This is an optimization exercise on Yosys and OpenROAD, whose aim is small area, not a production implementation. The RTL was checked by simulation tests, not by an equivalence proof against the original design. Not every run is shown, and edits may drop behaviour that the tests do not exercise.

==> flow/design.v <==
`timescale 1ns / 1ps
module BCD(clk,rst,DATA_IN,DATA_OUT);
input              clk;
input              rst;
input    [7 :0]    DATA_IN;
output   [11:0]    DATA_OUT;
  reg [11:0] DATA_OUT;
  wire[2:0]  c_in;
  wire[2:0]  c_out;
  reg [3:0]  dec_sreg0;
  reg [3:0]  dec_sreg1;
  reg [3:0]  dec_sreg2;
  wire[3:0]  next_sreg0,next_sreg1,next_sreg2;
  reg [3:0]  bit_cnt;
  reg [7:0]  bin_sreg;
wire load=~|bit_cnt;
wire convert_ready= (bit_cnt==4'h9);
wire convert_end= (bit_cnt==4'ha);
always @ (posedge clk or posedge rst)
begin
  if(rst) bit_cnt<=4'h0;
  else if(convert_end) bit_cnt<=4'h0;
  else bit_cnt<=bit_cnt+4'h1;
end
always @ (posedge clk or posedge rst)
begin
  if(rst) bin_sreg<=8'h00;
  else if(load) bin_sreg<=DATA_IN[7:0];
  else bin_sreg <={bin_sreg[6:0],1'b0};
end
assign c_in[0] =bin_sreg[7];
assign c_in[1] =(dec_sreg0>=5);
assign c_in[2] =(dec_sreg1>=5);
assign c_out[0]=c_in[1];
assign c_out[1]=c_in[2];
assign c_out[2]=(dec_sreg2>=5);
assign next_sreg0=c_out[0]? ({dec_sreg0[2:0],c_in[0]}+4'h6):({dec_sreg0[2:0],c_in[0]});
assign next_sreg1=c_out[1]? ({dec_sreg1[2:0],c_in[1]}+4'h6):({dec_sreg1[2:0],c_in[1]});
assign next_sreg2=c_out[2]? ({dec_sreg2[2:0],c_in[2]}+4'h6):({dec_sreg2[2:0],c_in[2]});
always @ (posedge clk or posedge rst)
begin
  if(rst)
    begin
      dec_sreg0<=4'h0;
      dec_sreg1<=4'h0;
      dec_sreg2<=4'h0;
    end
  else if(load)
    begin
      dec_sreg0<=4'h0;
      dec_sreg1<=4'h0;
      dec_sreg2<=4'h0;
    end
  else
    begin
      dec_sreg0<=next_sreg0;
      dec_sreg1<=next_sreg1;
      dec_sreg2<=next_sreg2;
    end
end
always @ (posedge clk or posedge rst)
begin
  if(rst)
      DATA_OUT<=12'h000;
  else if(convert_ready)
    begin
      DATA_OUT[3:0]<=dec_sreg0;
      DATA_OUT[7:4]<=dec_sreg1;
      DATA_OUT[11:8]<=dec_sreg2;
    end
end
endmodule
`timescale 1 ns / 1 ns
module btn_xd(i_clk, i_rst, i_btn, o_btn);
   parameter [18:0] n = 19'b1111010000100100000;
   input            i_clk;
   input            i_rst;
   input            i_btn;
   output           o_btn;
   reg              o_btn;
   reg [18:0]       count;
   always @(posedge i_clk or posedge i_rst)
      begin
         if (i_rst)
         begin
            count <= {19{1'b0}};
            o_btn <= 1'b0;
         end
         else if (i_btn == 1'b1)
         begin
            if (count == n)
               count <= count;
            else
               count <= count + 1;
            if (count == n - 1)
               o_btn <= 1'b1;
            else
               o_btn <= 1'b0;
         end
         else
            count <= {19{1'b0}};
      end
endmodule
`timescale 1ns / 1ps
module data_c(clk,rst,data_DS,data_Light,dataout,btn,flag);
input clk,rst,btn;
input [15:0] data_Light,data_DS;
output[15:0] dataout;
output flag;
reg flag;
reg [8:0] count;
reg [15:0] dataout;
always @(posedge clk or posedge rst) begin
	if (rst) begin
	flag <= 1'b1;
	end
	else if (btn) begin
	flag <= !flag;
	end
end
always @(posedge clk or posedge rst) begin
	if (rst) begin
	count <= 0;
	dataout <= 0;
	end
	else if (count[8] == 1'b1) begin
		if(flag)
		dataout <= data_DS;
		else begin
		dataout <= data_Light;
		end
	end
	else begin
	count <= count + 1'b1;
	end
end
endmodule
`timescale 1ns / 1ps
module ds18b20_drive(
  input         clk,                   
  input         rst,                  
  input         one_wire,              
  output        one_wire_pull,         
  output [15:0] temperature           
);
reg [5:0] cnt;                         
always @ (posedge clk or posedge rst)
  if (rst)
    cnt <= 0;
  else
    if (cnt == 49)
      cnt <= 0;
    else
      cnt <= cnt + 1'b1;
wire tick_1us = (cnt == 25);
reg [19:0] cnt_1us;                       
reg cnt_1us_clear;                        
always @ (posedge clk or posedge rst)
  if (rst)
    cnt_1us <= 0;
  else if (tick_1us)
  begin
    if (cnt_1us_clear)
      cnt_1us <= 0;
    else
      cnt_1us <= cnt_1us + 1'b1;
  end
parameter S00     = 5'h00;
parameter S0      = 5'h01;
parameter S1      = 5'h03;
parameter S2      = 5'h02;
parameter S3      = 5'h06;
parameter S4      = 5'h07;
parameter S5      = 5'h05;
parameter S6      = 5'h04;
parameter S7      = 5'h0C;
parameter WRITE0  = 5'h0D;
parameter WRITE1  = 5'h0F;
parameter WRITE00 = 5'h0E;
parameter WRITE01 = 5'h0A;
parameter READ0   = 5'h0B;
parameter READ1   = 5'h09;
parameter READ2   = 5'h08;
parameter READ3   = 5'h18;
reg [4:0] state;                       
reg one_wire_buf;                       
reg [15:0] temperature_buf;            
reg [5:0] step;                         
reg [3:0] bit_valid;                   
always @(posedge clk, posedge rst)
begin
  if (rst)
  begin
    one_wire_buf    <= 1'b1;
    step            <= 0;
    state           <= S00;
    cnt_1us_clear   <= 1;
    temperature_buf <= 0;
    bit_valid       <= 0;
  end
  else if (tick_1us)
  begin
    case (state)
      S00 : begin
              temperature_buf <= 16'h001F;
              state           <= S0;
            end
      S0 :  begin                       
              cnt_1us_clear <= 1;
              one_wire_buf  <= 0;
              state         <= S1;
            end
      S1 :  begin
              cnt_1us_clear <= 0;
              if (cnt_1us == 500)          
              begin
                cnt_1us_clear <= 1;
                one_wire_buf  <= 1'b1;  
                state         <= S2;
              end
            end
      S2 :  begin
              cnt_1us_clear <= 0;
              if (cnt_1us == 100)          
              begin
                cnt_1us_clear <= 1;
                state         <= S3;
              end
            end
      S3 :  if (~one_wire)               
              state <= S4;
            else if (one_wire)           
              state <= S0;
      S4 :  begin
              cnt_1us_clear <= 0;
              if (cnt_1us == 400)          
              begin
                cnt_1us_clear <= 1;
                state         <= S5;
              end
            end
      S5 :  begin                       
              if      (step == 0)        
              begin
                step  <= step + 1'b1;
                state <= WRITE0;
              end
              else if (step == 1)
              begin
                step  <= step + 1'b1;
                state <= WRITE0;
              end
              else if (step == 2)
              begin
                one_wire_buf <= 0;
                step         <= step + 1'b1;
                state        <= WRITE01;
              end
              else if (step == 3)
              begin
                one_wire_buf <= 0;
                step         <= step + 1'b1;
                state        <= WRITE01;
              end
              else if (step == 4)
              begin
                step  <= step + 1'b1;
                state <= WRITE0;
              end
              else if (step == 5)
              begin
                step  <= step + 1'b1;
                state <= WRITE0;
              end
              else if (step == 6)
              begin
                one_wire_buf <= 0;
                step         <= step + 1'b1;
                state        <= WRITE01;
              end
              else if (step == 7)
              begin
                one_wire_buf <= 0;
                step         <= step + 1'b1;
                state        <= WRITE01;
              end
              else if (step == 8)        
              begin
                step  <= step + 1'b1;
                state <= WRITE0;
              end
              else if (step == 9)
              begin
                step  <= step + 1'b1;
                state <= WRITE0;
              end
              else if (step == 10)
              begin
                one_wire_buf <= 0;
                step         <= step + 1'b1;
                state        <= WRITE01;
              end
              else if (step == 11)
              begin
                step  <= step + 1'b1;
                state <= WRITE0;
              end
              else if (step == 12)
              begin
                step  <= step + 1'b1;
                state <= WRITE0;
              end
              else if (step == 13)
              begin
                step  <= step + 1'b1;
                state <= WRITE0;
              end
              else if (step == 14)
              begin
                one_wire_buf <= 0;
                step         <= step + 1'b1;
                state        <= WRITE01;
              end
              else if (step == 15)
              begin
                step  <= step + 1'b1;
                state <= WRITE0;
              end
              else if (step == 16)
              begin
                one_wire_buf <= 1'b1;
                step         <= step + 1'b1;
                state        <= S6;
              end
              else if (step == 17)       
              begin
                step  <= step + 1'b1;
                state <= WRITE0;
              end
              else if (step == 18)
              begin
                step  <= step + 1'b1;
                state <= WRITE0;
              end
              else if (step == 19)
              begin
                one_wire_buf <= 0;
                step         <= step + 1'b1;
                state        <= WRITE01;
              end
              else if (step == 20)
              begin
                step  <= step + 1'b1;
                state <= WRITE01;
                one_wire_buf <= 0;
              end
              else if (step == 21)
              begin
                step  <= step + 1'b1;
                state <= WRITE0;
              end
              else if (step == 22)
              begin
                step  <= step + 1'b1;
                state <= WRITE0;
              end
              else if (step == 23)
              begin
                one_wire_buf <= 0;
                step         <= step + 1'b1;
                state        <= WRITE01;
              end
              else if (step == 24)
              begin
                one_wire_buf <= 0;
                step         <= step + 1'b1;
                state        <= WRITE01;
              end
              else if (step == 25)       
              begin
                step  <= step + 1'b1;
                state <= WRITE0;
              end
              else if (step == 26)
              begin
                one_wire_buf <= 0;
                step         <= step + 1'b1;
                state        <= WRITE01;
              end
              else if (step == 27)
              begin
                one_wire_buf <= 0;
                step         <= step + 1'b1;
                state        <= WRITE01;
              end
              else if (step == 28)
              begin
                one_wire_buf <= 0;
                step         <= step + 1'b1;
                state        <= WRITE01;
              end
              else if (step == 29)
              begin
                one_wire_buf <= 0;
                step         <= step + 1'b1;
                state        <= WRITE01;
              end
              else if (step == 30)
              begin
                one_wire_buf <= 0;
                step         <= step + 1'b1;
                state        <= WRITE01;
              end
              else if (step == 31)
              begin
                step  <= step + 1'b1;
                state <= WRITE0;
              end
              else if (step == 32)
              begin
                one_wire_buf <= 0;
                step         <= step + 1'b1;
                state        <= WRITE01;
              end
              else if (step == 33)
              begin
                step  <= step + 1'b1;
                state <= S7;
              end
            end
      S6 :  begin
              cnt_1us_clear <= 0;
              if (cnt_1us == 750000 | one_wire)      
              begin
                cnt_1us_clear <= 1;
                state         <= S0;     
              end
            end
      S7 :  begin                       
              if      (step == 34)
              begin
                bit_valid    <= 0;
                one_wire_buf <= 0;
                step         <= step + 1'b1;
                state        <= READ0;
              end
              else if (step == 35)
              begin
                bit_valid    <= bit_valid + 1'b1;
                one_wire_buf <= 0;
                step         <= step + 1'b1;
                state        <= READ0;
              end
              else if (step == 36)
              begin
                bit_valid    <= bit_valid + 1'b1;
                one_wire_buf <= 0;
                step         <= step + 1'b1;
                state        <= READ0;
              end
              else if (step == 37)
              begin
                bit_valid    <= bit_valid + 1'b1;
                one_wire_buf <= 0;
                step         <= step + 1'b1;
                state        <= READ0;
              end
              else if (step == 38)
              begin
                bit_valid    <= bit_valid + 1'b1;
                one_wire_buf <= 0;
                step         <= step + 1'b1;
                state        <= READ0;
              end
              else if (step == 39)
              begin
                bit_valid    <= bit_valid + 1'b1;
                one_wire_buf <= 0;
                step         <= step + 1'b1;
                state        <= READ0;
              end
              else if (step == 40)
              begin
                bit_valid    <= bit_valid + 1'b1;
                one_wire_buf <= 0;
                step         <= step + 1'b1;
                state        <= READ0;
              end
              else if (step == 41)
              begin
                bit_valid    <= bit_valid + 1'b1;
                one_wire_buf <= 0;
                step         <= step + 1'b1;
                state        <= READ0;
              end
              else if (step == 42)
              begin
                bit_valid    <= bit_valid + 1'b1;
                one_wire_buf <= 0;
                step         <= step + 1'b1;
                state        <= READ0;
              end
              else if (step == 43)
              begin
                bit_valid    <= bit_valid + 1'b1;
                one_wire_buf <= 0;
                step         <= step + 1'b1;
                state        <= READ0;
              end
              else if (step == 44)
              begin
                bit_valid    <= bit_valid + 1'b1;
                one_wire_buf <= 0;
                step         <= step + 1'b1;
                state        <= READ0;
              end
              else if (step == 45)
              begin
                bit_valid    <= bit_valid + 1'b1;
                one_wire_buf <= 0;
                step         <= step + 1'b1;
                state        <= READ0;
              end
              else if (step == 46)
              begin
                bit_valid    <= bit_valid + 1'b1;
                one_wire_buf <= 0;
                step         <= step + 1'b1;
                state        <= READ0;
              end
              else if (step == 47)
              begin
                bit_valid    <= bit_valid + 1'b1;
                one_wire_buf <= 0;
                step         <= step + 1'b1;
                state        <= READ0;
              end
              else if (step == 48)
              begin
                bit_valid    <= bit_valid + 1'b1;
                one_wire_buf <= 0;
                step         <= step + 1'b1;
                state        <= READ0;
              end
              else if (step == 49)
              begin
                bit_valid    <= bit_valid + 1'b1;
                one_wire_buf <= 0;
                step         <= step + 1'b1;
                state        <= READ0;
              end
              else if (step == 50)
              begin
                step  <= 0;
                state <= S0;
              end
            end
      WRITE0 :
            begin
              cnt_1us_clear <= 0;
              one_wire_buf  <= 0;        
              if (cnt_1us == 80)         
              begin
                cnt_1us_clear <= 1;
                one_wire_buf  <= 1'b1;  
                state         <= WRITE00;
              end
            end
      WRITE00 :                         
              state <= S5;
      WRITE01 :                         
              state <= WRITE1;
      WRITE1 :
            begin
              cnt_1us_clear <= 0;
              one_wire_buf  <= 1'b1;     
              if (cnt_1us == 80)         
              begin
                cnt_1us_clear <= 1;
                state         <= S5;
              end
            end
      READ0 : state <= READ1;           
      READ1 :
            begin
              cnt_1us_clear <= 0;
              one_wire_buf  <= 1'b1;    
              if (cnt_1us == 10)         
              begin
                cnt_1us_clear <= 1;
                state         <= READ2;
              end
            end
      READ2 :                           
            begin
              temperature_buf[bit_valid] <= one_wire;
              state                      <= READ3;
            end
      READ3 :
            begin
              cnt_1us_clear <= 0;
              if (cnt_1us == 55)         
              begin
                cnt_1us_clear <= 1;
                state         <= S7;
              end
            end
      default : state <= S00;
    endcase
  end
end
assign one_wire_pull = ~one_wire_buf;   
reg [15:4] reg_temperature;
assign temperature[3 : 0] = (temperature_buf[3:0] * 10) >> 4;
assign temperature[15: 4] =  reg_temperature[15:4] ;
  wire[2:0] c_in;
  wire[2:0] c_out;
  reg [3:0] dec_sreg0;
  reg [3:0] dec_sreg1;
  reg [3:0] dec_sreg2;
  wire[3:0] next_sreg0,next_sreg1,next_sreg2;
  reg [3:0] bit_cnt;
  reg [7:0] bin_sreg;
wire load=~|bit_cnt;
wire convert_ready= (bit_cnt==4'h9);
wire convert_end= (bit_cnt==4'ha);
always @ (posedge clk or posedge rst)
begin
  if(rst) bit_cnt<=4'h0;
  else if(convert_end) bit_cnt<=4'h0;
  else bit_cnt<=bit_cnt+4'h1;
end
always @ (posedge clk or posedge rst)
begin
  if(rst) bin_sreg<=8'h00;
  else if(load) bin_sreg<=temperature_buf[11:4];
  else bin_sreg <={bin_sreg[6:0],1'b0};
end
assign c_in[0] =bin_sreg[7];
assign c_in[1] =(dec_sreg0>=5);
assign c_in[2] =(dec_sreg1>=5);
assign c_out[0]=c_in[1];
assign c_out[1]=c_in[2];
assign c_out[2]=(dec_sreg2>=5);
assign next_sreg0=c_out[0]? ({dec_sreg0[2:0],c_in[0]}+4'h6):({dec_sreg0[2:0],c_in[0]});
assign next_sreg1=c_out[1]? ({dec_sreg1[2:0],c_in[1]}+4'h6):({dec_sreg1[2:0],c_in[1]});
assign next_sreg2=c_out[2]? ({dec_sreg2[2:0],c_in[2]}+4'h6):({dec_sreg2[2:0],c_in[2]});
always @ (posedge clk or posedge rst)
begin
  if(rst)
    begin
      dec_sreg0<=4'h0;
      dec_sreg1<=4'h0;
      dec_sreg2<=4'h0;
    end
  else if(load)
    begin
      dec_sreg0<=4'h0;
      dec_sreg1<=4'h0;
      dec_sreg2<=4'h0;
    end
  else
    begin
      dec_sreg0<=next_sreg0;
      dec_sreg1<=next_sreg1;
      dec_sreg2<=next_sreg2;
    end
end
always @ (posedge clk or posedge rst)
begin
  if(rst)
      reg_temperature<=12'h000;
  else if(convert_ready)
    begin
      reg_temperature[7:4]<=dec_sreg0;
      reg_temperature[11:8]<=dec_sreg1;
      reg_temperature[15:12]<=dec_sreg2;
    end
end
endmodule
`timescale 1ns / 1ps
module seg_drive(
  input         i_clk,
  input         i_rst,
  input  [3:0]  i_turn_off,              
  input  [3:0]  i_dp,                    
  input  [15:0] i_data,                  
  output [7:0]  o_seg,                  
  output [3:0]  o_sel                   
);
reg [10:0] cnt;
always @ (posedge i_clk or posedge i_rst)
  if (i_rst)
    cnt <= 0;
  else cnt <= cnt + 1'b1;
wire seg7_clk_rise = (cnt == 11'h3FF);
reg [2:0]  seg7_addr;                    
always @ (posedge i_clk or posedge i_rst)
  if (i_rst)
    seg7_addr <= 0;
  else if (seg7_clk_rise)
    seg7_addr <= seg7_addr + 1'b1;
reg [3:0] o_sel_r;                      
always @ (seg7_addr)
	begin
        o_sel_r = 4'b1111;
  case (seg7_addr)
    0 : o_sel_r = 4'b1110;
    1 : o_sel_r = 4'b1101;
    2 : o_sel_r = 4'b1011;
    3 : o_sel_r = 4'b0111;
  endcase
  end
reg turn_off_r;                         
always @ (seg7_addr or i_turn_off)
begin
        turn_off_r = 1'b0;
  case (seg7_addr)
    0 : turn_off_r = i_turn_off[0];
    1 : turn_off_r = i_turn_off[1];
    2 : turn_off_r = i_turn_off[2];
    3 : turn_off_r = i_turn_off[3];
  endcase
end
reg dp_r;                               
always @ (seg7_addr or i_dp)
  begin
        dp_r = 1'b0;
  case (seg7_addr)
    0 : dp_r = i_dp[0];
    1 : dp_r = i_dp[1];
    2 : dp_r = i_dp[2];
    3 : dp_r = i_dp[3];
  endcase
  end
reg [3:0] seg_data_r;                   
always @ (seg7_addr or i_data)
  begin
        seg_data_r = 4'b0000;
  case (seg7_addr)
    0 : seg_data_r = i_data[3:0];
    1 : seg_data_r = i_data[7:4];
    2 : seg_data_r = i_data[11:8];
    3 : seg_data_r = i_data[15:12];
  endcase
  end
reg [7:0] o_seg_r;                      
always @ (posedge i_clk or posedge i_rst)
  if (i_rst)
    o_seg_r <= 8'hFF;                   
  else
    if(turn_off_r)                      
      o_seg_r <= 8'hFF;
    else
      if(!dp_r)
      begin
        case(seg_data_r)                
          4'h0 : o_seg_r <= 8'hC0;
          4'h1 : o_seg_r <= 8'hF9;
          4'h2 : o_seg_r <= 8'hA4;
          4'h3 : o_seg_r <= 8'hB0;
          4'h4 : o_seg_r <= 8'h99;
          4'h5 : o_seg_r <= 8'h92;
          4'h6 : o_seg_r <= 8'h82;
          4'h7 : o_seg_r <= 8'hF8;
          4'h8 : o_seg_r <= 8'h80;
          4'h9 : o_seg_r <= 8'h90;
          4'hA : o_seg_r <= 8'hFE;
          4'hB : o_seg_r <= 8'hFD;
          4'hC : o_seg_r <= 8'hFB;
          4'hD : o_seg_r <= 8'hF7;
          4'hE : o_seg_r <= 8'hEF;
          4'hF : o_seg_r <= 8'hDF;
        endcase
      end
      else
      begin
        case(seg_data_r)                
          4'h0 : o_seg_r <= 8'hC0 ^ 8'h80;
          4'h1 : o_seg_r <= 8'hF9 ^ 8'h80;
          4'h2 : o_seg_r <= 8'hA4 ^ 8'h80;
          4'h3 : o_seg_r <= 8'hB0 ^ 8'h80;
          4'h4 : o_seg_r <= 8'h99 ^ 8'h80;
          4'h5 : o_seg_r <= 8'h92 ^ 8'h80;
          4'h6 : o_seg_r <= 8'h82 ^ 8'h80;
          4'h7 : o_seg_r <= 8'hF8 ^ 8'h80;
          4'h8 : o_seg_r <= 8'h80 ^ 8'h80;
          4'h9 : o_seg_r <= 8'h90 ^ 8'h80;
          4'hA : o_seg_r <= 8'hFE ^ 8'h80;
          4'hB : o_seg_r <= 8'hFD ^ 8'h80;
          4'hC : o_seg_r <= 8'hFB ^ 8'h80;
          4'hD : o_seg_r <= 8'hF7 ^ 8'h80;
          4'hE : o_seg_r <= 8'hEF ^ 8'h80;
          4'hF : o_seg_r <= 8'hDF ^ 8'h80;
        endcase
      end
assign o_sel = o_sel_r;                 
assign o_seg = o_seg_r;                 
endmodule
module tlc549_drive(clk,cs,sdate,clk_ad,reset,dateout);
input          clk,reset,sdate;
output         cs,clk_ad;
output  [7:0]  dateout;
reg            cs,clk_ad_r,clk_r;
reg     [7:0]  dateout, dateout_r;
reg     [7:0]  count;
reg     [2:0]  temp;
reg     [3:0]  cnt;
reg     [2:0]  c_st;
reg            mark;
reg            flag;
parameter [2:0]s0=0,s1=1,s2=2;
wire clk_r_rise  = ~(count<119) & ~clk_r;
wire clk_ad_rise = ~clk_ad_r & ~clk_r;
always@(posedge clk or negedge reset)
begin
    if(!reset) begin
        count<=0;
        clk_r<=0;
    end
    else if(count<119)
        count<=count+1;
    else begin
        clk_r<=~clk_r;
        count<=0;
    end
end
always@(posedge clk or negedge reset)
begin
    if(!reset)
        clk_ad_r<=1;
    else
        clk_ad_r<=~clk_r;
end
assign clk_ad=clk_ad_r;
always@(posedge clk or negedge reset)
begin
    if(!reset) begin
        c_st<=s0;
        cs<=1;
        mark<=0;
        temp<=0;
    end
    else if(clk_r_rise)
        case(c_st)
            s0:
            begin
                cs<=1;
                mark<=0;
                if(temp==3)
                begin
                    temp<=0;
                    c_st<=s1;
                end
                else begin
                    temp<=temp+1;
                    c_st<=s0;
                end
            end
            s1:
            begin
                cs<=0;
                mark<=1;
                c_st<=s2;
            end
            s2:
            begin
                cs<=0;
                mark<=1;
                if(flag==1)
                    c_st<=s0;
                else
                    c_st<=s2;
            end
            default:c_st<=s0;
        endcase
end
always@(posedge clk or negedge reset)
begin
    if(!reset) begin
        cnt<=0;
        flag<=0;
    end
    else if(clk_ad_rise & mark==1)
    if(cnt==8)
        begin
            cnt<=0;
            flag<=1;
        end
   else
        begin
            cnt<=cnt+1;
            flag<=0;
        end
end
always@(posedge clk or negedge reset)
begin
    if(!reset) begin
        dateout<=0;
        dateout_r<=0;
    end
    else if(clk_ad_rise & mark==1)
    if(flag==1)
        dateout<=dateout_r;
    else
        dateout_r<={dateout_r[6:0],sdate};
end
endmodule
`timescale 1ns / 1ps
module ds18b20_light(clk,rst,ds18b20_in,ds18b20_pull,the_btn,SEG7_SEG,SEG7_SEL,ADC549_DATA,ADC549_CLK,ADC549_CS_N,led);
input  clk,rst,the_btn,ADC549_DATA;
input  ds18b20_in;      
output ds18b20_pull;    
output ADC549_CLK,ADC549_CS_N;
output [7:0] led;
output [7:0] SEG7_SEG;
output [3:0] SEG7_SEL;
wire [15:0] t_buf_inside;
reg [7:0] led;
ds18b20_drive ds18b20_0(
	.clk(clk),
	.rst(rst),
	.one_wire(ds18b20_in),
	.one_wire_pull(ds18b20_pull),
	.temperature(t_buf_inside));
wire   [7 :0] ad_data;
wire   [15:0] segdata;
wire   [11:0] wire_bcd;
wire   [7 :0] change;
assign change = 8'b11111111-ad_data;
assign segdata = {4'b0000,wire_bcd};
tlc549_drive tlc549(
    .clk              (clk),
    .reset            (~rst),
    .dateout          (ad_data),
    .cs               (ADC549_CS_N),
    .clk_ad           (ADC549_CLK),
    .sdate            (ADC549_DATA));
BCD bcd(
    .clk              (clk),
    .rst              (rst),
    .DATA_IN          (change),
    .DATA_OUT         (wire_bcd));
wire xd_btn;
btn_xd btn_xd(
	.i_clk(clk),
	.i_rst(rst),
	.i_btn(the_btn),
	.o_btn(xd_btn));
wire [15:0] data_display;
wire flag;
data_c data(
	.clk(clk),
	.rst(rst),
	.flag(flag),
	.data_DS(t_buf_inside),
	.data_Light(segdata),
	.dataout(data_display),
	.btn(xd_btn));
wire [3:0] dp_in,turn_off_in;
assign dp_in = flag?(4'b0010):(4'b0000) ;
assign turn_off_in =4'b0000;
seg_drive seg(
  .i_clk            (clk),
  .i_rst            (rst),
  .i_turn_off       (turn_off_in),
  .i_dp             (dp_in),
  .i_data           (data_display),
  .o_seg            (SEG7_SEG),
  .o_sel            (SEG7_SEL)
);
always @(*) begin
	led = 0;
	if (rst) begin
	led = 0;
	end
	else if (change>8'b11011111) begin led[7:0] = 8'b11111111; end
	else if (change>8'b10111111) begin led[6:0] = 7'b1111111; end
	else if (change>8'b10011111) begin led[5:0] = 6'b111111; end
	else if (change>8'b01111111) begin led[4:0] = 5'b11111; end
	else if (change>8'b01011111) begin led[3:0] = 4'b1111; end
	else if (change>8'b00111111) begin led[2:0] = 3'b111; end
	else if (change>8'b00011111) begin led[1:0] = 2'b11; end
	else if (change>8'b00000010) begin led[0:0] = 1'b1; end
	else led = 1'b0;
end
endmodule
==> flow/run.sh <==
#!/bin/bash
# synth_recipe.tcl (not shown) runs the flow's synth.tcl, then flattens the netlist and writes it again
# the make line also repeats each setting of config.mk as NAME=value (left out here)
make -C /OpenROAD-flow-scripts/flow DESIGN_CONFIG=/design/flow/config.mk WORK_HOME=/design/flow/orfs CLKGATE_MAP_FILE= SYNTH_SCRIPT=/design/flow/synth_recipe.tcl finish
==> flow/config.mk <==
export PLATFORM = sky130hd
export DESIGN_NAME = ds18b20_light
export DESIGN_NICKNAME = ds18b20_light
export VERILOG_FILES = /design/flow/design.v
export SDC_FILE = /design/flow/constraint.sdc
export NUM_CORES = 4
export LEC_CHECK = 0
export CAP_MARGIN = 20
export CORE_MARGIN = 2
export CORE_UTILIZATION = 40
export SLEW_MARGIN = 20
==> flow/constraint.sdc <==
create_clock -name core_clock -period 20.0 [get_ports {clk}]
set_input_delay 4.0000 -clock core_clock [delete_from_list [all_inputs] [get_ports {clk}]]
set_output_delay 4.0000 -clock core_clock [all_outputs]
set_load 0.01 [all_outputs]
==> reports/metrics.yaml, run 1 <==
cells_and_area:
  finalInstanceArea_um2: 13810
  area_growth_pct: 11.99
  fin_nets: 1318
  layout_common_cells: "220 x dfrtp_1, 122 x nor2_1, 98 x nand2_1"
  drive_above_1_share: 0.1088
  diodes: 0
cts:
  cts_buffers: 26
  post_cts_buffers: 0
  cts_resized: 0
  ctsRootBufferMaster: "clkbuf_16"
  cts_tree: "built"
  cts_buffer_depth: 3
  clk_latency_ps: 520
  htree_num_levels: 1
  clk_pin_slew_ps: 60
  ctsHoldBuffers: 0
floorplanning:
  start_util: 0.4043
  ios: 28
placed_design:
  portBuffers: 27
  post-dp-hpwl_mm: 16.03
  place_area_um2: 12950
  placed_cells: 1628
  place_congestion: 0.8526
global_route:
  track_usage: 0.1506
  grt.overflow.total: 0
  grt_pass1_wl_mm: 42.28
  grt_antenna_before_repair: 0
  grt_pass1_vias: 8678
  grt_max_degree: 91
critical_path:
  crit_type: "in2out"
  cp.arrival_ps: 5850
  reg2reg_slack_ps: 16760
  start_kind: "input port"
  cp-end-kind: "output port"
  required_ps: 16000
timing:
  rsz0062_at_grt: "no"
  hold_violations: 0
  fin_crit_sh: 0.4924
  drv_slew: 0
  clock_skew_ps: 12.37
  setup_tns_ps: 0
  final.min_clock_period_ps: 9848
  slew_headroom: 0.2964
  finalSetupViolCount: 0
status:
  status: "finished clean"
synthesis:
  async_reset_ff_frac: 1.000
  postSynthAreaPerCell_um2: 9.867
  seq_area_frac_synth: 0.4740
  syn-cell-area_um2: 12330
  syn-num-nets: 1308
  syn_inst: 1250
  synthFlopType: "dfrtp_1"
  yosys_warnings: 7
  yosysUniqueCellTypes: 78
  synth-edff-count: 0
route:
  wl_per_cell_um: 14.23
  via_count: 8972
  drc_errors: 0
  routed_wirelength_mm: 23.82
  first_pass_iters: 5
  ant_nets: 0
worst_hold_path:
  hp-class: "reg2reg"
flow_run:
  maxCapViolCount: 0
run 1: layout make-up:
class / count / area (um^2)
Tap cell: 396 / 495.5
Clock inverter: 7 / 75.07
Sequential cell: 233 / 5847
Timing Repair Buffer: 33 / 319.1
Inverter: 56 / 217.7
Clock buffer: 39 / 780.7
Fill cell: 2870 / 16700
Multi-Input combinational cell: 910 / 6078
run 1: sequential cells by signal, summed over array words and instances, names as in the netlist, 5 cells and up:
name	cells
ds18b20_0.cnt_1us	20
btn_xd.count	19
data.dataout	16
bcd.DATA_OUT	12
ds18b20_0.reg_temperature	12
ds18b20_0.temperature_buf	12
seg.cnt	11
data.count	9
bcd.bin_sreg	8
ds18b20_0.bin_sreg	8
seg.o_seg_r	8
tlc549.count	8
tlc549.dateout	8
tlc549.dateout_r	8
ds18b20_0.cnt	6
ds18b20_0.step	6
ds18b20_0.state	5
run 1: logic make-up after synthesis:
logic type	Yosys count	synth area share
flops	233	0.4740
mux	71	0.06350
other cells	1	0.0003040
compound gates	262	0.1361
xor+xnor	64	0.04545
buf+inv	107	0.03368
fa+ha+maj	53	0.05437
simple gates	459	0.1925
run 1: critical path, cell delays in order:
cell,delay (ps)
clkdlybuf4s50_1,600
inv_8,510
a21o_1,190
clkdlybuf4s50_1,530
run 1: cells in the mapped netlist, types with 4 or more instances:
cell | n | area [um^2]
dfrtp_1 | 220 | 5505
nor2_1 | 122 | 457.9
nand2_1 | 98 | 367.9
a21oi_1 | 77 | 385.4
o21ai_0 | 68 | 340.3
inv_1 | 56 | 210.2
mux2_2 | 54 | 608.1
ha_1 | 52 | 650.6
nand3_1 | 47 | 235.2
clkbuf_1 | 40 | 150.1
xnor2_1 | 38 | 332.8
and2_1 | 28 | 175.2
xor2_1 | 26 | 227.7
nor3_1 | 24 | 120.1
nand2b_1 | 23 | 143.9
or3_1 | 17 | 106.4
nand4_1 | 15 | 93.84
and3_1 | 14 | 87.58
dfstp_2 | 13 | 341.6
mux2i_1 | 13 | 130.1
nor2b_1 | 13 | 81.33
nor4_1 | 13 | 81.33
a211oi_1 | 11 | 82.58
buf_2 | 11 | 55.05
o31ai_1 | 11 | 82.58
a21boi_0 | 8 | 60.06
a21o_1 | 8 | 60.06
a31oi_1 | 8 | 50.05
nand3b_1 | 7 | 52.55
nor3b_1 | 6 | 45.04
o211ai_1 | 6 | 45.04
a211o_1 | 5 | 43.79
a22oi_1 | 5 | 37.54
o2111ai_1 | 5 | 43.79
o21a_1 | 5 | 37.54
a221o_1 | 4 | 40.04
a31o_2 | 4 | 35.03
mux2_1 | 4 | 45.04
nand4b_1 | 4 | 35.03
o221ai_1 | 4 | 35.03
or2_2 | 4 | 25.02
run 1: routing by layer:
metal,global-route usage,up-vias,wire length [um]
met5,0,-,0
met4,0.03252,0,435
met3,0.02127,33,857
met2,0.2417,149,10900
met1,0.2173,4341,11630
li1,-,4449,-
run 1: per-stage QoR:
stage	worst slack [ps]	util	hold slack [ps]
floorplan	6649	-	403.3
global placement	10090	0.4246	433.8
detailed placement	10070	0.4246	441.9
CTS	10070	0.4526	449.1
global route	9966	0.4528	470.6
finish	10150	0.4528	447.6
run 1: worst paths after layout:
check	startpoint	end	cells past startpoint
min in group asynchronous	rst	tlc549.dateout[7]	2
hold reg to reg	btn_xd.o_btn	data.flag	1
hold / removal	btn_xd.o_btn	data.flag	1
setup / recovery	rst	led[0]	4
setup reg to reg	ds18b20_0.step[0]	ds18b20_0.step[3]	8
max in group asynchronous	rst	btn_xd.count[2]	4
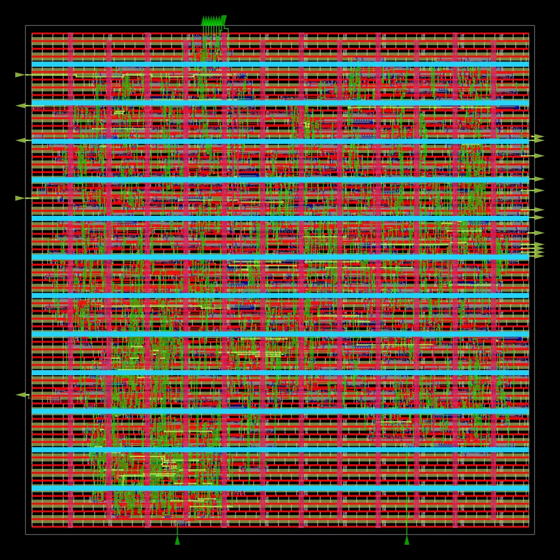
Run 1: the whole layout, all layers
Die W: 179.6 um
DIE AREA: 32,260 um^2
final non-filler cell total: 1,674

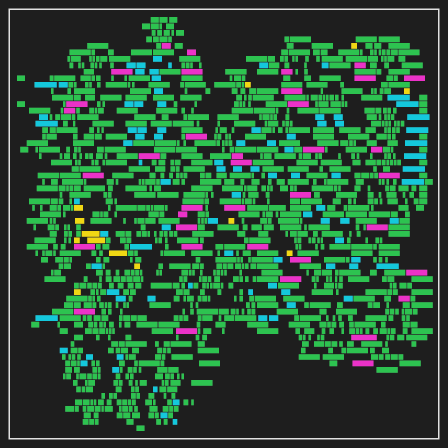
Run 1: cells by drive strength
_3 and _4 cells -> yellow  # cells 13, share 1.0%
_0 and _1 cells -> green  # cells 1,139, share 89%
_6 and larger -> magenta  # cells 37, share 2.9%
_2 cells -> cyan  # cells 89, share 7.0%

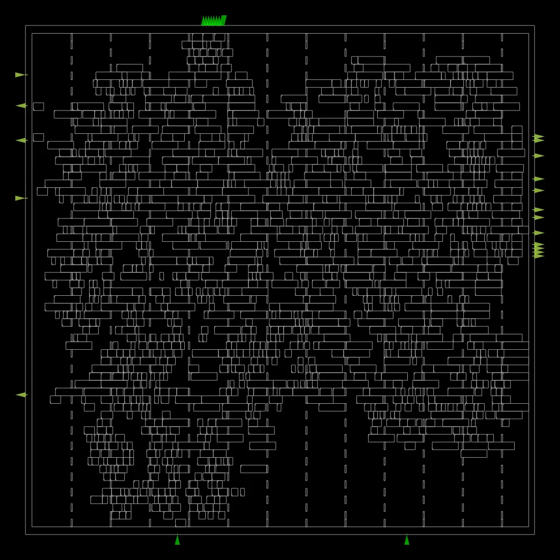
Run 1: cell placement
Core Region: 30,510 um^2
fin util: 0.4528
row cnt: 64
# Taps: 396

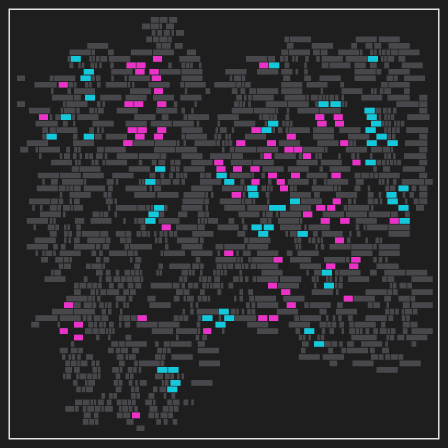
Run 1: logic cells by family
multiplexers -> magenta  # cells 71
adder and majority cells -> cyan  # cells 53
most common cell after layout, fill and taps aside: dfrtp_1
fraction of area in multi-input gates: 0.4400

Run 1, placement density heat map:
The bar under the picture is 50 um long. The die is cut into 18 by 18 equal tiles; black is low, pale yellow is high, 0 to 100% covered.
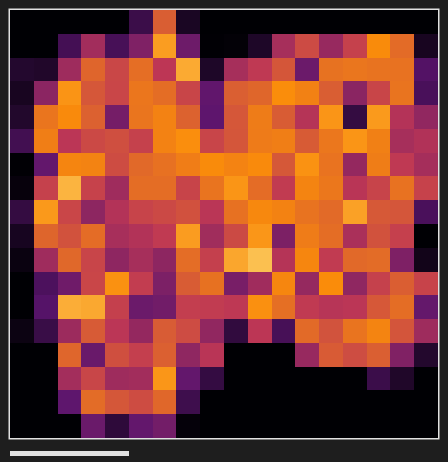

==> run 2: a larger rewrite; changed files in full <==
==> flow/design.v <==
`timescale 1ns / 1ps
module ds18b20_light(clk,rst,ds18b20_in,ds18b20_pull,the_btn,SEG7_SEG,SEG7_SEL,ADC549_DATA,ADC549_CLK,ADC549_CS_N,led);
input  clk,rst,the_btn,ADC549_DATA;
input  ds18b20_in;      
output ds18b20_pull;    
output ADC549_CLK,ADC549_CS_N;
output [7:0] led;
output [7:0] SEG7_SEG;
output [3:0] SEG7_SEL;
reg [3:0] bc;
always @(posedge clk or posedge rst)
  if (rst) bc <= 4'd0;
  else if (bc == 4'd10) bc <= 4'd0;
  else bc <= bc + 4'd1;
wire bc0 = (bc == 4'd0);
reg [13:0] u;
always @(posedge clk or posedge rst)
  if (rst) u <= 14'd1023;
  else u <= u + 14'd1;
reg started;                           
always @(posedge clk or posedge rst)
  if (rst) started <= 1'b0;
  else if (u[10] & u[8]) started <= 1'b1;
wire first = ~started & (&u[9:0]);     
wire [2:0] a_now = u[13:11] + {2'b00, &u[10:0]};
assign SEG7_SEL = (a_now == 3'd0) ? 4'b1110 :
                  (a_now == 3'd1) ? 4'b1101 :
                  (a_now == 3'd2) ? 4'b1011 :
                  (a_now == 3'd3) ? 4'b0111 : 4'b1111;
reg [18:0] bcount;
reg        o_btn;
always @(posedge clk or posedge rst)
  if (rst) begin
    bcount <= 19'd0;
    o_btn  <= 1'b0;
  end else if (the_btn) begin
    if (bcount != 19'd500000) bcount <= bcount + 19'd1;
    o_btn <= (bcount == 19'd499999);
  end else
    bcount <= 19'd0;
reg flag0, flag1, flag2;
always @(posedge clk or posedge rst)
  if (rst) begin
    flag0 <= 1'b1; flag1 <= 1'b1; flag2 <= 1'b1;
  end else begin
    flag0 <= flag0 ^ o_btn;
    flag1 <= flag0;
    flag2 <= flag1;
  end
reg [6:0] c120;
reg       clk_r;
reg [3:0] slot;
reg       f1;                           
always @(posedge clk or posedge rst)
  if (rst) begin
    c120 <= 7'd0; clk_r <= 1'b0; slot <= 4'd0; f1 <= 1'b1;
  end else if (c120 == 7'd119) begin
    c120 <= 7'd0;
    clk_r <= ~clk_r;
    if (clk_r) begin
      if (slot == 4'd13) slot <= 4'd0;
      else if (slot == 4'd4) begin
        slot <= f1 ? 4'd5 : 4'd6;
        f1 <= 1'b0;
      end else slot <= slot + 4'd1;
    end
  end else
    c120 <= c120 + 7'd1;
reg clk_ad_r;
always @(posedge clk or posedge rst)
  if (rst) clk_ad_r <= 1'b1;
  else clk_ad_r <= ~clk_r;
assign ADC549_CLK = clk_ad_r;
wire a_ev = (c120 == 7'd119) & ~clk_r;    
wire b_ev = (c120 == 7'd0) & ~clk_r;      
reg cs;
always @(posedge clk or posedge rst)
  if (rst) cs <= 1'b1;
  else if (a_ev & (slot == 4'd0)) cs <= 1'b1;
  else if (a_ev & (slot == 4'd4)) cs <= 1'b0;
assign ADC549_CS_N = cs;
wire ad_load  = b_ev & (slot == 4'd0);
wire ad_shift = b_ev & (slot >= 4'd5);
reg [7:0] ad_sr;                       
always @(posedge clk or posedge rst)
  if (rst) ad_sr <= 8'd0;
  else if (ad_shift) ad_sr <= {ad_sr[6:0], ADC549_DATA};
reg [1:0] pl;                           
reg [7:0] ad_d;
always @(posedge clk or posedge rst)
  if (rst) begin
    pl <= 2'd0; ad_d <= 8'd0;
  end else if (ad_load) pl <= 2'd1;
  else if (bc0) begin
    if (pl == 2'd1) pl <= 2'd2;
    else if (pl == 2'd2) begin
      pl <= 2'd0;
      ad_d <= ad_sr;
    end
  end
wire [7:0] ad_data = (pl != 2'd0) ? ad_sr : ad_d;
wire [7:0] change = ~ad_data;
assign led = rst ? 8'h00 :
             (change > 8'hDF) ? 8'hFF :
             (change > 8'hBF) ? 8'h7F :
             (change > 8'h9F) ? 8'h3F :
             (change > 8'h7F) ? 8'h1F :
             (change > 8'h5F) ? 8'h0F :
             (change > 8'h3F) ? 8'h07 :
             (change > 8'h1F) ? 8'h03 :
             (change > 8'h02) ? 8'h01 : 8'h00;
reg [5:0] c50;
always @(posedge clk or posedge rst)
  if (rst) c50 <= 6'd0;
  else if (c50 == 6'd49) c50 <= 6'd0;
  else c50 <= c50 + 6'd1;
wire tick = (c50 == 6'd25);
localparam [4:0] S00 = 5'd0,  S0 = 5'd1,  S1 = 5'd2,  S2 = 5'd3,  S3 = 5'd4,
                 S4 = 5'd5,  S5 = 5'd6,  S6 = 5'd7,  S7 = 5'd8,
                 WR0 = 5'd9, WR00 = 5'd10, WR01 = 5'd11, WR1 = 5'd12,
                 RD0 = 5'd13, RD1 = 5'd14, RD2 = 5'd15, RD3 = 5'd16;
reg [4:0]  st;
reg [19:0] k;           
reg [5:0]  sp;          
reg        owb;         
reg        pbit;        
reg [1:0]  pt;          
reg [3:0]  tl;          
reg [7:0]  th;          
wire k501 = (k == 20'd501);
wire k101 = (k == 20'd101);
wire k401 = (k == 20'd401);
wire k81  = (k == 20'd81);
wire k11  = (k == 20'd11);
wire k56  = (k == 20'd56);
wire kend = (k == 20'd750001);
reg wbit;
always @(*)
  case (sp)
    6'd15, 6'd16, 6'd19, 6'd20, 6'd23, 6'd27,
    6'd32, 6'd33, 6'd36, 6'd37, 6'd39, 6'd40, 6'd41, 6'd42, 6'd43, 6'd45: wbit = 1'b1;
    default: wbit = 1'b0;
  endcase
reg       adv;        
reg [4:0] nst;
always @(*) begin
  adv = 1'b1;
  nst = st;
  case (st)
    S00:  nst = S0;
    S0:   nst = S1;
    S1:   begin adv = k501; nst = S2; end
    S2:   begin adv = k101; nst = S3; end
    S3:   nst = ds18b20_in ? S0 : S4;
    S4:   begin adv = k401; nst = S5; end
    S5:   if (sp == 6'd29) nst = S6;
          else if (sp == 6'd46) nst = S7;
          else nst = wbit ? WR01 : WR0;
    S6:   begin adv = kend | ds18b20_in; nst = S0; end
    S7:   nst = (sp == 6'd63) ? S0 : RD0;
    WR0:  begin adv = k81; nst = WR00; end
    WR00: nst = S5;
    WR01: nst = WR1;
    WR1:  begin adv = k81; nst = S5; end
    RD0:  nst = RD1;
    RD1:  begin adv = k11; nst = RD2; end
    RD2:  nst = RD3;
    RD3:  begin adv = k56; nst = S7; end
    default: nst = S00;
  endcase
end
always @(posedge clk or posedge rst)
  if (rst) begin
    st <= S00; k <= 20'd0; sp <= 6'd13; owb <= 1'b1;
  end else if (tick) begin
    k <= adv ? 20'd0 : k + 20'd1;
    if (adv) st <= nst;
    case (st)
      S0:   owb <= 1'b0;
      S1:   if (k501) owb <= 1'b1;
      S5:   begin
              sp <= sp + 6'd1;
              if (sp == 6'd29) owb <= 1'b1;
              else if (sp != 6'd46 && wbit) owb <= 1'b0;
            end
      S7:   if (sp == 6'd63) sp <= 6'd13;
            else begin sp <= sp + 6'd1; owb <= 1'b0; end
      WR0:  owb <= k81;
      WR1:  owb <= 1'b1;
      RD1:  owb <= 1'b1;
      default: ;
    endcase
  end
assign ds18b20_pull = ~owb;
wire rd_ev = tick & (st == RD2);
always @(posedge clk)
  if (rd_ev) pbit <= ds18b20_in;
always @(posedge clk or posedge rst)
  if (rst) pt <= 2'd0;
  else if (rd_ev) pt <= 2'd1;
  else if (bc0) begin
    if (pt == 2'd1) pt <= 2'd2;
    else if (pt == 2'd2) pt <= 2'd0;
  end
wire [3:0] idx = sp[3:0];
wire commit_lo = (pt != 2'd0) & (c50 == 6'd27) & (idx[3:2] == 2'd0);
wire commit_hi = (pt == 2'd2) & bc0;
always @(posedge clk or posedge rst)
  if (rst) tl <= 4'hF;
  else if (commit_lo) tl[idx[1:0]] <= pbit;
always @(posedge clk or posedge rst)
  if (rst) th <= 8'h01;
  else if (commit_hi && idx >= 4'd4 && idx <= 4'd11) th[idx - 4'd4] <= pbit;
wire [2:0] a = u[13:11];           
wire [7:0] x = flag2 ? th : ~ad_d;
function [3:0] add3;
  input [3:0] v;
  add3 = (v >= 4'd5) ? v + 4'd3 : v;
endfunction
wire [3:0] d1 = add3({1'b0, x[7:5]});
wire [3:0] d2 = add3({d1[2:0], x[4]});
wire [3:0] d3 = add3({d2[2:0], x[3]});
wire [3:0] d4 = add3({d3[2:0], x[2]});
wire [3:0] d5 = add3({d4[2:0], x[1]});
wire [3:0] e1 = add3({1'b0, d1[3], d2[3], d3[3]});
wire [3:0] e2 = add3({e1[2:0], d4[3]});
wire [3:0] ones = {d5[2:0], x[0]};
wire [3:0] tens = {e2[2:0], d5[3]};
wire [3:0] hund = {2'b00, e1[3], e2[3]};
wire [7:0] fr = {tl, 3'b000} + {2'b00, tl, 1'b0};
wire [3:0] frac = fr[7:4];
reg [3:0] nib;
always @(*)
  if (!started || a[2]) nib = 4'd0;
  else if (flag2)
    case (a[1:0])
      2'd0: nib = frac;
      2'd1: nib = ones;
      2'd2: nib = tens;
      default: nib = hund;
    endcase
  else
    case (a[1:0])
      2'd0: nib = ones;
      2'd1: nib = tens;
      2'd2: nib = hund;
      default: nib = 4'd0;
    endcase
reg [6:0] seg;
always @(*)
  case (nib)
    4'h0: seg = 7'h40;
    4'h1: seg = 7'h79;
    4'h2: seg = 7'h24;
    4'h3: seg = 7'h30;
    4'h4: seg = 7'h19;
    4'h5: seg = 7'h12;
    4'h6: seg = 7'h02;
    4'h7: seg = 7'h78;
    4'h8: seg = 7'h00;
    4'h9: seg = 7'h10;
    4'hA: seg = 7'h7E;
    4'hB: seg = 7'h7D;
    4'hC: seg = 7'h7B;
    4'hD: seg = 7'h77;
    4'hE: seg = 7'h6F;
    default: seg = 7'h5F;
  endcase
wire dp = flag1 & (a == 3'd1);
assign SEG7_SEG = first ? 8'hFF : {~dp, seg};
endmodule
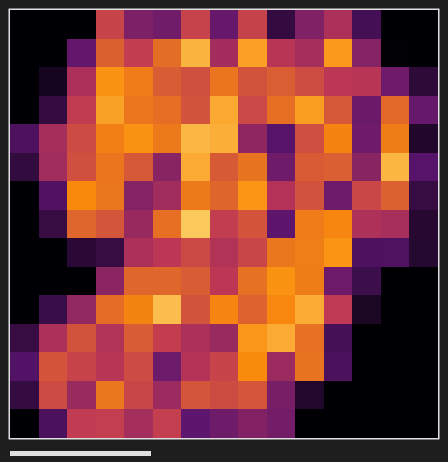
Run 2: placement density heat map
The bar under the picture is 50 um long. The die is cut into 15 by 15 equal tiles; black is low, pale yellow is high, 0 to 100% covered.
mean over tiles = 41%
tiles over 75% full = 8.9%
emptiest ninth of the die = south-east
nearly empty tiles = 17%
fullest tile = 88%
fin util: 0.4571
Core Region: 21,690 um^2
Initial Utilization: 0.4044

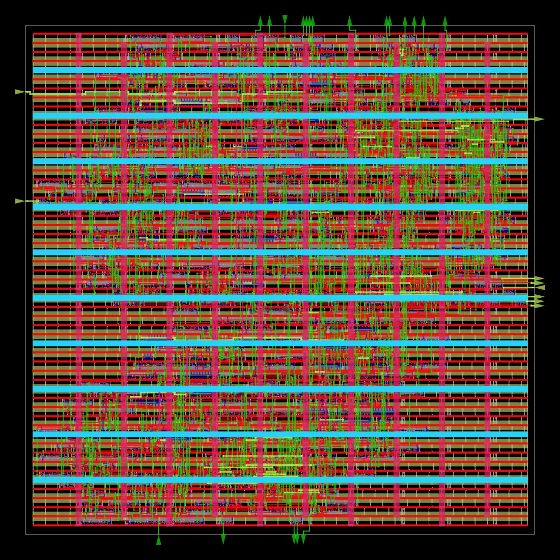
Run 2: the whole layout, all layers
Final Cell Area: 9915 um^2
row cnt: 54
final non-filler cell total: 1,298

==> run 2 against run 1 <==
Net effect: still clean on timing, DRC and antenna; critical path depth grew 24; fmax shrank 19%; synthesized cell count shrank 21%; flip-flop and latch count shrank 105; core utilization grew 0.44 points; sequential share of layout area shrank 9.7 points; global-route usage grew 2.1 points; hold slack lost 76 ps; final cell count shrank 22%.
==> reports/metrics.yaml, run 2 <==
synthesis:
  syn-cell-area_um2: 8771  # -29%
  synthXorXnorAreaFrac: 0.06177  # +0.01632
  synth_top_cell_by_area: "dfrtp_1"
  syn-num-nets: 1038  # -21%
  yosys.area_share.simple: 0.2365  # +0.04399
  postSynthAreaPerCell_um2: 8.833  # -10%
  synth_top_family_by_area: "simple AND/OR/NAND/NOR gates"
  synth_compound_area_frac: 0.1799  # +0.04375
  synthFlopType: "dfrtp_1"
  synth_mux_area_frac: 0.05321  # -0.01029
  synthAdderAreaFrac: 0.05906  # +0.004686
  synth.most_common_cell: "nand2_1"
  seq_area_frac_synth: 0.3693  # -0.1047
  yosysUniqueCellTypes: 92  # +18%
  async_reset_ff_frac: 0.9922  # -0.007813
  yosys-top-cells-area: "dfrtp_1 29%, dfstp_2 7.5%, ha_1 5.6%, nand2_1 4.4%, xnor2_1 4.2%"
  synth-edff-count: 1  # +1
  syn_inst: 993  # -21%
critical_path:
  crit_type: "reg2out"
  critPathMaxStageDelay_ps: 900  # +300 ps
  required_ps: 16000  # about the same
  path_common_cell: "ha_1"
  cp-end-kind: "output port"
  path_max_fanout: 34
  cp.arrival_ps: 8160  # +2310 ps
  critPathSlowestCell: "dfstp_2"
  start_kind: "register"
cts:
  cts_resized: 0  # unchanged
  post_cts_buffers: 0  # unchanged
  clk_latency_ps: 420  # -100 ps
  cts_tree: "built"
  cts_buffer_depth: 2  # -1
  ctsRootBufferMaster: "clkbuf_16"
  htree_num_levels: 4  # +3
  clk_pin_slew_ps: 60  # about the same
  ctsHoldBuffers: 0  # unchanged
  cts_buffers: 17  # -35%
cells_and_area:
  drive_above_1_share: 0.1159  # +0.007150
  layout_common_cells: "103 x nand2_1, 102 x dfrtp_1, 89 x nor2_1"
  fin_nets: 1050  # -20%
  top_register: "k"
  area_growth_pct: 13.04
  multi_input_area_um2: 5185  # -15%
  seqCellArea_um2: 3239  # -45%
  largest_reg_flops: 20  # unchanged
  final_common_cell: "nand2_1"
  fillers: 2067  # -28%
  reg_top3: "k: 20 flops, bcount: 19 flops, u: 14 flops"
  diodes: 0  # unchanged
timing:
  drv_slew: 0  # unchanged
  finalSetupViolCount: 0  # unchanged
  hold_violations: 0  # unchanged
  rsz0062_at_grt: "no"
  clock_skew_ps: 9.053  # -3.319 ps
  setup_tns_ps: 0  # unchanged
  slew_headroom: 0.3076  # +0.01127
  fin_crit_sh: 0.6078  # +0.1154
global_route:
  grt.overflow.total: 0  # unchanged
  grt_max_degree: 77  # -15%
  track_usage: 0.1711  # +0.02050
  grt_antenna_before_repair: 0  # unchanged
  grt_pass1_wl_mm: 33.40  # -21%
  grt_pass1_vias: 6744  # -22%
placed_design:
  place_area_um2: 9251  # -29%
  portBuffers: 27  # unchanged
  post-dp-hpwl_mm: 13.85  # -14%
  place_congestion: 0.8518  # about the same
route:
  ant_nets: 0  # unchanged
  routed_wirelength_mm: 19.08  # -20%
  drc_errors: 0  # unchanged
  via_count: 7150  # -20%
  wl_per_cell_um: 14.70  # +3.3%
  first_pass_iters: 5  # unchanged
status:
  status: "finished clean"
floorplanning:
  die-width_um: 152.1  # -15%
  die-area_um2: 23130  # -28%
  ios: 28  # unchanged
flow_run:
  maxCapViolCount: 0  # unchanged
worst_hold_path:
  hp-class: "reg2reg"
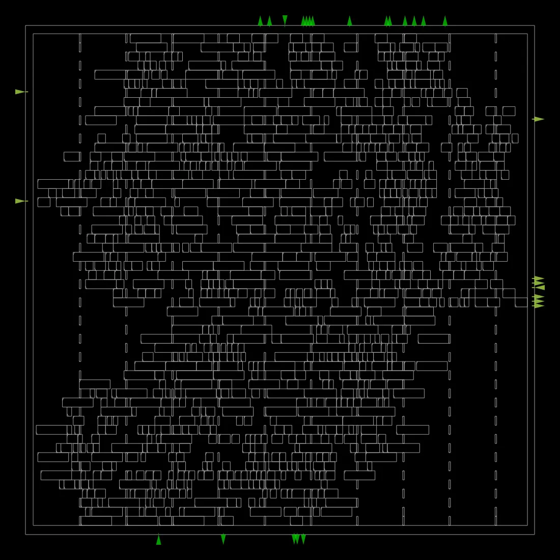
Run 2: cell placement
# Taps: 280
fraction of area in registers: 0.3267

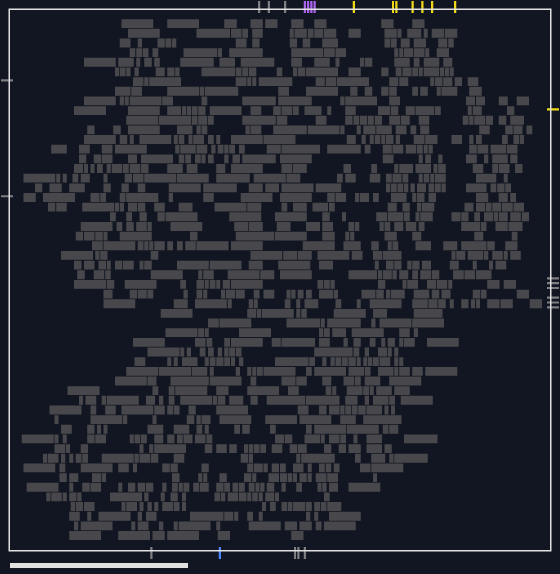
Run 2: I/O pins on the die edge
The bar under the picture is 50 um long. Pins as bars across the die edge, other pins in grey.
SEG7_SEG -> yellow  # pins 8, direction output, edge 7 north, 1 east
SEG7_SEL -> purple  # pins 4, direction output, edge north
ds18b20_pull -> blue  # pins 1, direction output, edge south

-- run 2: changes by cell type after synthesis, sizes merged, moves of 9 or more --
cell / previous run / this run
dfrtp: 220 / 102
nor2: 122 / 90
mux2: 58 / 29
a21oi: 77 / 49
o21ai: 68 / 53
clkbuf: 40 / 27
ha: 52 / 39
dfstp: 13 / 25
inv: 56 / 47
-- run 2: logic make-up (layout without fill, tap and decap cells) --
family                     count (synthesis)  count (layout)
AOI/OAI and AO/OA                        226             226
xor gates and xnor gates                  61              61
adders and majority gates                 41              41
buffers and inverters                     86             111
DFF                                      128             128
muxes                                     41              41
and+or+nand+nor                          410             410
-- run 2: metal layers --
layer	vias to the layer above	share of wire	track usage
met5	-	0	0
met4	0	0.013	0.04317
met3	17	0.035	0.03366
met2	107	0.45	0.2653
met1	3398	0.50	0.2461
li1	3628	-	-
-- run 2: per-stage QoR --
step	hold WS, ps	setup WS [ps]	instances	util
after floorplan	350.8	8431	993	-
after global placement	369.7	8585	1266	0.4266
after detailed placement	371.3	8327	1266	0.4266
after CTS	375.6	7865	1298	0.4568
after global routing	380.4	7089	1298	0.4571
final	371.8	7845	1298	0.4571
-- run 2: worst paths after layout --
path / start / to / slack [ps] / cells after the start
min in group asynchronous: rst / th[7] / 4330 / 3
hold / removal: flag1 / flag2 / 370 / 0
max in group asynchronous: rst / k[12] / 14440 / 4
setup reg to reg: st[1] / st[3] / 15840 / 10
hold reg to reg: flag1 / flag2 / 370 / 0
setup / recovery: flag2 / SEG7_SEG[0] / 7840 / 28
-- run 2: layout make-up --
type / count / area share
multi-input cells: 779 / 0.5230
flip-flops and latches: 128 / 0.3267
clock buffers: 22 / 0.04796
well taps: 280 / 0.03534
repair buffers: 31 / 0.03029
inverters: 48 / 0.01843
clock inverters: 10 / 0.01830
-- run 2: worst max-delay path, delay by kind of cell, from the launching register on --
family          cells  cell delay (ps)
fa+ha+maj           4              890
simple gates        7             1280
compound gates     10             2550
mux                 2             1240
flops               1              900
buf+inv             5              850
Run 2, logic cells by family:
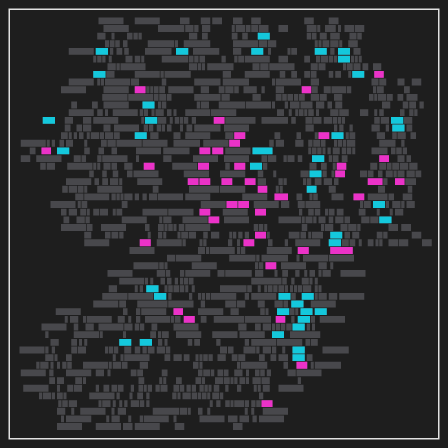

## Run 3: files that changed since run 2, shown whole
==> flow/design.v <==
`timescale 1ns / 1ps
module ds_time(
  input        clk, rst,
  output [2:0] pos_prev,      
  output [2:0] pos_now,       
  output reg   started,       
  output       first,         
  output reg [2:0] a5,        
  output       tick,          
  output       tick2,         
  output       upd,           
  output       a_ev,          
  output       b_ev,          
  output       s_ev,          
  output       h_ev,          
  output       bc0            
);
reg [13:0] u;
reg [2:0]  b5;
reg [1:0]  m3;
reg [3:0]  bc;
always @(posedge clk or posedge rst)
  if (rst) begin
    u <= 14'd1023; a5 <= 3'd0; b5 <= 3'd0; m3 <= 2'd0; bc <= 4'd0; started <= 1'b0;
  end else begin
    u  <= u + 14'd1;
    a5 <= (a5 == 3'd4) ? 3'd0 : a5 + 3'd1;
    if (a5 == 3'd4) b5 <= (b5 == 3'd4) ? 3'd0 : b5 + 3'd1;
    m3 <= (m3 == 2'd2) ? 2'd0 : m3 + 2'd1;
    bc <= (bc == 4'd10) ? 4'd0 : bc + 4'd1;
    if (u[10] & u[8]) started <= 1'b1;
  end
assign pos_prev = u[13:11];
assign pos_now  = u[13:11] + {2'b00, &u[10:0]};
assign first    = ~started & (&u[9:0]);
wire   h     = ~u[0] ^ a5[0] ^ b5[0];
assign tick  = ~u[0] & (a5 == 3'd0) & (b5 == 3'd0);
assign tick2 = ~u[0] & (a5 == 3'd2) & (b5 == 3'd0);
assign upd   = h & (b5 == 3'd1);
wire   m14   = (m3 == 2'd2) & (a5 == 3'd4);      
assign a_ev  = m14 & (u[3:0] == 4'd6);
assign s_ev  = m14 & (u[3:0] == 4'd14);
assign h_ev  = m14 & (u[2:0] == 3'd6);
assign b_ev  = (m3 == 2'd0) & (a5 == 3'd0) & (u[3:0] == 4'd15);
assign bc0   = (bc == 4'd0);
endmodule
module ds_btn(
  input      clk, rst, btn,
  output reg o_btn
);
reg [18:0] lf;
reg        sat;
wire hit = (lf == 19'h2b44b);          
wire run = btn & ~rst;
always @(posedge clk)
  if (run) begin
    lf  <= {lf[17:0], ~(lf[18] ^ lf[17] ^ lf[16] ^ lf[13])};
    sat <= sat | hit;
  end else begin
    lf  <= 19'd0;
    sat <= 1'b0;
  end
always @(posedge clk or posedge rst)
  if (rst) o_btn <= 1'b0;
  else if (btn) o_btn <= hit & ~sat;
endmodule
module ds_adc(
  input            clk, rst, sdata,
  input            a_ev, b_ev, s_ev, h_ev, bc0,
  output reg       clk_ad,
  output reg       cs,
  output [7:0]     sample,       
  output reg [7:0] sample_d      
);
reg       clk_r;
reg [3:0] slot;
reg       f1;                     
always @(posedge clk or posedge rst)
  if (rst) begin
    clk_r <= 1'b0; slot <= 4'd0; f1 <= 1'b1; clk_ad <= 1'b1; cs <= 1'b1;
  end else begin
    if (h_ev) clk_r <= ~clk_r;
    if (s_ev) begin
      if (slot == 4'd13) slot <= 4'd0;
      else if (slot == 4'd4) begin
        slot <= f1 ? 4'd5 : 4'd6;
        f1 <= 1'b0;
      end else slot <= slot + 4'd1;
    end
    clk_ad <= ~clk_r;
    if (a_ev & (slot == 4'd0)) cs <= 1'b1;
    else if (a_ev & (slot == 4'd4)) cs <= 1'b0;
  end
wire ad_load  = b_ev & (slot == 4'd0) & ~f1;
wire ad_shift = b_ev & (slot >= 4'd5);
reg [7:0] sr;
always @(posedge clk)
  if (ad_shift) sr <= {sr[6:0], sdata};
reg [1:0] pl;                      
always @(posedge clk or posedge rst)
  if (rst) begin
    pl <= 2'd0; sample_d <= 8'd0;
  end else if (ad_load) pl <= 2'd1;
  else if (bc0) begin
    if (pl == 2'd1) pl <= 2'd2;
    else if (pl == 2'd2) begin
      pl <= 2'd0;
      sample_d <= sr;
    end
  end
assign sample = (pl != 2'd0) ? sr : sample_d;
endmodule
module ds_ow(
  input            clk, rst, bus, tick, tick2, upd, bc0,
  input      [2:0] a5,
  output           pull,
  output reg [3:0] tl,           
  output reg [7:0] th            
);
localparam [4:0] S00 = 5'd0,  S0 = 5'd1,  S1 = 5'd2,  S2 = 5'd3,  S3 = 5'd4,
                 S4 = 5'd5,  S5 = 5'd6,  S6 = 5'd7,  S7 = 5'd8,
                 WR0 = 5'd9, WR00 = 5'd10, WR01 = 5'd11, WR1 = 5'd12,
                 RD0 = 5'd13, RD1 = 5'd14, RD2 = 5'd15, RD3 = 5'd16;
reg [4:0]  st;
reg [5:0]  sp;          
reg        owb;         
reg        pbit;        
reg [1:0]  pt;          
reg        adv;         
reg [4:0]  nst;
reg [19:0] kr;
reg        kc, clr, km;
wire       j0 = (a5 == 3'd0);
wire       cin = j0 | kc;
wire [4:0] ksum = {1'b0, kr[3:0]} + {4'd0, cin};
wire [3:0] knew = upd ? (clr ? 4'd0 : ksum[3:0]) : kr[3:0];
reg [19:0] kw;
always @(*)
  case (st)
    S1:       kw = 20'd501;
    S2:       kw = 20'd101;
    S4:       kw = 20'd401;
    S6:       kw = 20'd750001;
    WR0, WR1: kw = 20'd81;
    RD1:      kw = 20'd11;
    RD3:      kw = 20'd56;
    default:  kw = 20'd0;
  endcase
reg [3:0] kwn;
always @(*)
  case (a5)
    3'd0: kwn = kw[3:0];
    3'd1: kwn = kw[7:4];
    3'd2: kwn = kw[11:8];
    3'd3: kwn = kw[15:12];
    default: kwn = kw[19:16];
  endcase
always @(posedge clk) begin
  kr <= {knew, kr[19:4]};
  kc <= ksum[4];
  km <= (j0 | km) & (&(kr[3:0] | ~kwn));
  if (tick) clr <= adv;
end
wire k501 = km, k101 = km, k401 = km, k81 = km, k11 = km, k56 = km, kend = km;
reg wbit;
always @(*)
  case (sp)
    6'd15, 6'd16, 6'd19, 6'd20, 6'd23, 6'd27,
    6'd32, 6'd33, 6'd36, 6'd37, 6'd39, 6'd40, 6'd41, 6'd42, 6'd43, 6'd45: wbit = 1'b1;
    default: wbit = 1'b0;
  endcase
always @(*) begin
  adv = 1'b1;
  nst = st;
  case (st)
    S00:  nst = S0;
    S0:   nst = S1;
    S1:   begin adv = k501; nst = S2; end
    S2:   begin adv = k101; nst = S3; end
    S3:   nst = bus ? S0 : S4;
    S4:   begin adv = k401; nst = S5; end
    S5:   if (sp == 6'd29) nst = S6;
          else if (sp == 6'd46) nst = S7;
          else nst = wbit ? WR01 : WR0;
    S6:   begin adv = kend | bus; nst = S0; end
    S7:   nst = (sp == 6'd63) ? S0 : RD0;
    WR0:  begin adv = k81; nst = WR00; end
    WR00: nst = S5;
    WR01: nst = WR1;
    WR1:  begin adv = k81; nst = S5; end
    RD0:  nst = RD1;
    RD1:  begin adv = k11; nst = RD2; end
    RD2:  nst = RD3;
    RD3:  begin adv = k56; nst = S7; end
    default: nst = S00;
  endcase
end
always @(posedge clk or posedge rst)
  if (rst) begin
    st <= S00; sp <= 6'd13; owb <= 1'b1;
  end else if (tick) begin
    if (adv) st <= nst;
    case (st)
      S0:   owb <= 1'b0;
      S1:   if (k501) owb <= 1'b1;
      S5:   begin
              sp <= sp + 6'd1;
              if (sp == 6'd29) owb <= 1'b1;
              else if (sp != 6'd46 && wbit) owb <= 1'b0;
            end
      S7:   if (sp == 6'd63) sp <= 6'd13;
            else begin sp <= sp + 6'd1; owb <= 1'b0; end
      WR0:  owb <= k81;
      WR1:  owb <= 1'b1;
      RD1:  owb <= 1'b1;
      default: ;
    endcase
  end
assign pull = ~owb;
wire rd_ev = tick & (st == RD2);
always @(posedge clk)
  if (rd_ev) pbit <= bus;
always @(posedge clk or posedge rst)
  if (rst) pt <= 2'd0;
  else if (rd_ev) pt <= 2'd1;
  else if (bc0) begin
    if (pt == 2'd1) pt <= 2'd2;
    else if (pt == 2'd2) pt <= 2'd0;
  end
wire [3:0] idx = sp[3:0];
wire commit_lo = (pt != 2'd0) & tick2 & (idx[3:2] == 2'd0);
wire commit_hi = (pt == 2'd2) & bc0;
always @(posedge clk or posedge rst)
  if (rst) tl <= 4'hF;
  else if (commit_lo) tl[idx[1:0]] <= pbit;
always @(posedge clk or posedge rst)
  if (rst) th <= 8'h01;
  else if (commit_hi && idx >= 4'd4 && idx <= 4'd11) th[idx - 4'd4] <= pbit;
endmodule
module ds_disp(
  input        clk, rst, btn, started, first,
  input  [2:0] a,
  input  [3:0] tl,
  input  [7:0] th,
  input  [7:0] sample_d,
  output [7:0] seg_out
);
reg flag0, flag1, flag2;
always @(posedge clk or posedge rst)
  if (rst) begin
    flag0 <= 1'b1; flag1 <= 1'b1; flag2 <= 1'b1;
  end else begin
    flag0 <= flag0 ^ btn;
    flag1 <= flag0;
    flag2 <= flag1;
  end
wire [7:0] x = flag2 ? th : ~sample_d;
function [3:0] add3;
  input [3:0] v;
  add3 = (v >= 4'd5) ? v + 4'd3 : v;
endfunction
wire [3:0] d1 = add3({1'b0, x[7:5]});
wire [3:0] d2 = add3({d1[2:0], x[4]});
wire [3:0] d3 = add3({d2[2:0], x[3]});
wire [3:0] d4 = add3({d3[2:0], x[2]});
wire [3:0] d5 = add3({d4[2:0], x[1]});
wire [3:0] e1 = add3({1'b0, d1[3], d2[3], d3[3]});
wire [3:0] e2 = add3({e1[2:0], d4[3]});
wire [3:0] ones = {d5[2:0], x[0]};
wire [3:0] tens = {e2[2:0], d5[3]};
wire [3:0] hund = {2'b00, e1[3], e2[3]};
wire [7:0] fr = {tl, 3'b000} + {2'b00, tl, 1'b0};
wire [3:0] frac = fr[7:4];
reg [3:0] nib;
always @(*)
  if (!started || a[2]) nib = 4'd0;
  else if (flag2)
    case (a[1:0])
      2'd0: nib = frac;
      2'd1: nib = ones;
      2'd2: nib = tens;
      default: nib = hund;
    endcase
  else
    case (a[1:0])
      2'd0: nib = ones;
      2'd1: nib = tens;
      2'd2: nib = hund;
      default: nib = 4'd0;
    endcase
reg [6:0] seg;
always @(*)
  case (nib)
    4'h0: seg = 7'h40;
    4'h1: seg = 7'h79;
    4'h2: seg = 7'h24;
    4'h3: seg = 7'h30;
    4'h4: seg = 7'h19;
    4'h5: seg = 7'h12;
    4'h6: seg = 7'h02;
    4'h7: seg = 7'h78;
    4'h8: seg = 7'h00;
    4'h9: seg = 7'h10;
    4'hA: seg = 7'h7E;
    4'hB: seg = 7'h7D;
    4'hC: seg = 7'h7B;
    4'hD: seg = 7'h77;
    4'hE: seg = 7'h6F;
    default: seg = 7'h5F;
  endcase
wire dp = flag1 & (a == 3'd1);
assign seg_out = first ? 8'hFF : {~dp, seg};
endmodule
module ds18b20_light(clk,rst,ds18b20_in,ds18b20_pull,the_btn,SEG7_SEG,SEG7_SEL,ADC549_DATA,ADC549_CLK,ADC549_CS_N,led);
input  clk,rst,the_btn,ADC549_DATA;
input  ds18b20_in;      
output ds18b20_pull;    
output ADC549_CLK,ADC549_CS_N;
output [7:0] led;
output [7:0] SEG7_SEG;
output [3:0] SEG7_SEL;
wire [2:0] pos_prev, pos_now;
wire started, first, tick, tick2, upd, a_ev, b_ev, s_ev, h_ev, bc0;
wire [2:0] a5;
ds_time tm(.clk(clk), .rst(rst), .pos_prev(pos_prev), .pos_now(pos_now), .started(started),
  .first(first), .a5(a5), .tick(tick), .tick2(tick2), .upd(upd), .a_ev(a_ev), .b_ev(b_ev), .s_ev(s_ev), .h_ev(h_ev), .bc0(bc0));
assign SEG7_SEL = (pos_now == 3'd0) ? 4'b1110 :
                  (pos_now == 3'd1) ? 4'b1101 :
                  (pos_now == 3'd2) ? 4'b1011 :
                  (pos_now == 3'd3) ? 4'b0111 : 4'b1111;
wire o_btn;
ds_btn bt(.clk(clk), .rst(rst), .btn(the_btn), .o_btn(o_btn));
wire [7:0] sample, sample_d;
ds_adc ad(.clk(clk), .rst(rst), .sdata(ADC549_DATA), .a_ev(a_ev), .b_ev(b_ev), .s_ev(s_ev),
  .h_ev(h_ev), .bc0(bc0), .clk_ad(ADC549_CLK), .cs(ADC549_CS_N), .sample(sample), .sample_d(sample_d));
wire [7:0] change = ~sample;
assign led = rst ? 8'h00 :
             (change > 8'hDF) ? 8'hFF :
             (change > 8'hBF) ? 8'h7F :
             (change > 8'h9F) ? 8'h3F :
             (change > 8'h7F) ? 8'h1F :
             (change > 8'h5F) ? 8'h0F :
             (change > 8'h3F) ? 8'h07 :
             (change > 8'h1F) ? 8'h03 :
             (change > 8'h02) ? 8'h01 : 8'h00;
wire [3:0] tl;
wire [7:0] th;
ds_ow ow(.clk(clk), .rst(rst), .bus(ds18b20_in), .tick(tick), .tick2(tick2), .upd(upd), .a5(a5), .bc0(bc0),
  .pull(ds18b20_pull), .tl(tl), .th(th));
ds_disp dsp(.clk(clk), .rst(rst), .btn(o_btn), .started(started), .first(first), .a(pos_prev),
  .tl(tl), .th(th), .sample_d(sample_d), .seg_out(SEG7_SEG));
endmodule
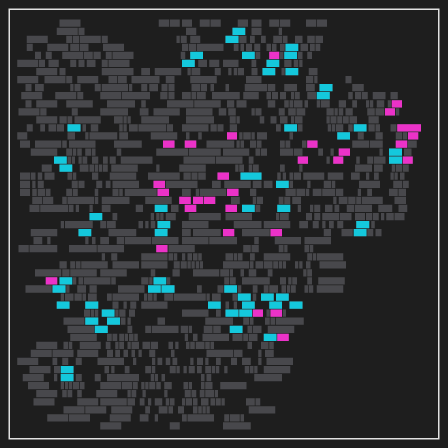
Run 3: logic cells by family
adder and majority cells -> cyan  # cells 56, where widely spread
multiplexers -> magenta  # cells 30

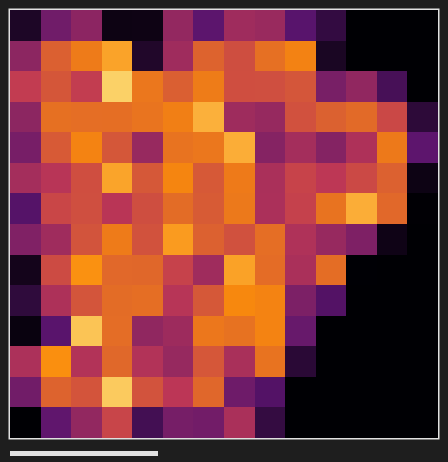
Run 3: placement density heat map
The bar under the picture is 50 um long. The die is cut into 14 by 14 equal tiles; black is low, pale yellow is high, 0 to 100% covered.
densest ninth of the die = centre
emptiest ninth of the die = south-east
tiles over 75% full = 6.1%
mean over tiles = 42%

==> run 3 against run 2 <==
Net effect: synthesized cell count decreased by 14%; via count decreased by 14%; area after synthesis decreased by 9.9%; first-iteration DRC count increased by 7.9%; critical endpoint is now SEG7_SEG[3]; largest cell class unchanged.
==> reports/metrics.yaml, run 3 <==
timing:
  slew_headroom: 0.3547  # +0.04712
  clock_skew_ps: 8.978  # -0.07555 ps
  rsz0062_at_grt: "no"
  setup_tns_ps: 0  # unchanged
  hold_violations: 0  # unchanged
  fin_crit_sh: 0.6239  # +0.01609
critical_path:
  start_kind: "register"
  required_ps: 16000  # about the same
  path_max_fanout: 32  # -5.9%
  cp-end-kind: "output port"
  critPathMaxStageDelay_ps: 890  # about the same
  r2r-end: "ad.sample_d[2]"
  cp.arrival_ps: 8480  # +320 ps
cells_and_area:
  fin_nets: 943  # -10%
  final_common_cell: "nand2_1"
  layout_common_cells: "73 x nand2_1, 65 x nor2_1, 55 x ha_1"
  top_register: "ow.kr"
placed_design:
  place_congestion: 0.8453  # -0.76%
  post-dp-hpwl_mm: 11.90  # -14%
  dp_slack_ps: 8012  # -315.6 ps
global_route:
  track_usage: 0.1676  # -0.003512
  grt_pass1_wl_mm: 27.92  # -16%
  grt_max_degree: 77  # unchanged
cts:
  ctsHoldBuffers: 0  # unchanged
  cts_resized: 0  # unchanged
  cts_buffers: 17  # unchanged
worst_hold_path:
  holdPathEnd: "ow.kr[10]"
synthesis:
  seq_area_frac_synth: 0.3859  # +0.01658
  syn-num-nets: 917  # -12%
  yosys-top-cells-area: "dfrtp_1 16%, dfxtp_1 11%, ha_1 8.7%, dfstp_2 8.3%, edfxtp_1 3.8%"
  postSynthAreaPerCell_um2: 9.231  # +4.5%
  synth-edff-count: 10  # +9
  syn-cell-area_um2: 7901  # -9.9%
  synth_top_cell_by_area: "dfrtp_1"
floorplanning:
  coreArea_um2: 19400  # -11%
  rows: 51  # -5.6%
route:
  ant_nets: 0  # unchanged
  wl_per_cell_um: 14.29  # -2.8%
  drc_errors: 0  # unchanged
  via_count: 6176  # -14%
status:
  status: "finished clean"
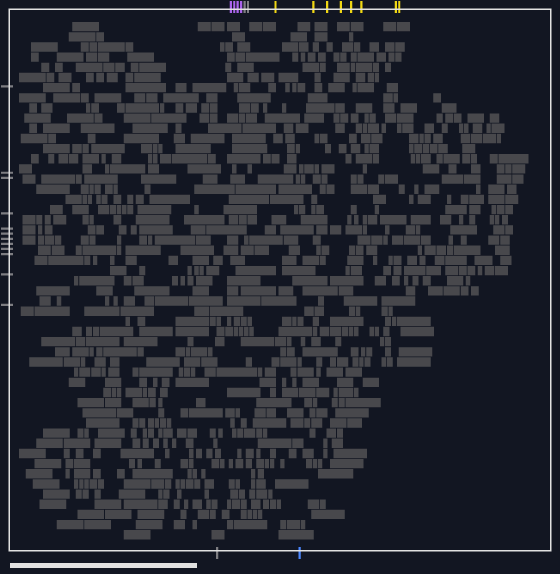
Run 3: I/O pins on the die edge
The bar under the picture is 50 um long. Pins as bars across the die edge, other pins in grey.
SEG7_SEL -> purple  # pins 4, direction output, edge north
SEG7_SEG -> yellow  # pins 8, direction output, edge north
ds18b20_pull -> blue  # pins 1, direction output, edge south

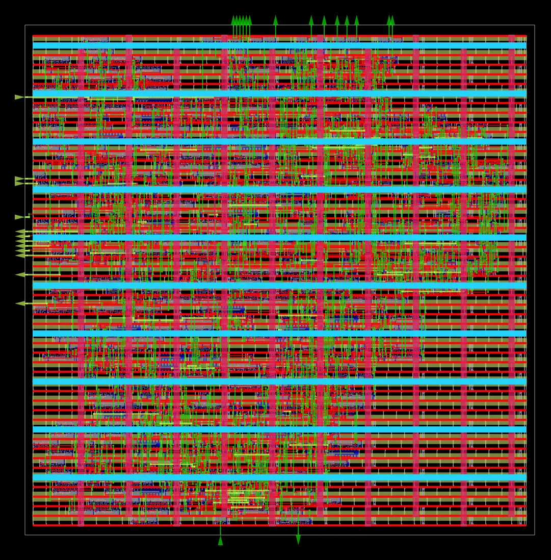
Run 3: the whole layout, all layers
DIE AREA: 20,890 um^2
Final Cell Area: 9025 um^2
Die Y: 144.5 um

run 3: through the flow:
step	cell area (um^2)	hold WS, ps	utilization
floorplan	7901	309.6	-
global placement	8431	310.1	0.4346
detailed placement	8431	313.2	0.4346
CTS	9025	327.0	0.4652
global route	9025	334.1	0.4652
finish	9025	324.4	0.4652
run 3: cell type report:
cell class                 instances  area [um^2]
clock buffer                      19        475.5
clock inverter                    12        118.9
fill                            1912        10370
inverter                          53        200.2
multi-input combinational        653         4557
sequential                       127         3049
tap                              265        331.6
timing repair buffer              30        292.8
run 3: routing by layer:
layer,vias up,global-route usage,share of wire
met1,2948,0.2454,0.51
met4,0,0.04957,0.0088
met5,-,0,0
met2,94,0.2489,0.45
met3,11,0.03444,0.031
li1,3123,-,-
run 3: worst max-delay path by stage:
stage	from	end	depth (start not counted)	slack, ps
after floorplan	ad.sample_d[7]	SEG7_SEG[3]	32	9450
after global placement	dsp.flag2	SEG7_SEG[3]	33	8170
after detailed placement	dsp.flag2	SEG7_SEG[3]	33	8010
after CTS	dsp.flag2	SEG7_SEG[3]	33	7520
after global routing	dsp.flag2	SEG7_SEG[3]	33	6760
final	dsp.flag2	SEG7_SEG[3]	33	7520
run 3: kinds of logic (layout without fill, tap and decap cells):
| group | Yosys count | in the layout | share of synthesized area |
|---|---|---|---|
| XOR/XNOR | 35 | 35 | 0.04070 |
| AO/OA/AOI/OAI | 215 | 215 | 0.1905 |
| AND/OR/NAND/NOR | 317 | 317 | 0.2135 |
| buffers and inverters | 76 | 114 | 0.03737 |
| flip-flops | 127 | 127 | 0.3859 |
| adder cells (fa/ha/maj) | 56 | 56 | 0.08963 |
| multiplexers | 30 | 30 | 0.04244 |
run 3: critical path, delay by kind of cell (launching register included):
kind            cells  cell delay, ps
xor+xnor            4            1030
fa+ha+maj           5            1480
buf+inv             2             700
compound gates      9            1460
flops               1             890
simple gates       13            2430
Run 3, cell placement:
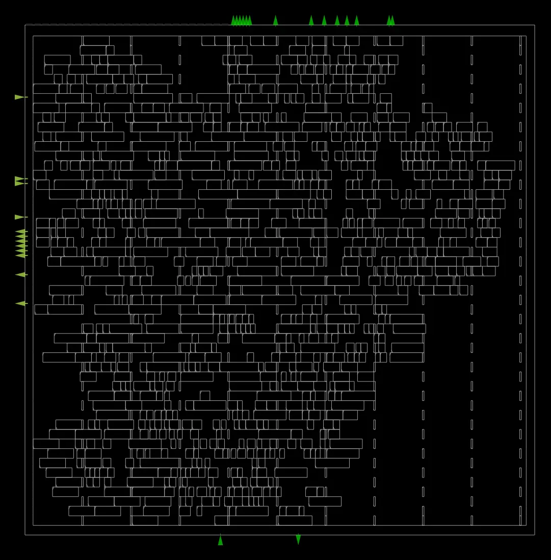

==> inputs of run 4 (changes only) <==
--- a/flow/config.mk
+++ b/flow/config.mk
@@ -8,4 +8,5 @@
 export CAP_MARGIN = 20
 export CORE_MARGIN = 2
 export CORE_UTILIZATION = 40
+export CTS_BUF_LIST = sky130_fd_sc_hd__clkbuf_4
 export SLEW_MARGIN = 20
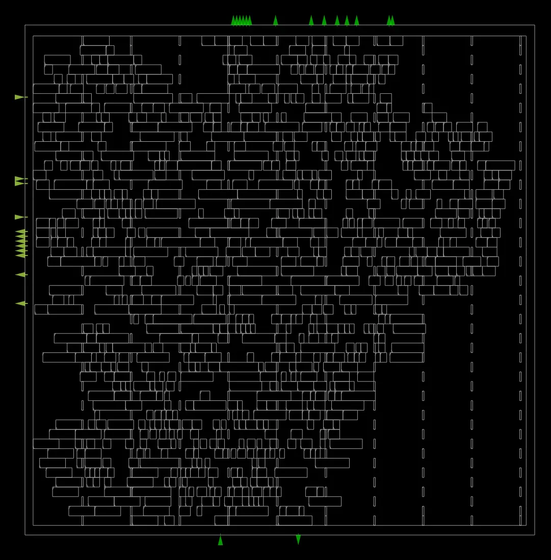
Run 4: cell placement
fin util: 0.4505
fillers: 1,949
Core Region: 19,400 um^2
fraction of area in registers: 0.3489
final non-filler cell total: 1,160

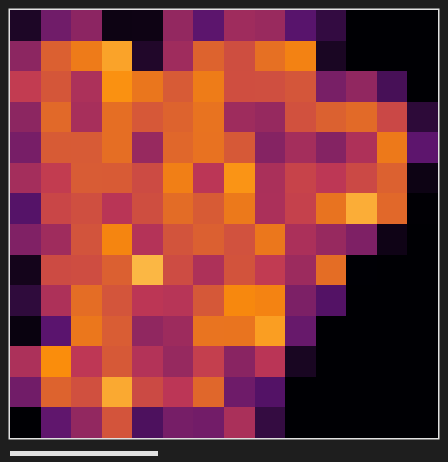
Run 4: placement density heat map
The bar under the picture is 50 um long. The die is cut into 14 by 14 equal tiles; black is low, pale yellow is high, 0 to 100% covered.
fullest tile = 84%
tiles over 75% full = 4.1%
emptiest ninth of the die = south-east
nearly empty tiles = 17%
densest ninth of the die = centre

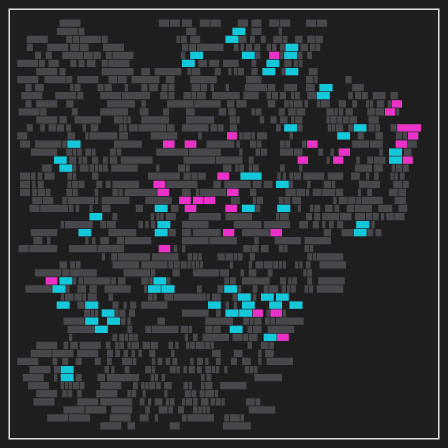
Run 4: logic cells by family
adder and majority cells -> cyan  # cells 56, where widely spread
multiplexers -> magenta  # cells 30
most common cell after layout, fill and taps aside: nand2_1
fraction of area in multi-input gates: 0.5214

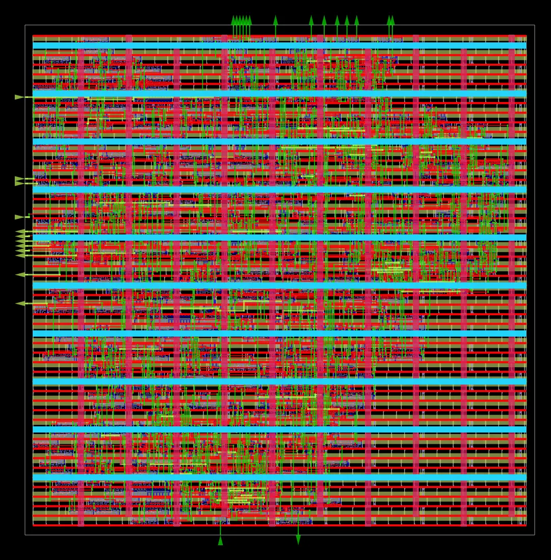
Run 4: the whole layout, all layers
Final Cell Area: 8740 um^2
routed wire length: 16.40 mm

==> run 4 against run 3 <==
Net effect: via count is 0.29% lower; clock-buffer cell count is 2 lower; register-to-register slack hardly changed; critical path depth stayed put.
==> reports/metrics.yaml, run 4 <==
timing:
  setup_tns_ps: 0  # unchanged
  hold_violations: 0  # unchanged
  clock_skew_ps: 11.79  # +2.812 ps
  fin_crit_sh: 0.6312  # +0.007343
  rsz0062_at_grt: "no"
  slew_headroom: 0.3576  # +0.002856
  final.min_clock_period_ps: 12620
cells_and_area:
  layout_common_cells: "73 x nand2_1, 65 x nor2_1, 55 x ha_1"
  drive_above_1_share: 0.1309
  fin_nets: 943  # unchanged
  top_register: "ow.kr"
cts:
  ctsHoldBuffers: 0  # unchanged
  clk_latency_ps: 540
  cts_buffer_depth: 2
  cts_buffers: 17  # unchanged
  cts_resized: 0  # unchanged
  htree_num_levels: 4
placed_design:
  place_area_um2: 8431  # unchanged
  dp_slack_ps: 8012  # unchanged
  place_congestion: 0.8453  # unchanged
  post-dp-hpwl_mm: 11.90  # unchanged
floorplanning:
  die-area_um2: 20890  # unchanged
  rows: 51  # unchanged
  die-width_um: 144.5
  die_height_um: 144.5  # unchanged
route:
  first_pass_iters: 5
  via_count: 6158  # -0.29%
  ant_nets: 0  # unchanged
  drc_errors: 0  # unchanged
  wl_per_cell_um: 14.14  # -1.1%
critical_path:
  cp.arrival_ps: 8620  # +140 ps
  required_ps: 16000  # about the same
  path_max_fanout: 32  # unchanged
  path_common_cell: "ha_1"
  start_kind: "register"
  critPathMaxStageDelay_ps: 910  # +20 ps
  crit_type: "reg2out"
  crit_start: "dsp.flag2"
  cp-end-kind: "output port"
  reg2reg_from: "tm.a5[0]"
synthesis:
  postSynthAreaPerCell_um2: 9.231  # unchanged
  seq_area_frac_synth: 0.3859  # unchanged
  synthFlopType: "dfrtp_1"
  yosys-top-cells-area: "dfrtp_1 16%, dfxtp_1 11%, ha_1 8.7%, dfstp_2 8.3%, edfxtp_1 3.8%"
  syn-num-nets: 917  # unchanged
  synth-edff-count: 10  # unchanged
  synth.most_common_cell: "nand2_1"
  yosys_warnings: 5
  syn-cell-area_um2: 7901  # unchanged
  synth_top_cell_by_area: "dfrtp_1"
global_route:
  grt_pass1_wl_mm: 27.61  # -1.1%
  grt_antenna_before_repair: 1
  track_usage: 0.1651  # -0.002467
  grt.overflow.total: 0
  grt_max_degree: 77  # unchanged
status:
  status: "finished clean"
run 4: cell counts after synthesis:
Identical to the previous run, type by type.
run 4: path summary, 6_finish.rpt:
kind                                       end  slack [ps]
worst max-delay path               SEG7_SEG[3]        7380
worst min-delay path                  ow.kr[2]         340
worst max register to register  ad.sample_d[2]       17180
worst min register to register        ow.kr[2]         340
max in group asynchronous             ow.th[5]       15200
min in group asynchronous           ad.slot[1]        4170
run 4: stage by stage:
step           hold WS (ps)
2_1_floorplan         309.6
3_3_place_gp          310.1
3_5_place_dp          313.2
4_1_cts               341.0
5_1_grt               346.2
6_report              337.8
run 4: per-layer routing:
| metal | vias to the layer above | part of all wire | GRT usage |
|---|---|---|---|
| met3 | 16 | 0.033 | 0.03278 |
| met2 | 99 | 0.45 | 0.2457 |
| li1 | 3121 | - | - |
| met1 | 2922 | 0.51 | 0.2423 |
| met5 | - | 0 | 0 |
| met4 | 0 | 0.011 | 0.04854 |
run 4: final cells by class:
type,instances,area [um^2]
clock buffer,17,127.6
timing repair buffer,30,292.8
tap,265,331.6
antenna,1,2.502
clock inverter,14,178.9
inverter,53,200.2
sequential,127,3049
fill,1949,10660
multi-input combinational,653,4557
run 4: cells by family after synthesis:
group | synth area share
muxes | 0.04244
adders and majority gates | 0.08963
and+or+nand+nor | 0.2135
buffers and inverters | 0.03737
DFF | 0.3859
AOI/OAI and AO/OA | 0.1905
xor gates and xnor gates | 0.04070
run 4: critical path: cells and delay by family (launching register included):
kind | cells | cell delay, ps
simple gates | 13 | 2430
fa+ha+maj | 5 | 1490
compound gates | 9 | 1460
xor+xnor | 4 | 1030
flops | 1 | 910
buf+inv | 2 | 700
Run 4, I/O pins on the die edge:
The bar under the picture is 50 um long. Pins as bars across the die edge, other pins in grey.
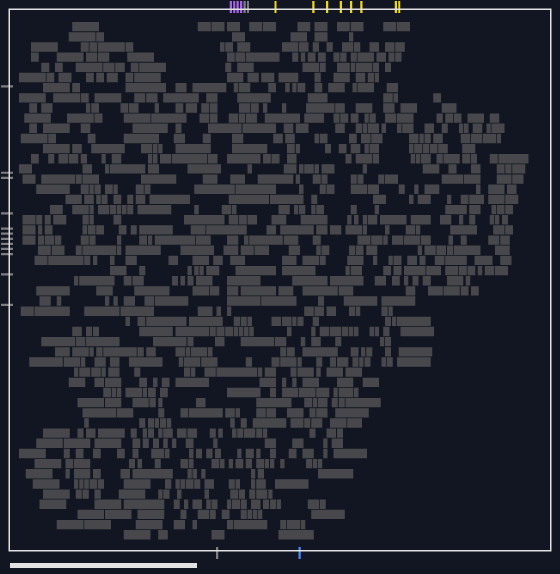

==> inputs of run 5 (changes only) <==
--- a/flow/config.mk
+++ b/flow/config.mk
@@ -7,6 +7,8 @@
 export LEC_CHECK = 0
 export CAP_MARGIN = 20
 export CORE_MARGIN = 2
-export CORE_UTILIZATION = 40
-export CTS_BUF_LIST = sky130_fd_sc_hd__clkbuf_4
+export CORE_UTILIZATION = 60
+export CTS_BUF_LIST = sky130_fd_sc_hd__clkbuf_8
+export CTS_CLUSTER_DIAMETER = 150
+export CTS_CLUSTER_SIZE = 40
 export SLEW_MARGIN = 20
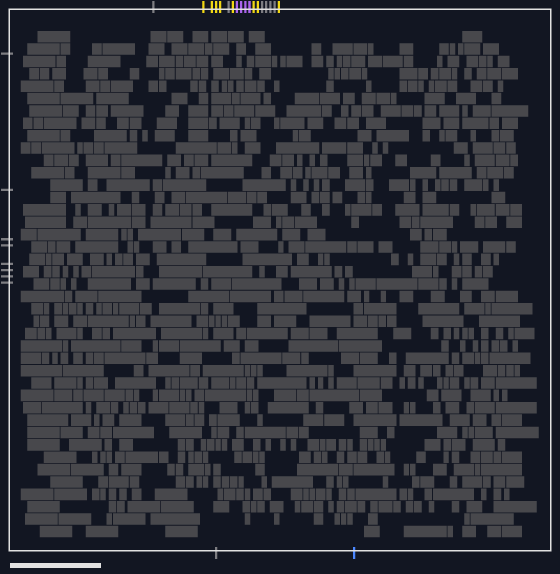
Run 5: I/O pins on the die edge
The bar under the picture is 20 um long. Pins as bars across the die edge, other pins in grey.
SEG7_SEL -> purple  # pins 4, direction output, edge north
SEG7_SEG -> yellow  # pins 8, direction output, edge north
ds18b20_pull -> blue  # pins 1, direction output, edge south
all pins by edge = 18 north, 8 west, 2 south

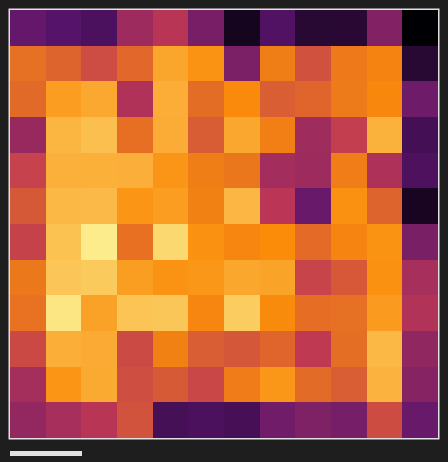
Run 5: placement density heat map
The bar under the picture is 20 um long. The die is cut into 12 by 12 equal tiles; black is low, pale yellow is high, 0 to 100% covered.
nearly empty tiles = 0.70%
emptiest ninth of the die = north-east
tiles over 75% full = 32%
mean over tiles = 60%
fullest tile = 96%
fin util: 0.6859
Initial Utilization: 0.6211

==> run 5 against run 4 <==
Net effect: core utilization up 24 points; still clean on timing, DRC and antenna; critical path type unchanged; synthesized cell count unchanged; final cell count down 8.1%; non-clock buffer count down 1.
==> reports/metrics.yaml, run 5 <==
status:
  status: "finished clean"
route:
  via_per_inst: 5.961
  first_pass_iters: 5  # unchanged
  routed_wirelength_mm: 17.41  # +6.2%
  drc_errors: 0  # unchanged
  ant_nets: 0  # unchanged
  first_iter_violations: 533
  wl_per_cell_um: 16.33  # +16%
  via_count: 6354  # +3.2%
cells_and_area:
  fin_nets: 942  # -0.11%
  layout_common_cells: "73 x nand2_1, 65 x nor2_1, 55 x ha_1"
  final_common_cell: "nand2_1"
  top_register: "ow.kr"
  drive_above_1_share: 0.1309  # unchanged
  area_growth_pct: 10.44
  finalInstanceArea_um2: 8726  # -0.16%
  diodes: 0  # -1
  largest_reg_flops: 20
critical_path:
  r2r-end: "ow.th[4]"
  critPathSlowestCell: "dfstp_2"
  required_ps: 16000  # about the same
  cp.arrival_ps: 8700  # +80 ps
  path_max_fanout: 32  # unchanged
  crit_type: "reg2out"
  reg2reg_slack_ps: 16930  # -250 ps
  cp-end-kind: "output port"
  path_common_cell: "ha_1"
  reg2reg_from: "tm.bc[1]"
  critPathMaxStageDelay_ps: 880  # -30 ps
  rr_worst_depth: 7
  start_kind: "register"
cts:
  clk_latency_ps: 460  # -80 ps
  post_cts_buffers: 0
  ctsRootBufferMaster: "clkbuf_8"
  cts_resized: 0  # unchanged
  ctsHoldBuffers: 0  # unchanged
  cts_buffers: 17  # unchanged
  cts_buffer_depth: 2  # unchanged
  htree_num_levels: 4  # unchanged
  clk_pin_slew_ps: 90
timing:
  clock_skew_ps: 7.601  # -4.189 ps
  fin_crit_sh: 0.6352  # +0.004005
  final.min_clock_period_ps: 12700  # +80.10 ps
  finalSetupViolCount: 0
  slew_headroom: 0.3197  # -0.03795
  max_slew.worst_pin.slew_ps: 1011
  drv_slew: 0
  whs_ps: 326.7  # -11.09 ps
  fmax_mhz: 78.71
  rsz0062_at_grt: "no"
  setup_tns_ps: 0  # unchanged
  hold_violations: 0  # unchanged
synthesis:
  yosys-top-cells-area: "dfrtp_1 16%, dfxtp_1 11%, ha_1 8.7%, dfstp_2 8.3%, edfxtp_1 3.8%"
  seq_area_frac_synth: 0.3859  # unchanged
  synthFlopType: "dfrtp_1"
  synth_top_cell_by_area: "dfrtp_1"
  async_reset_ff_frac: 0.5906
  synth.most_common_cell: "nand2_1"
  synth_top_area_frac: 0.1584
  synth_common_cells: "73 x nand2_1, 65 x nor2_1, 55 x ha_1, 53 x o21ai_0"
  synth-edff-count: 10  # unchanged
  postSynthAreaPerCell_um2: 9.231  # unchanged
  yosys_warnings: 5  # unchanged
  syn-cell-area_um2: 7901  # unchanged
  yosysUniqueCellTypes: 93
  ys_ff_latch: 127
  syn_inst: 856
  syn-num-nets: 917  # unchanged
floorplanning:
  die-width_um: 118.8  # -18%
  die_height_um: 118.8  # -18%
  ios: 28
  die-area_um2: 14100  # -33%
global_route:
  grt_max_degree: 76  # -1.3%
  grt.overflow.total: 0  # unchanged
  grt_pass1_vias: 6125
  grt_antenna_before_repair: 0  # -1
  grt_pass1_wl_mm: 29.26  # +6.0%
  track_usage: 0.2545  # +0.08934
flow_run:
  maxCapViolCount: 0
worst_hold_path:
  holdPathEnd: "ow.kr[6]"
  hold_depth: 0
  hp-class: "reg2reg"
placed_design:
  post-dp-hpwl_mm: 12.58  # +5.7%
  place_congestion: 0.8990  # +6.4%
  placed_cells: 1034
  place_area_um2: 8305  # -1.5%
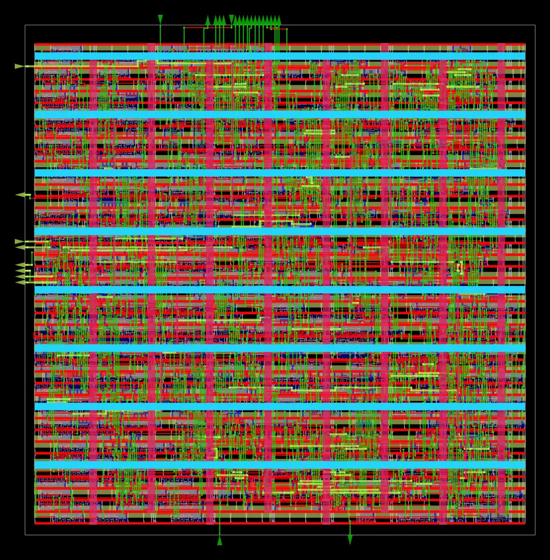
Run 5: the whole layout, all layers
final non-filler cell total: 1,066
row cnt: 41

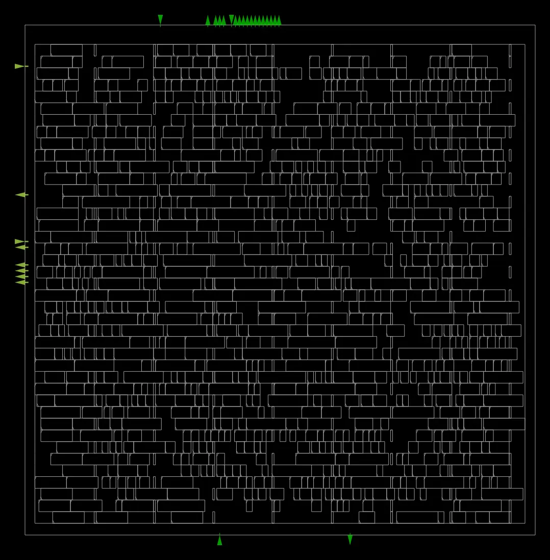
Run 5: cell placement
# Taps: 172
fraction of area in registers: 0.3494
seq_cells: 127
fillers: 1,046
Core Region: 12,720 um^2

## run 5: logic make-up after synthesis
| logic type | after synthesis | synth area share |
|---|---|---|
| AO/OA/AOI/OAI | 215 | 0.1905 |
| XOR/XNOR | 35 | 0.04070 |
| adder cells (fa/ha/maj) | 56 | 0.08963 |
| buffers and inverters | 76 | 0.03737 |
| flip-flops | 127 | 0.3859 |
| multiplexers | 30 | 0.04244 |
| AND/OR/NAND/NOR | 317 | 0.2135 |
## run 5: routing by layer
layer,share of wire,global-route usage,vias to the layer above,wire length (um)
li1,-,-,3118,-
met5,0,0,-,0
met1,0.47,0.3476,3075,8255
met4,0.013,0.06994,0,229
met2,0.47,0.4084,141,8254
met3,0.038,0.05647,20,668
## run 5: worst max-delay path, delay by kind of cell, from the launching register on
| family | cells | cell delay, ps |
|---|---|---|
| simple gates | 13 | 2450 |
| compound gates | 9 | 1570 |
| fa+ha+maj | 5 | 1550 |
| xor+xnor | 4 | 1100 |
| flops | 1 | 880 |
| buf+inv | 2 | 710 |
## run 5: worst max-delay path by stage
stage | to | startpoint | slack (ps) | cells after the start
floorplan | SEG7_SEG[3] | ad.sample_d[7] | 9450 | 32
global placement | SEG7_SEG[3] | dsp.flag2 | 8210 | 33
detailed placement | SEG7_SEG[3] | dsp.flag2 | 7910 | 33
CTS | SEG7_SEG[3] | dsp.flag2 | 7330 | 33
global route | SEG7_SEG[3] | dsp.flag2 | 6670 | 33
finish | SEG7_SEG[3] | dsp.flag2 | 7300 | 33
## run 5: metrics by stage
stage	utilization	setup WS [ps]
finish	0.6859	7296
global route	0.6859	6673
CTS	0.6859	7334
detailed placement	0.6528	7913
global placement	0.6528	8208
floorplan	-	9454
## run 5: final cells by class
type	instances	area, um^2	area share
clock buffer	17	234.0	0.02681
clock inverter	15	186.4	0.02137
inverter	53	198.9	0.02280
multi-input combinational	653	4557	0.5222
sequential	127	3049	0.3494
tap	172	215.2	0.02466
timing repair buffer	29	285.3	0.03269
Run 5, cells by drive strength:
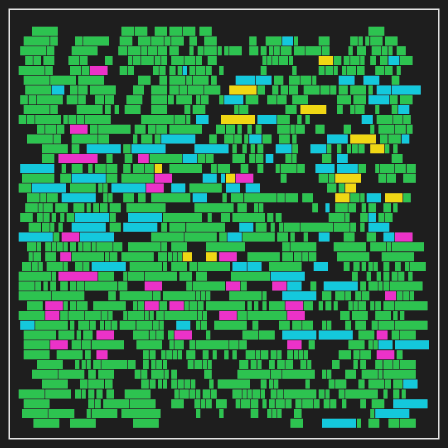

==> inputs of run 6 (changes only) <==
==> flow/flow/run.sh (new file) <==
#!/bin/bash
# Layout: the standard ORFS flow with two changes:
#  * ports are buffered with sky130_fd_sc_hd__buf_1 (the smallest buffer)
#  * CTS uses clkbuf_8 and inserts no dummy loads
# make's full output goes to make.log; each ORFS step logs under orfs/logs.
set -euo pipefail
CTS="-sink_clustering_enable -repair_clock_nets -dont_use_dummy_load -buf_list sky130_fd_sc_hd__clkbuf_8"
BUF="-buffer_cell sky130_fd_sc_hd__buf_1"
export CTS_ARGS="$CTS" BUFFER_PORTS_ARGS="$BUF"
bash standard.sh "CTS_ARGS=$CTS" "BUFFER_PORTS_ARGS=$BUF" finish > make.log 2>&1
==> flow/standard.sh (new file) <==
#!/bin/bash
# synth_recipe.tcl (not shown) runs the flow's synth.tcl, then flattens the netlist and writes it again
# the make line also repeats each setting of config.mk as NAME=value (left out here)
make -C /OpenROAD-flow-scripts/flow DESIGN_CONFIG=/design/flow/config.mk WORK_HOME=/design/flow/orfs CLKGATE_MAP_FILE= SYNTH_SCRIPT=/design/flow/synth_recipe.tcl "${@:-finish}"
--- a/flow/config.mk
+++ b/flow/config.mk
@@ -7,8 +7,5 @@
 export LEC_CHECK = 0
 export CAP_MARGIN = 20
 export CORE_MARGIN = 2
-export CORE_UTILIZATION = 60
-export CTS_BUF_LIST = sky130_fd_sc_hd__clkbuf_8
-export CTS_CLUSTER_DIAMETER = 150
-export CTS_CLUSTER_SIZE = 40
+export CORE_UTILIZATION = 40
 export SLEW_MARGIN = 20
removed: flow/run.sh
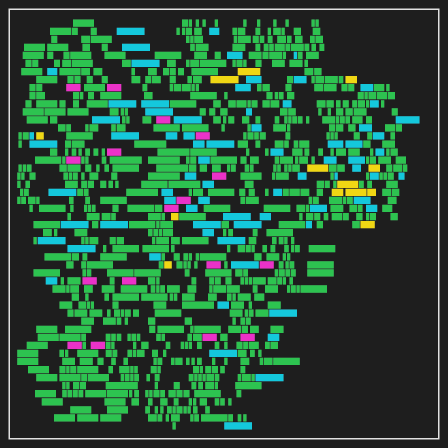
Run 6: cells by drive strength
_3 and _4 cells -> yellow  # cells 13, share 1.5%
_6 and larger -> magenta  # cells 17, share 1.9%
_0 and _1 cells -> green  # cells 777, share 88%
_2 cells -> cyan  # cells 73, share 8.3%

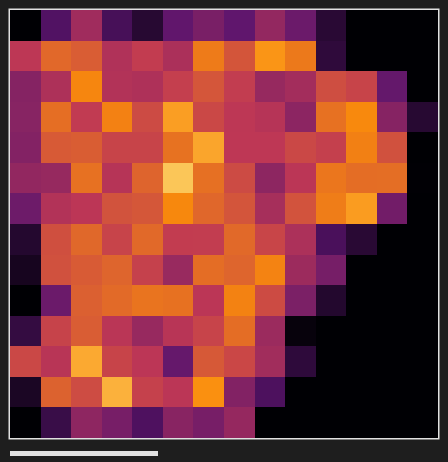
Run 6: placement density heat map
The bar under the picture is 50 um long. The die is cut into 14 by 14 equal tiles; black is low, pale yellow is high, 0 to 100% covered.
tiles over 75% full = 4.1%
nearly empty tiles = 21%
densest ninth of the die = centre
mean over tiles = 39%
emptiest ninth of the die = south-east

==> run 6 against run 5 <==
Net effect: highest routed layer unchanged; wire length down 7.5%; clock skew is 7.5 ps higher; final area fell by 2.6%; worst setup slack improved by 610 ps; critical path type unchanged; fmax is 5.1% higher; core utilization down 25 points.
==> reports/metrics.yaml, run 6 <==
timing:
  fin_crit_sh: 0.6046  # -0.03065
  setup_tns_ps: 0  # unchanged
  max_slew.worst_pin.slew_ps: 951.1  # -60.05 ps
  final.min_clock_period_ps: 12090  # -613.1 ps
  fin_ws_ps: 7909  # +613.1 ps
worst_hold_path:
  hp-class: "reg2reg"
cells_and_area:
  final_common_cell: "nand2_1"
  area_growth_pct: 7.522
floorplanning:
  die-area_um2: 20890  # +48%
  die_height_um: 144.5  # +22%
  coreArea_um2: 19400  # +52%
synthesis:
  synthFlopType: "dfrtp_1"
  postSynthAreaPerCell_um2: 9.231  # unchanged
  ys_ff_latch: 127  # unchanged
  synth.most_common_cell: "nand2_1"
  synth-edff-count: 10  # unchanged
  syn_inst: 856  # unchanged
  yosys-top-cells-area: "dfrtp_1 16%, dfxtp_1 11%, ha_1 8.7%, dfstp_2 8.3%, edfxtp_1 3.8%"
  synth_top_area_frac: 0.1584  # unchanged
  synth_top_cell_by_area: "dfrtp_1"
  yosysUniqueCellTypes: 93  # unchanged
  seq_area_frac_synth: 0.3859  # unchanged
placed_design:
  dp_slack_ps: 8379  # +465.9 ps
critical_path:
  cp-end-kind: "output port"
  path_common_cell: "ha_1"
  crit_type: "reg2out"
  start_kind: "register"
  required_ps: 16000  # about the same
cts:
  clk_pin_slew_ps: 70  # -20 ps
  htree_num_levels: 4  # unchanged
  cts_buffer_depth: 2  # unchanged
  post_cts_buffers: 0  # unchanged
route:
  via_per_inst: 5.299  # -11%
  drc_errors: 0  # unchanged
  first_pass_iters: 5  # unchanged
global_route:
  grt.overflow.total: 0  # unchanged
  grt_pass1_vias: 5708  # -6.8%
  grt_antenna_before_repair: 0  # unchanged
status:
  status: "finished clean"
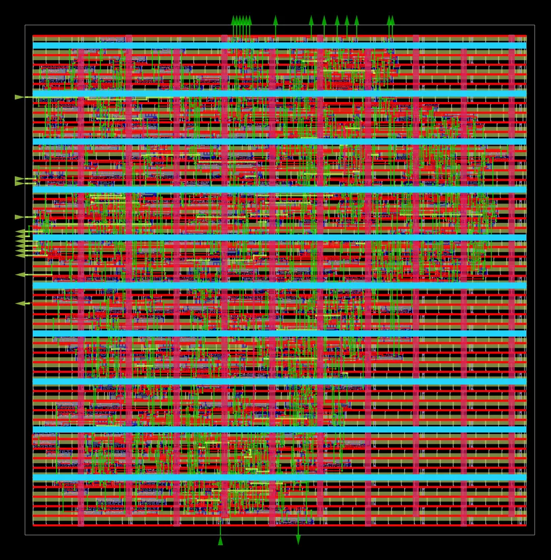
Run 6: the whole layout, all layers
final non-filler cell total: 1,145
Final Cell Area: 8496 um^2
io pins: 28
row cnt: 51
routed wire length: 16.09 mm

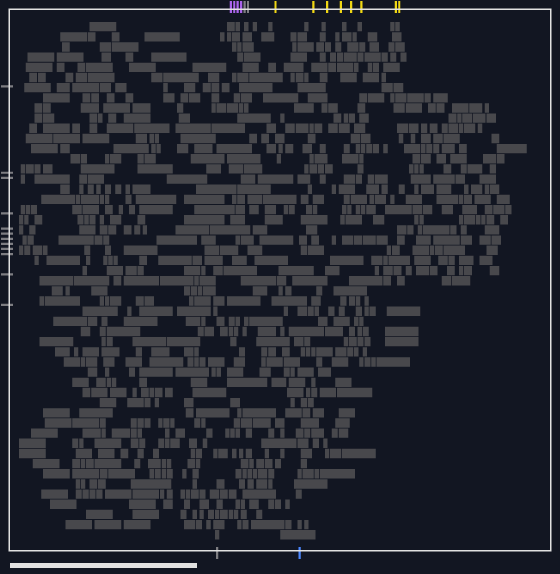
Run 6: I/O pins on the die edge
The bar under the picture is 50 um long. Pins as bars across the die edge, other pins in grey.
SEG7_SEL -> purple  # pins 4, direction output, edge north
ds18b20_pull -> blue  # pins 1, direction output, edge south
SEG7_SEG -> yellow  # pins 8, direction output, edge north
all pins by edge = 14 north, 12 west, 2 south

==> run 6: cell counts after synthesis <==
Identical to the previous run, type by type.
==> run 6: routing by layer <==
| layer | routed length, um | up-vias | GRT usage |
|---|---|---|---|
| met5 | 0 | - | 0 |
| met4 | 198 | 0 | 0.04139 |
| met3 | 505 | 21 | 0.03113 |
| met2 | 7240 | 95 | 0.2507 |
| met1 | 8150 | 2852 | 0.2314 |
| li1 | - | 3099 | - |
==> run 6: worst paths after layout <==
kind	startpoint	endpoint	slack, ps
max	dsp.flag2	SEG7_SEG[3]	7910
min	ow.kr[6]	ow.kr[2]	330
max reg2reg	tm.a5[0]	ad.sample_d[6]	17200
min reg2reg	ow.kr[6]	ow.kr[2]	330
max in group asynchronous	rst	ad.sample_d[2]	15440
min in group asynchronous	rst	bt.o_btn	3940
==> run 6: cell families (layout without fill, tap and decap cells) <==
| kind of cell | after synthesis | in the layout | share of synthesized area |
|---|---|---|---|
| mux | 30 | 30 | 0.04244 |
| flops | 127 | 127 | 0.3859 |
| compound gates | 215 | 215 | 0.1905 |
| simple gates | 317 | 317 | 0.2135 |
| buf+inv | 76 | 100 | 0.03737 |
| fa+ha+maj | 56 | 56 | 0.08963 |
| xor+xnor | 35 | 35 | 0.04070 |
==> run 6: metrics by stage <==
step                      cell area (um^2)    util  hold slack [ps]  instances
after global routing                  8496  0.4380            337.8       1145
final                                 8496  0.4380            330.7       1145
after global placement                8262  0.4259            310.5       1128
after detailed placement              8262  0.4259            312.8       1128
after CTS                             8496  0.4380            333.6       1145
after floorplan                       7901       -            309.6        856
==> run 6: area by class of cell <==
cell class                      instances  area, um^2  area share
Sequential cell                       127        3049      0.3589
Inverter                               53       200.2     0.02356
Timing Repair Buffer                   30       123.9     0.01458
Tap cell                              265       331.6     0.03903
Clock buffer                           17       234.0     0.02754
Multi-Input combinational cell        653        4557      0.5364
==> run 6: critical path, delay by kind of cell, from the launching register on <==
family,cells,cell delay (ps)
and+or+nand+nor,13,2440
adders and majority gates,5,1500
AOI/OAI and AO/OA,9,1470
xor gates and xnor gates,4,1070
DFF,1,880
buffers and inverters,2,320
Run 6, cell placement:
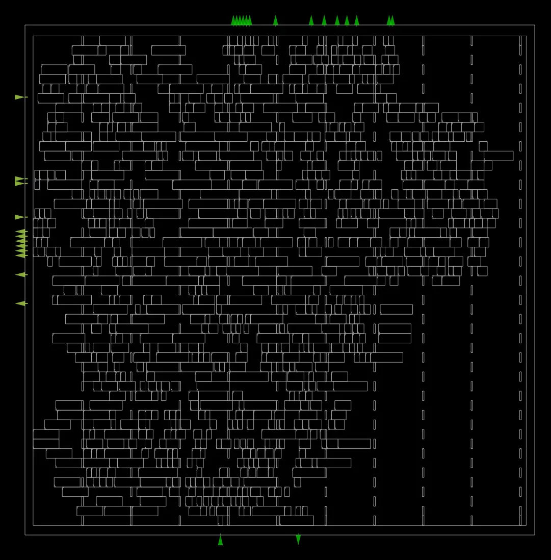

==> inputs of run 7 (changes only) <==
==> flow/flow/run.sh (replaced) <==
#!/bin/bash
# Layout: the standard ORFS flow (standard.sh) with these changes:
#  * synthesis maps the logic with an area-oriented ABC script
#    (flow/abc_area.script, used through a copy of ORFS's scripts folder;
#    registers are mapped by the standard steps and left as they are)
#  * ports are buffered with sky130_fd_sc_hd__buf_1
#  * CTS uses clkbuf_8 and inserts no dummy loads
# make's full output goes to make.log; each ORFS step logs under orfs/logs.
set -euo pipefail
here=$(pwd)
rm -rf "$here/scripts_area"
cp -r "$FLOW_HOME/scripts" "$here/scripts_area"
cp "$here/flow/abc_area.script" "$here/scripts_area/abc_area.script"
CTS="-sink_clustering_enable -repair_clock_nets -dont_use_dummy_load -buf_list sky130_fd_sc_hd__clkbuf_8"
BUF="-buffer_cell sky130_fd_sc_hd__buf_1"
export CTS_ARGS="$CTS" BUFFER_PORTS_ARGS="$BUF"
bash standard.sh "SCRIPTS_DIR=$here/scripts_area" "ABC_AREA=1" "CTS_ARGS=$CTS" "BUFFER_PORTS_ARGS=$BUF" finish > make.log 2>&1
==> flow/flow/abc_area.script (new file) <==
strash
&get -n
&deepsyn -T 20
&put
&get -n
&dch
&nf -R 1000
&put
topo
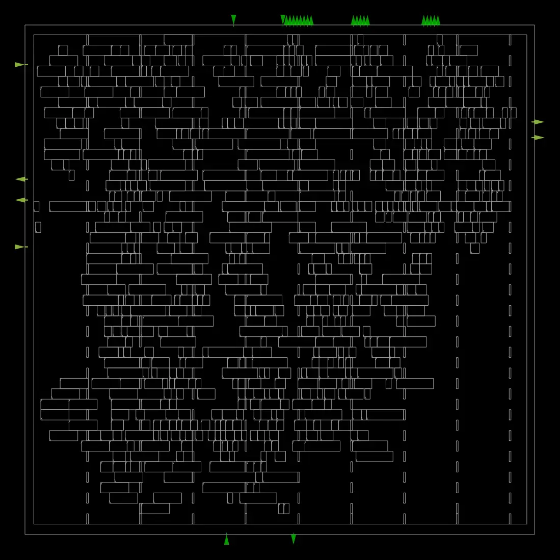
Run 7: cell placement
Core Region: 16,470 um^2
# Taps: 220
fraction of area in registers: 0.4181
fin util: 0.4429

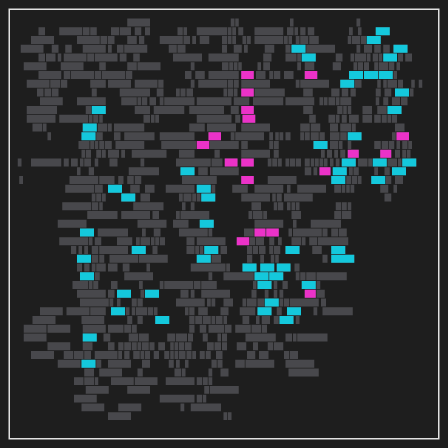
Run 7: logic cells by family
multiplexers -> magenta  # cells 18
adder and majority cells -> cyan  # cells 56

==> run 7 against run 6 <==
Net effect: sequential share of layout area is 5.9 points higher; fmax is 6.8% higher; clock-buffer cell count stayed put; still clean on timing, DRC and antenna.
==> reports/metrics.yaml, run 7 <==
synthesis:
  seq_area_frac_synth: 0.4573  # +0.07140
  synth-edff-count: 10  # unchanged
  synth_compound_area_frac: 0.1511  # -0.03944
  synth_top_area_frac: 0.1877  # +0.02930
  ys_ff_latch: 127  # unchanged
  synthFlopType: "dfrtp_1"
  syn_inst: 692  # -19%
  synthAdderAreaFrac: 0.1062  # +0.01658
  synth.most_common_cell: "nor2_1"
  synth_mux_area_frac: 0.02946  # -0.01298
  yosysUniqueCellTypes: 56  # -40%
  synth_top_cell_by_area: "dfrtp_1"
  synthXorXnorAreaFrac: 0.03941  # -0.001290
  yosys-top-cells-area: "dfrtp_1 19%, dfxtp_1 13%, ha_1 10%, dfstp_2 9.9%, edfxtp_1 4.5%"
  synth_top_family_by_area: "simple AND/OR/NAND/NOR gates"
worst_hold_path:
  hp-class: "reg2reg"
timing:
  fin_crit_sh: 0.5662  # -0.03835
  final.min_clock_period_ps: 11320  # -767.0 ps
  whs_ps: 326.2  # -4.508 ps
  max_slew.worst_pin.slew_ps: 824.3  # -126.9 ps
  setup_tns_ps: 0  # unchanged
floorplanning:
  rows: 47  # -7.8%
  die-area_um2: 17720  # -15%
  ios: 28  # unchanged
status:
  status: "finished clean"
critical_path:
  start_kind: "register"
  reg2reg_from: "tm.a5[0]"
  reg2reg_slack_ps: 17040  # -160 ps
  r2r-end: "ad.slot[3]"
  endpoint: "SEG7_SEG[3]"
  path_common_cell: "ha_1"
  crit_type: "reg2out"
  crit_start: "dsp.flag2"
  required_ps: 16000  # about the same
  cp-end-kind: "output port"
route:
  first_pass_iters: 5  # unchanged
  drc_errors: 0  # unchanged
  via_per_inst: 5.292  # -0.12%
  routed_wirelength_mm: 13.34  # -17%
cells_and_area:
  seqCellArea_um2: 3049  # unchanged
  multi_input_area_um2: 3420  # -25%
  finalInstanceArea_um2: 7293  # -14%
  final_common_cell: "nor2_1"
placed_design:
  placed_cells: 940  # -17%
  place_area_um2: 7052  # -15%
global_route:
  grt.overflow.total: 0  # unchanged
  grt_antenna_before_repair: 0  # unchanged
cts:
  post_cts_buffers: 0  # unchanged
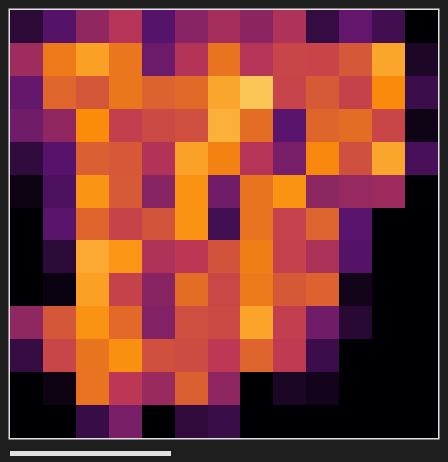
Run 7: placement density heat map
The bar under the picture is 50 um long. The die is cut into 13 by 13 equal tiles; black is low, pale yellow is high, 0 to 100% covered.
fullest tile = 88%
mean over tiles = 40%
nearly empty tiles = 18%
emptiest ninth of the die = south-east
Initial Utilization: 0.4049

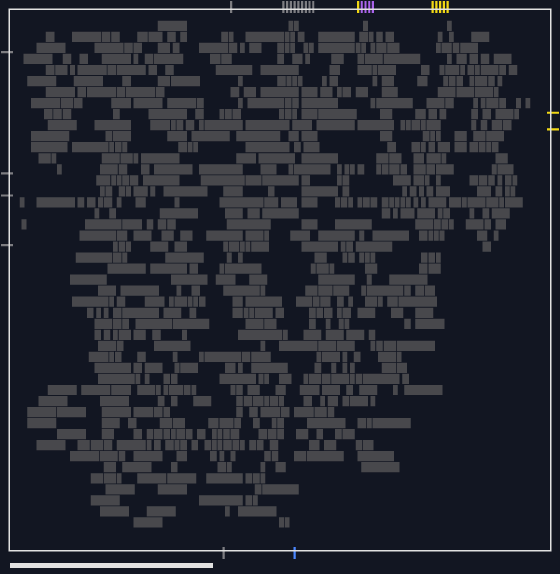
Run 7: I/O pins on the die edge
The bar under the picture is 50 um long. Pins as bars across the die edge, other pins in grey.
SEG7_SEG -> yellow  # pins 8, direction output, edge 6 north, 2 east
ds18b20_pull -> blue  # pins 1, direction output, edge south
SEG7_SEL -> purple  # pins 4, direction output, edge north
Die W: 133.1 um
port bufs: 27

-- run 7: cell types whose count changed in the layout (fill, tap and decap cells not counted), sizes merged, moves of 7 or more --
cell,change
o211ai,-10
inv,-51
a211oi,-7
o31ai,-9
nor3,-10
o21ai,-20
nand2,-16
nand2b,-11
a22o,+8
clkinv,+51
-- run 7: routing by layer --
layer	up-vias	track usage	wire length, um
met1	2432	0.2029	6255
met3	12	0.03995	378
met2	82	0.2712	6553
met4	0	0.04728	150
met5	-	0	0
li1	2544	-	-
-- run 7: worst max-delay path, delay by kind of cell (launching register included) --
kind	cells	cell delay (ps)
flip-flops	1	720
multiplexers	1	240
AO/OA/AOI/OAI	7	1440
adder cells (fa/ha/maj)	5	1210
XOR/XNOR	4	1130
buffers and inverters	4	500
AND/OR/NAND/NOR	9	1670
-- run 7: cell type report --
| cell class | instances | area share |
|---|---|---|
| clock buffer | 17 | 0.03208 |
| inverter | 53 | 0.02728 |
| sequential | 127 | 0.4181 |
| timing repair buffer | 29 | 0.01595 |
| multi-input combinational | 512 | 0.4689 |
| tap | 220 | 0.03774 |
-- run 7: kinds of logic after synthesis --
| logic type | after synthesis |
|---|---|
| adders and majority gates | 56 |
| AOI/OAI and AO/OA | 162 |
| and+or+nand+nor | 246 |
| DFF | 127 |
| muxes | 18 |
| xor gates and xnor gates | 30 |
| buffers and inverters | 53 |
-- run 7: stage by stage --
step | setup WS (ps)
after floorplan | 10090
after global placement | 9629
after detailed placement | 9201
after CTS | 8703
after global routing | 7811
final | 8676
-- run 7: worst min path at each step --
| stage | endpoint | slack, ps | cells after the start |
|---|---|---|---|
| floorplan | ow.kr[0] | 310 | 0 |
| global placement | ow.kr[2] | 310 | 0 |
| detailed placement | ow.kr[1] | 310 | 0 |
| CTS | ow.kr[8] | 330 | 0 |
| global route | ow.kr[0] | 330 | 0 |
| finish | ow.kr[14] | 330 | 0 |

==> layout pictures side by side <==
Cells by drive strength.
panel A
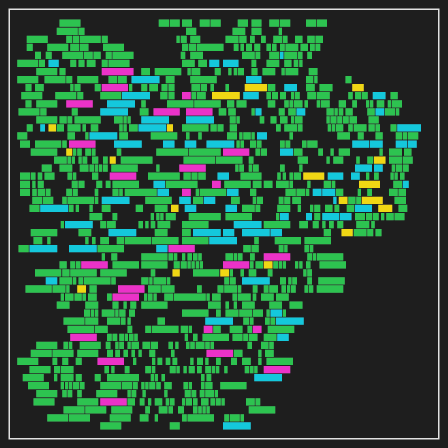
panel B
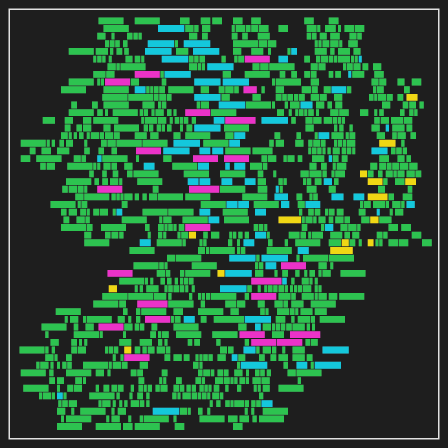
Panel B comes from run 2.
Panel A comes from run 3.

Key to panel B:
_6 and larger -> magenta  # cells 24, share 2.4%
_2 cells -> cyan  # cells 79, share 7.8%
_0 and _1 cells -> green  # cells 900, share 88%
_3 and _4 cells -> yellow  # cells 15, share 1.5%

-- static timing again, ports no longer ideal --
The results above use ideal ports. As a check the final layouts listed here were re-extracted and re-timed, cells and wires unchanged. Step 1 assumes that a clkbuf_16 drives the clock port and a buf_2 every other input. Step 2 adds t to the input delays and takes it off the output delays; t is the mean of the earliest and latest rising clock arrival at the registers after step 1. Input paths then give back, and output paths get back, about the clock's delay inside the block. a / b / c = ideal / step 1 / step 2; a / b = the first two.
run | shift t [ns] | slack for setup (ns) | worst slew at a driven data input, ns
run 1 | 0.561 | 10.152 / 10.124 / 10.124 | 0.04
run 2 | 0.455 | 7.845 / 7.802 / 8.257 | 0.03
run 3 | 0.455 | 7.523 / 7.483 / 7.938 | 0.03
run 4 | 0.570 | 7.376 / 7.341 / 7.911 | 0.03
run 5 | 0.489 | 7.296 / 7.259 / 7.748 | 0.04
run 6 | 0.451 | 7.909 / 7.874 / 8.325 | 0.03
run 7 | 0.445 | 8.676 / 8.640 / 9.085 | 0.03
After both steps setup and hold are still met in every run listed. For run 1, which loses most, drivers alone change the setup slack by -0.028 ns; drivers and shift together by -0.028 ns.
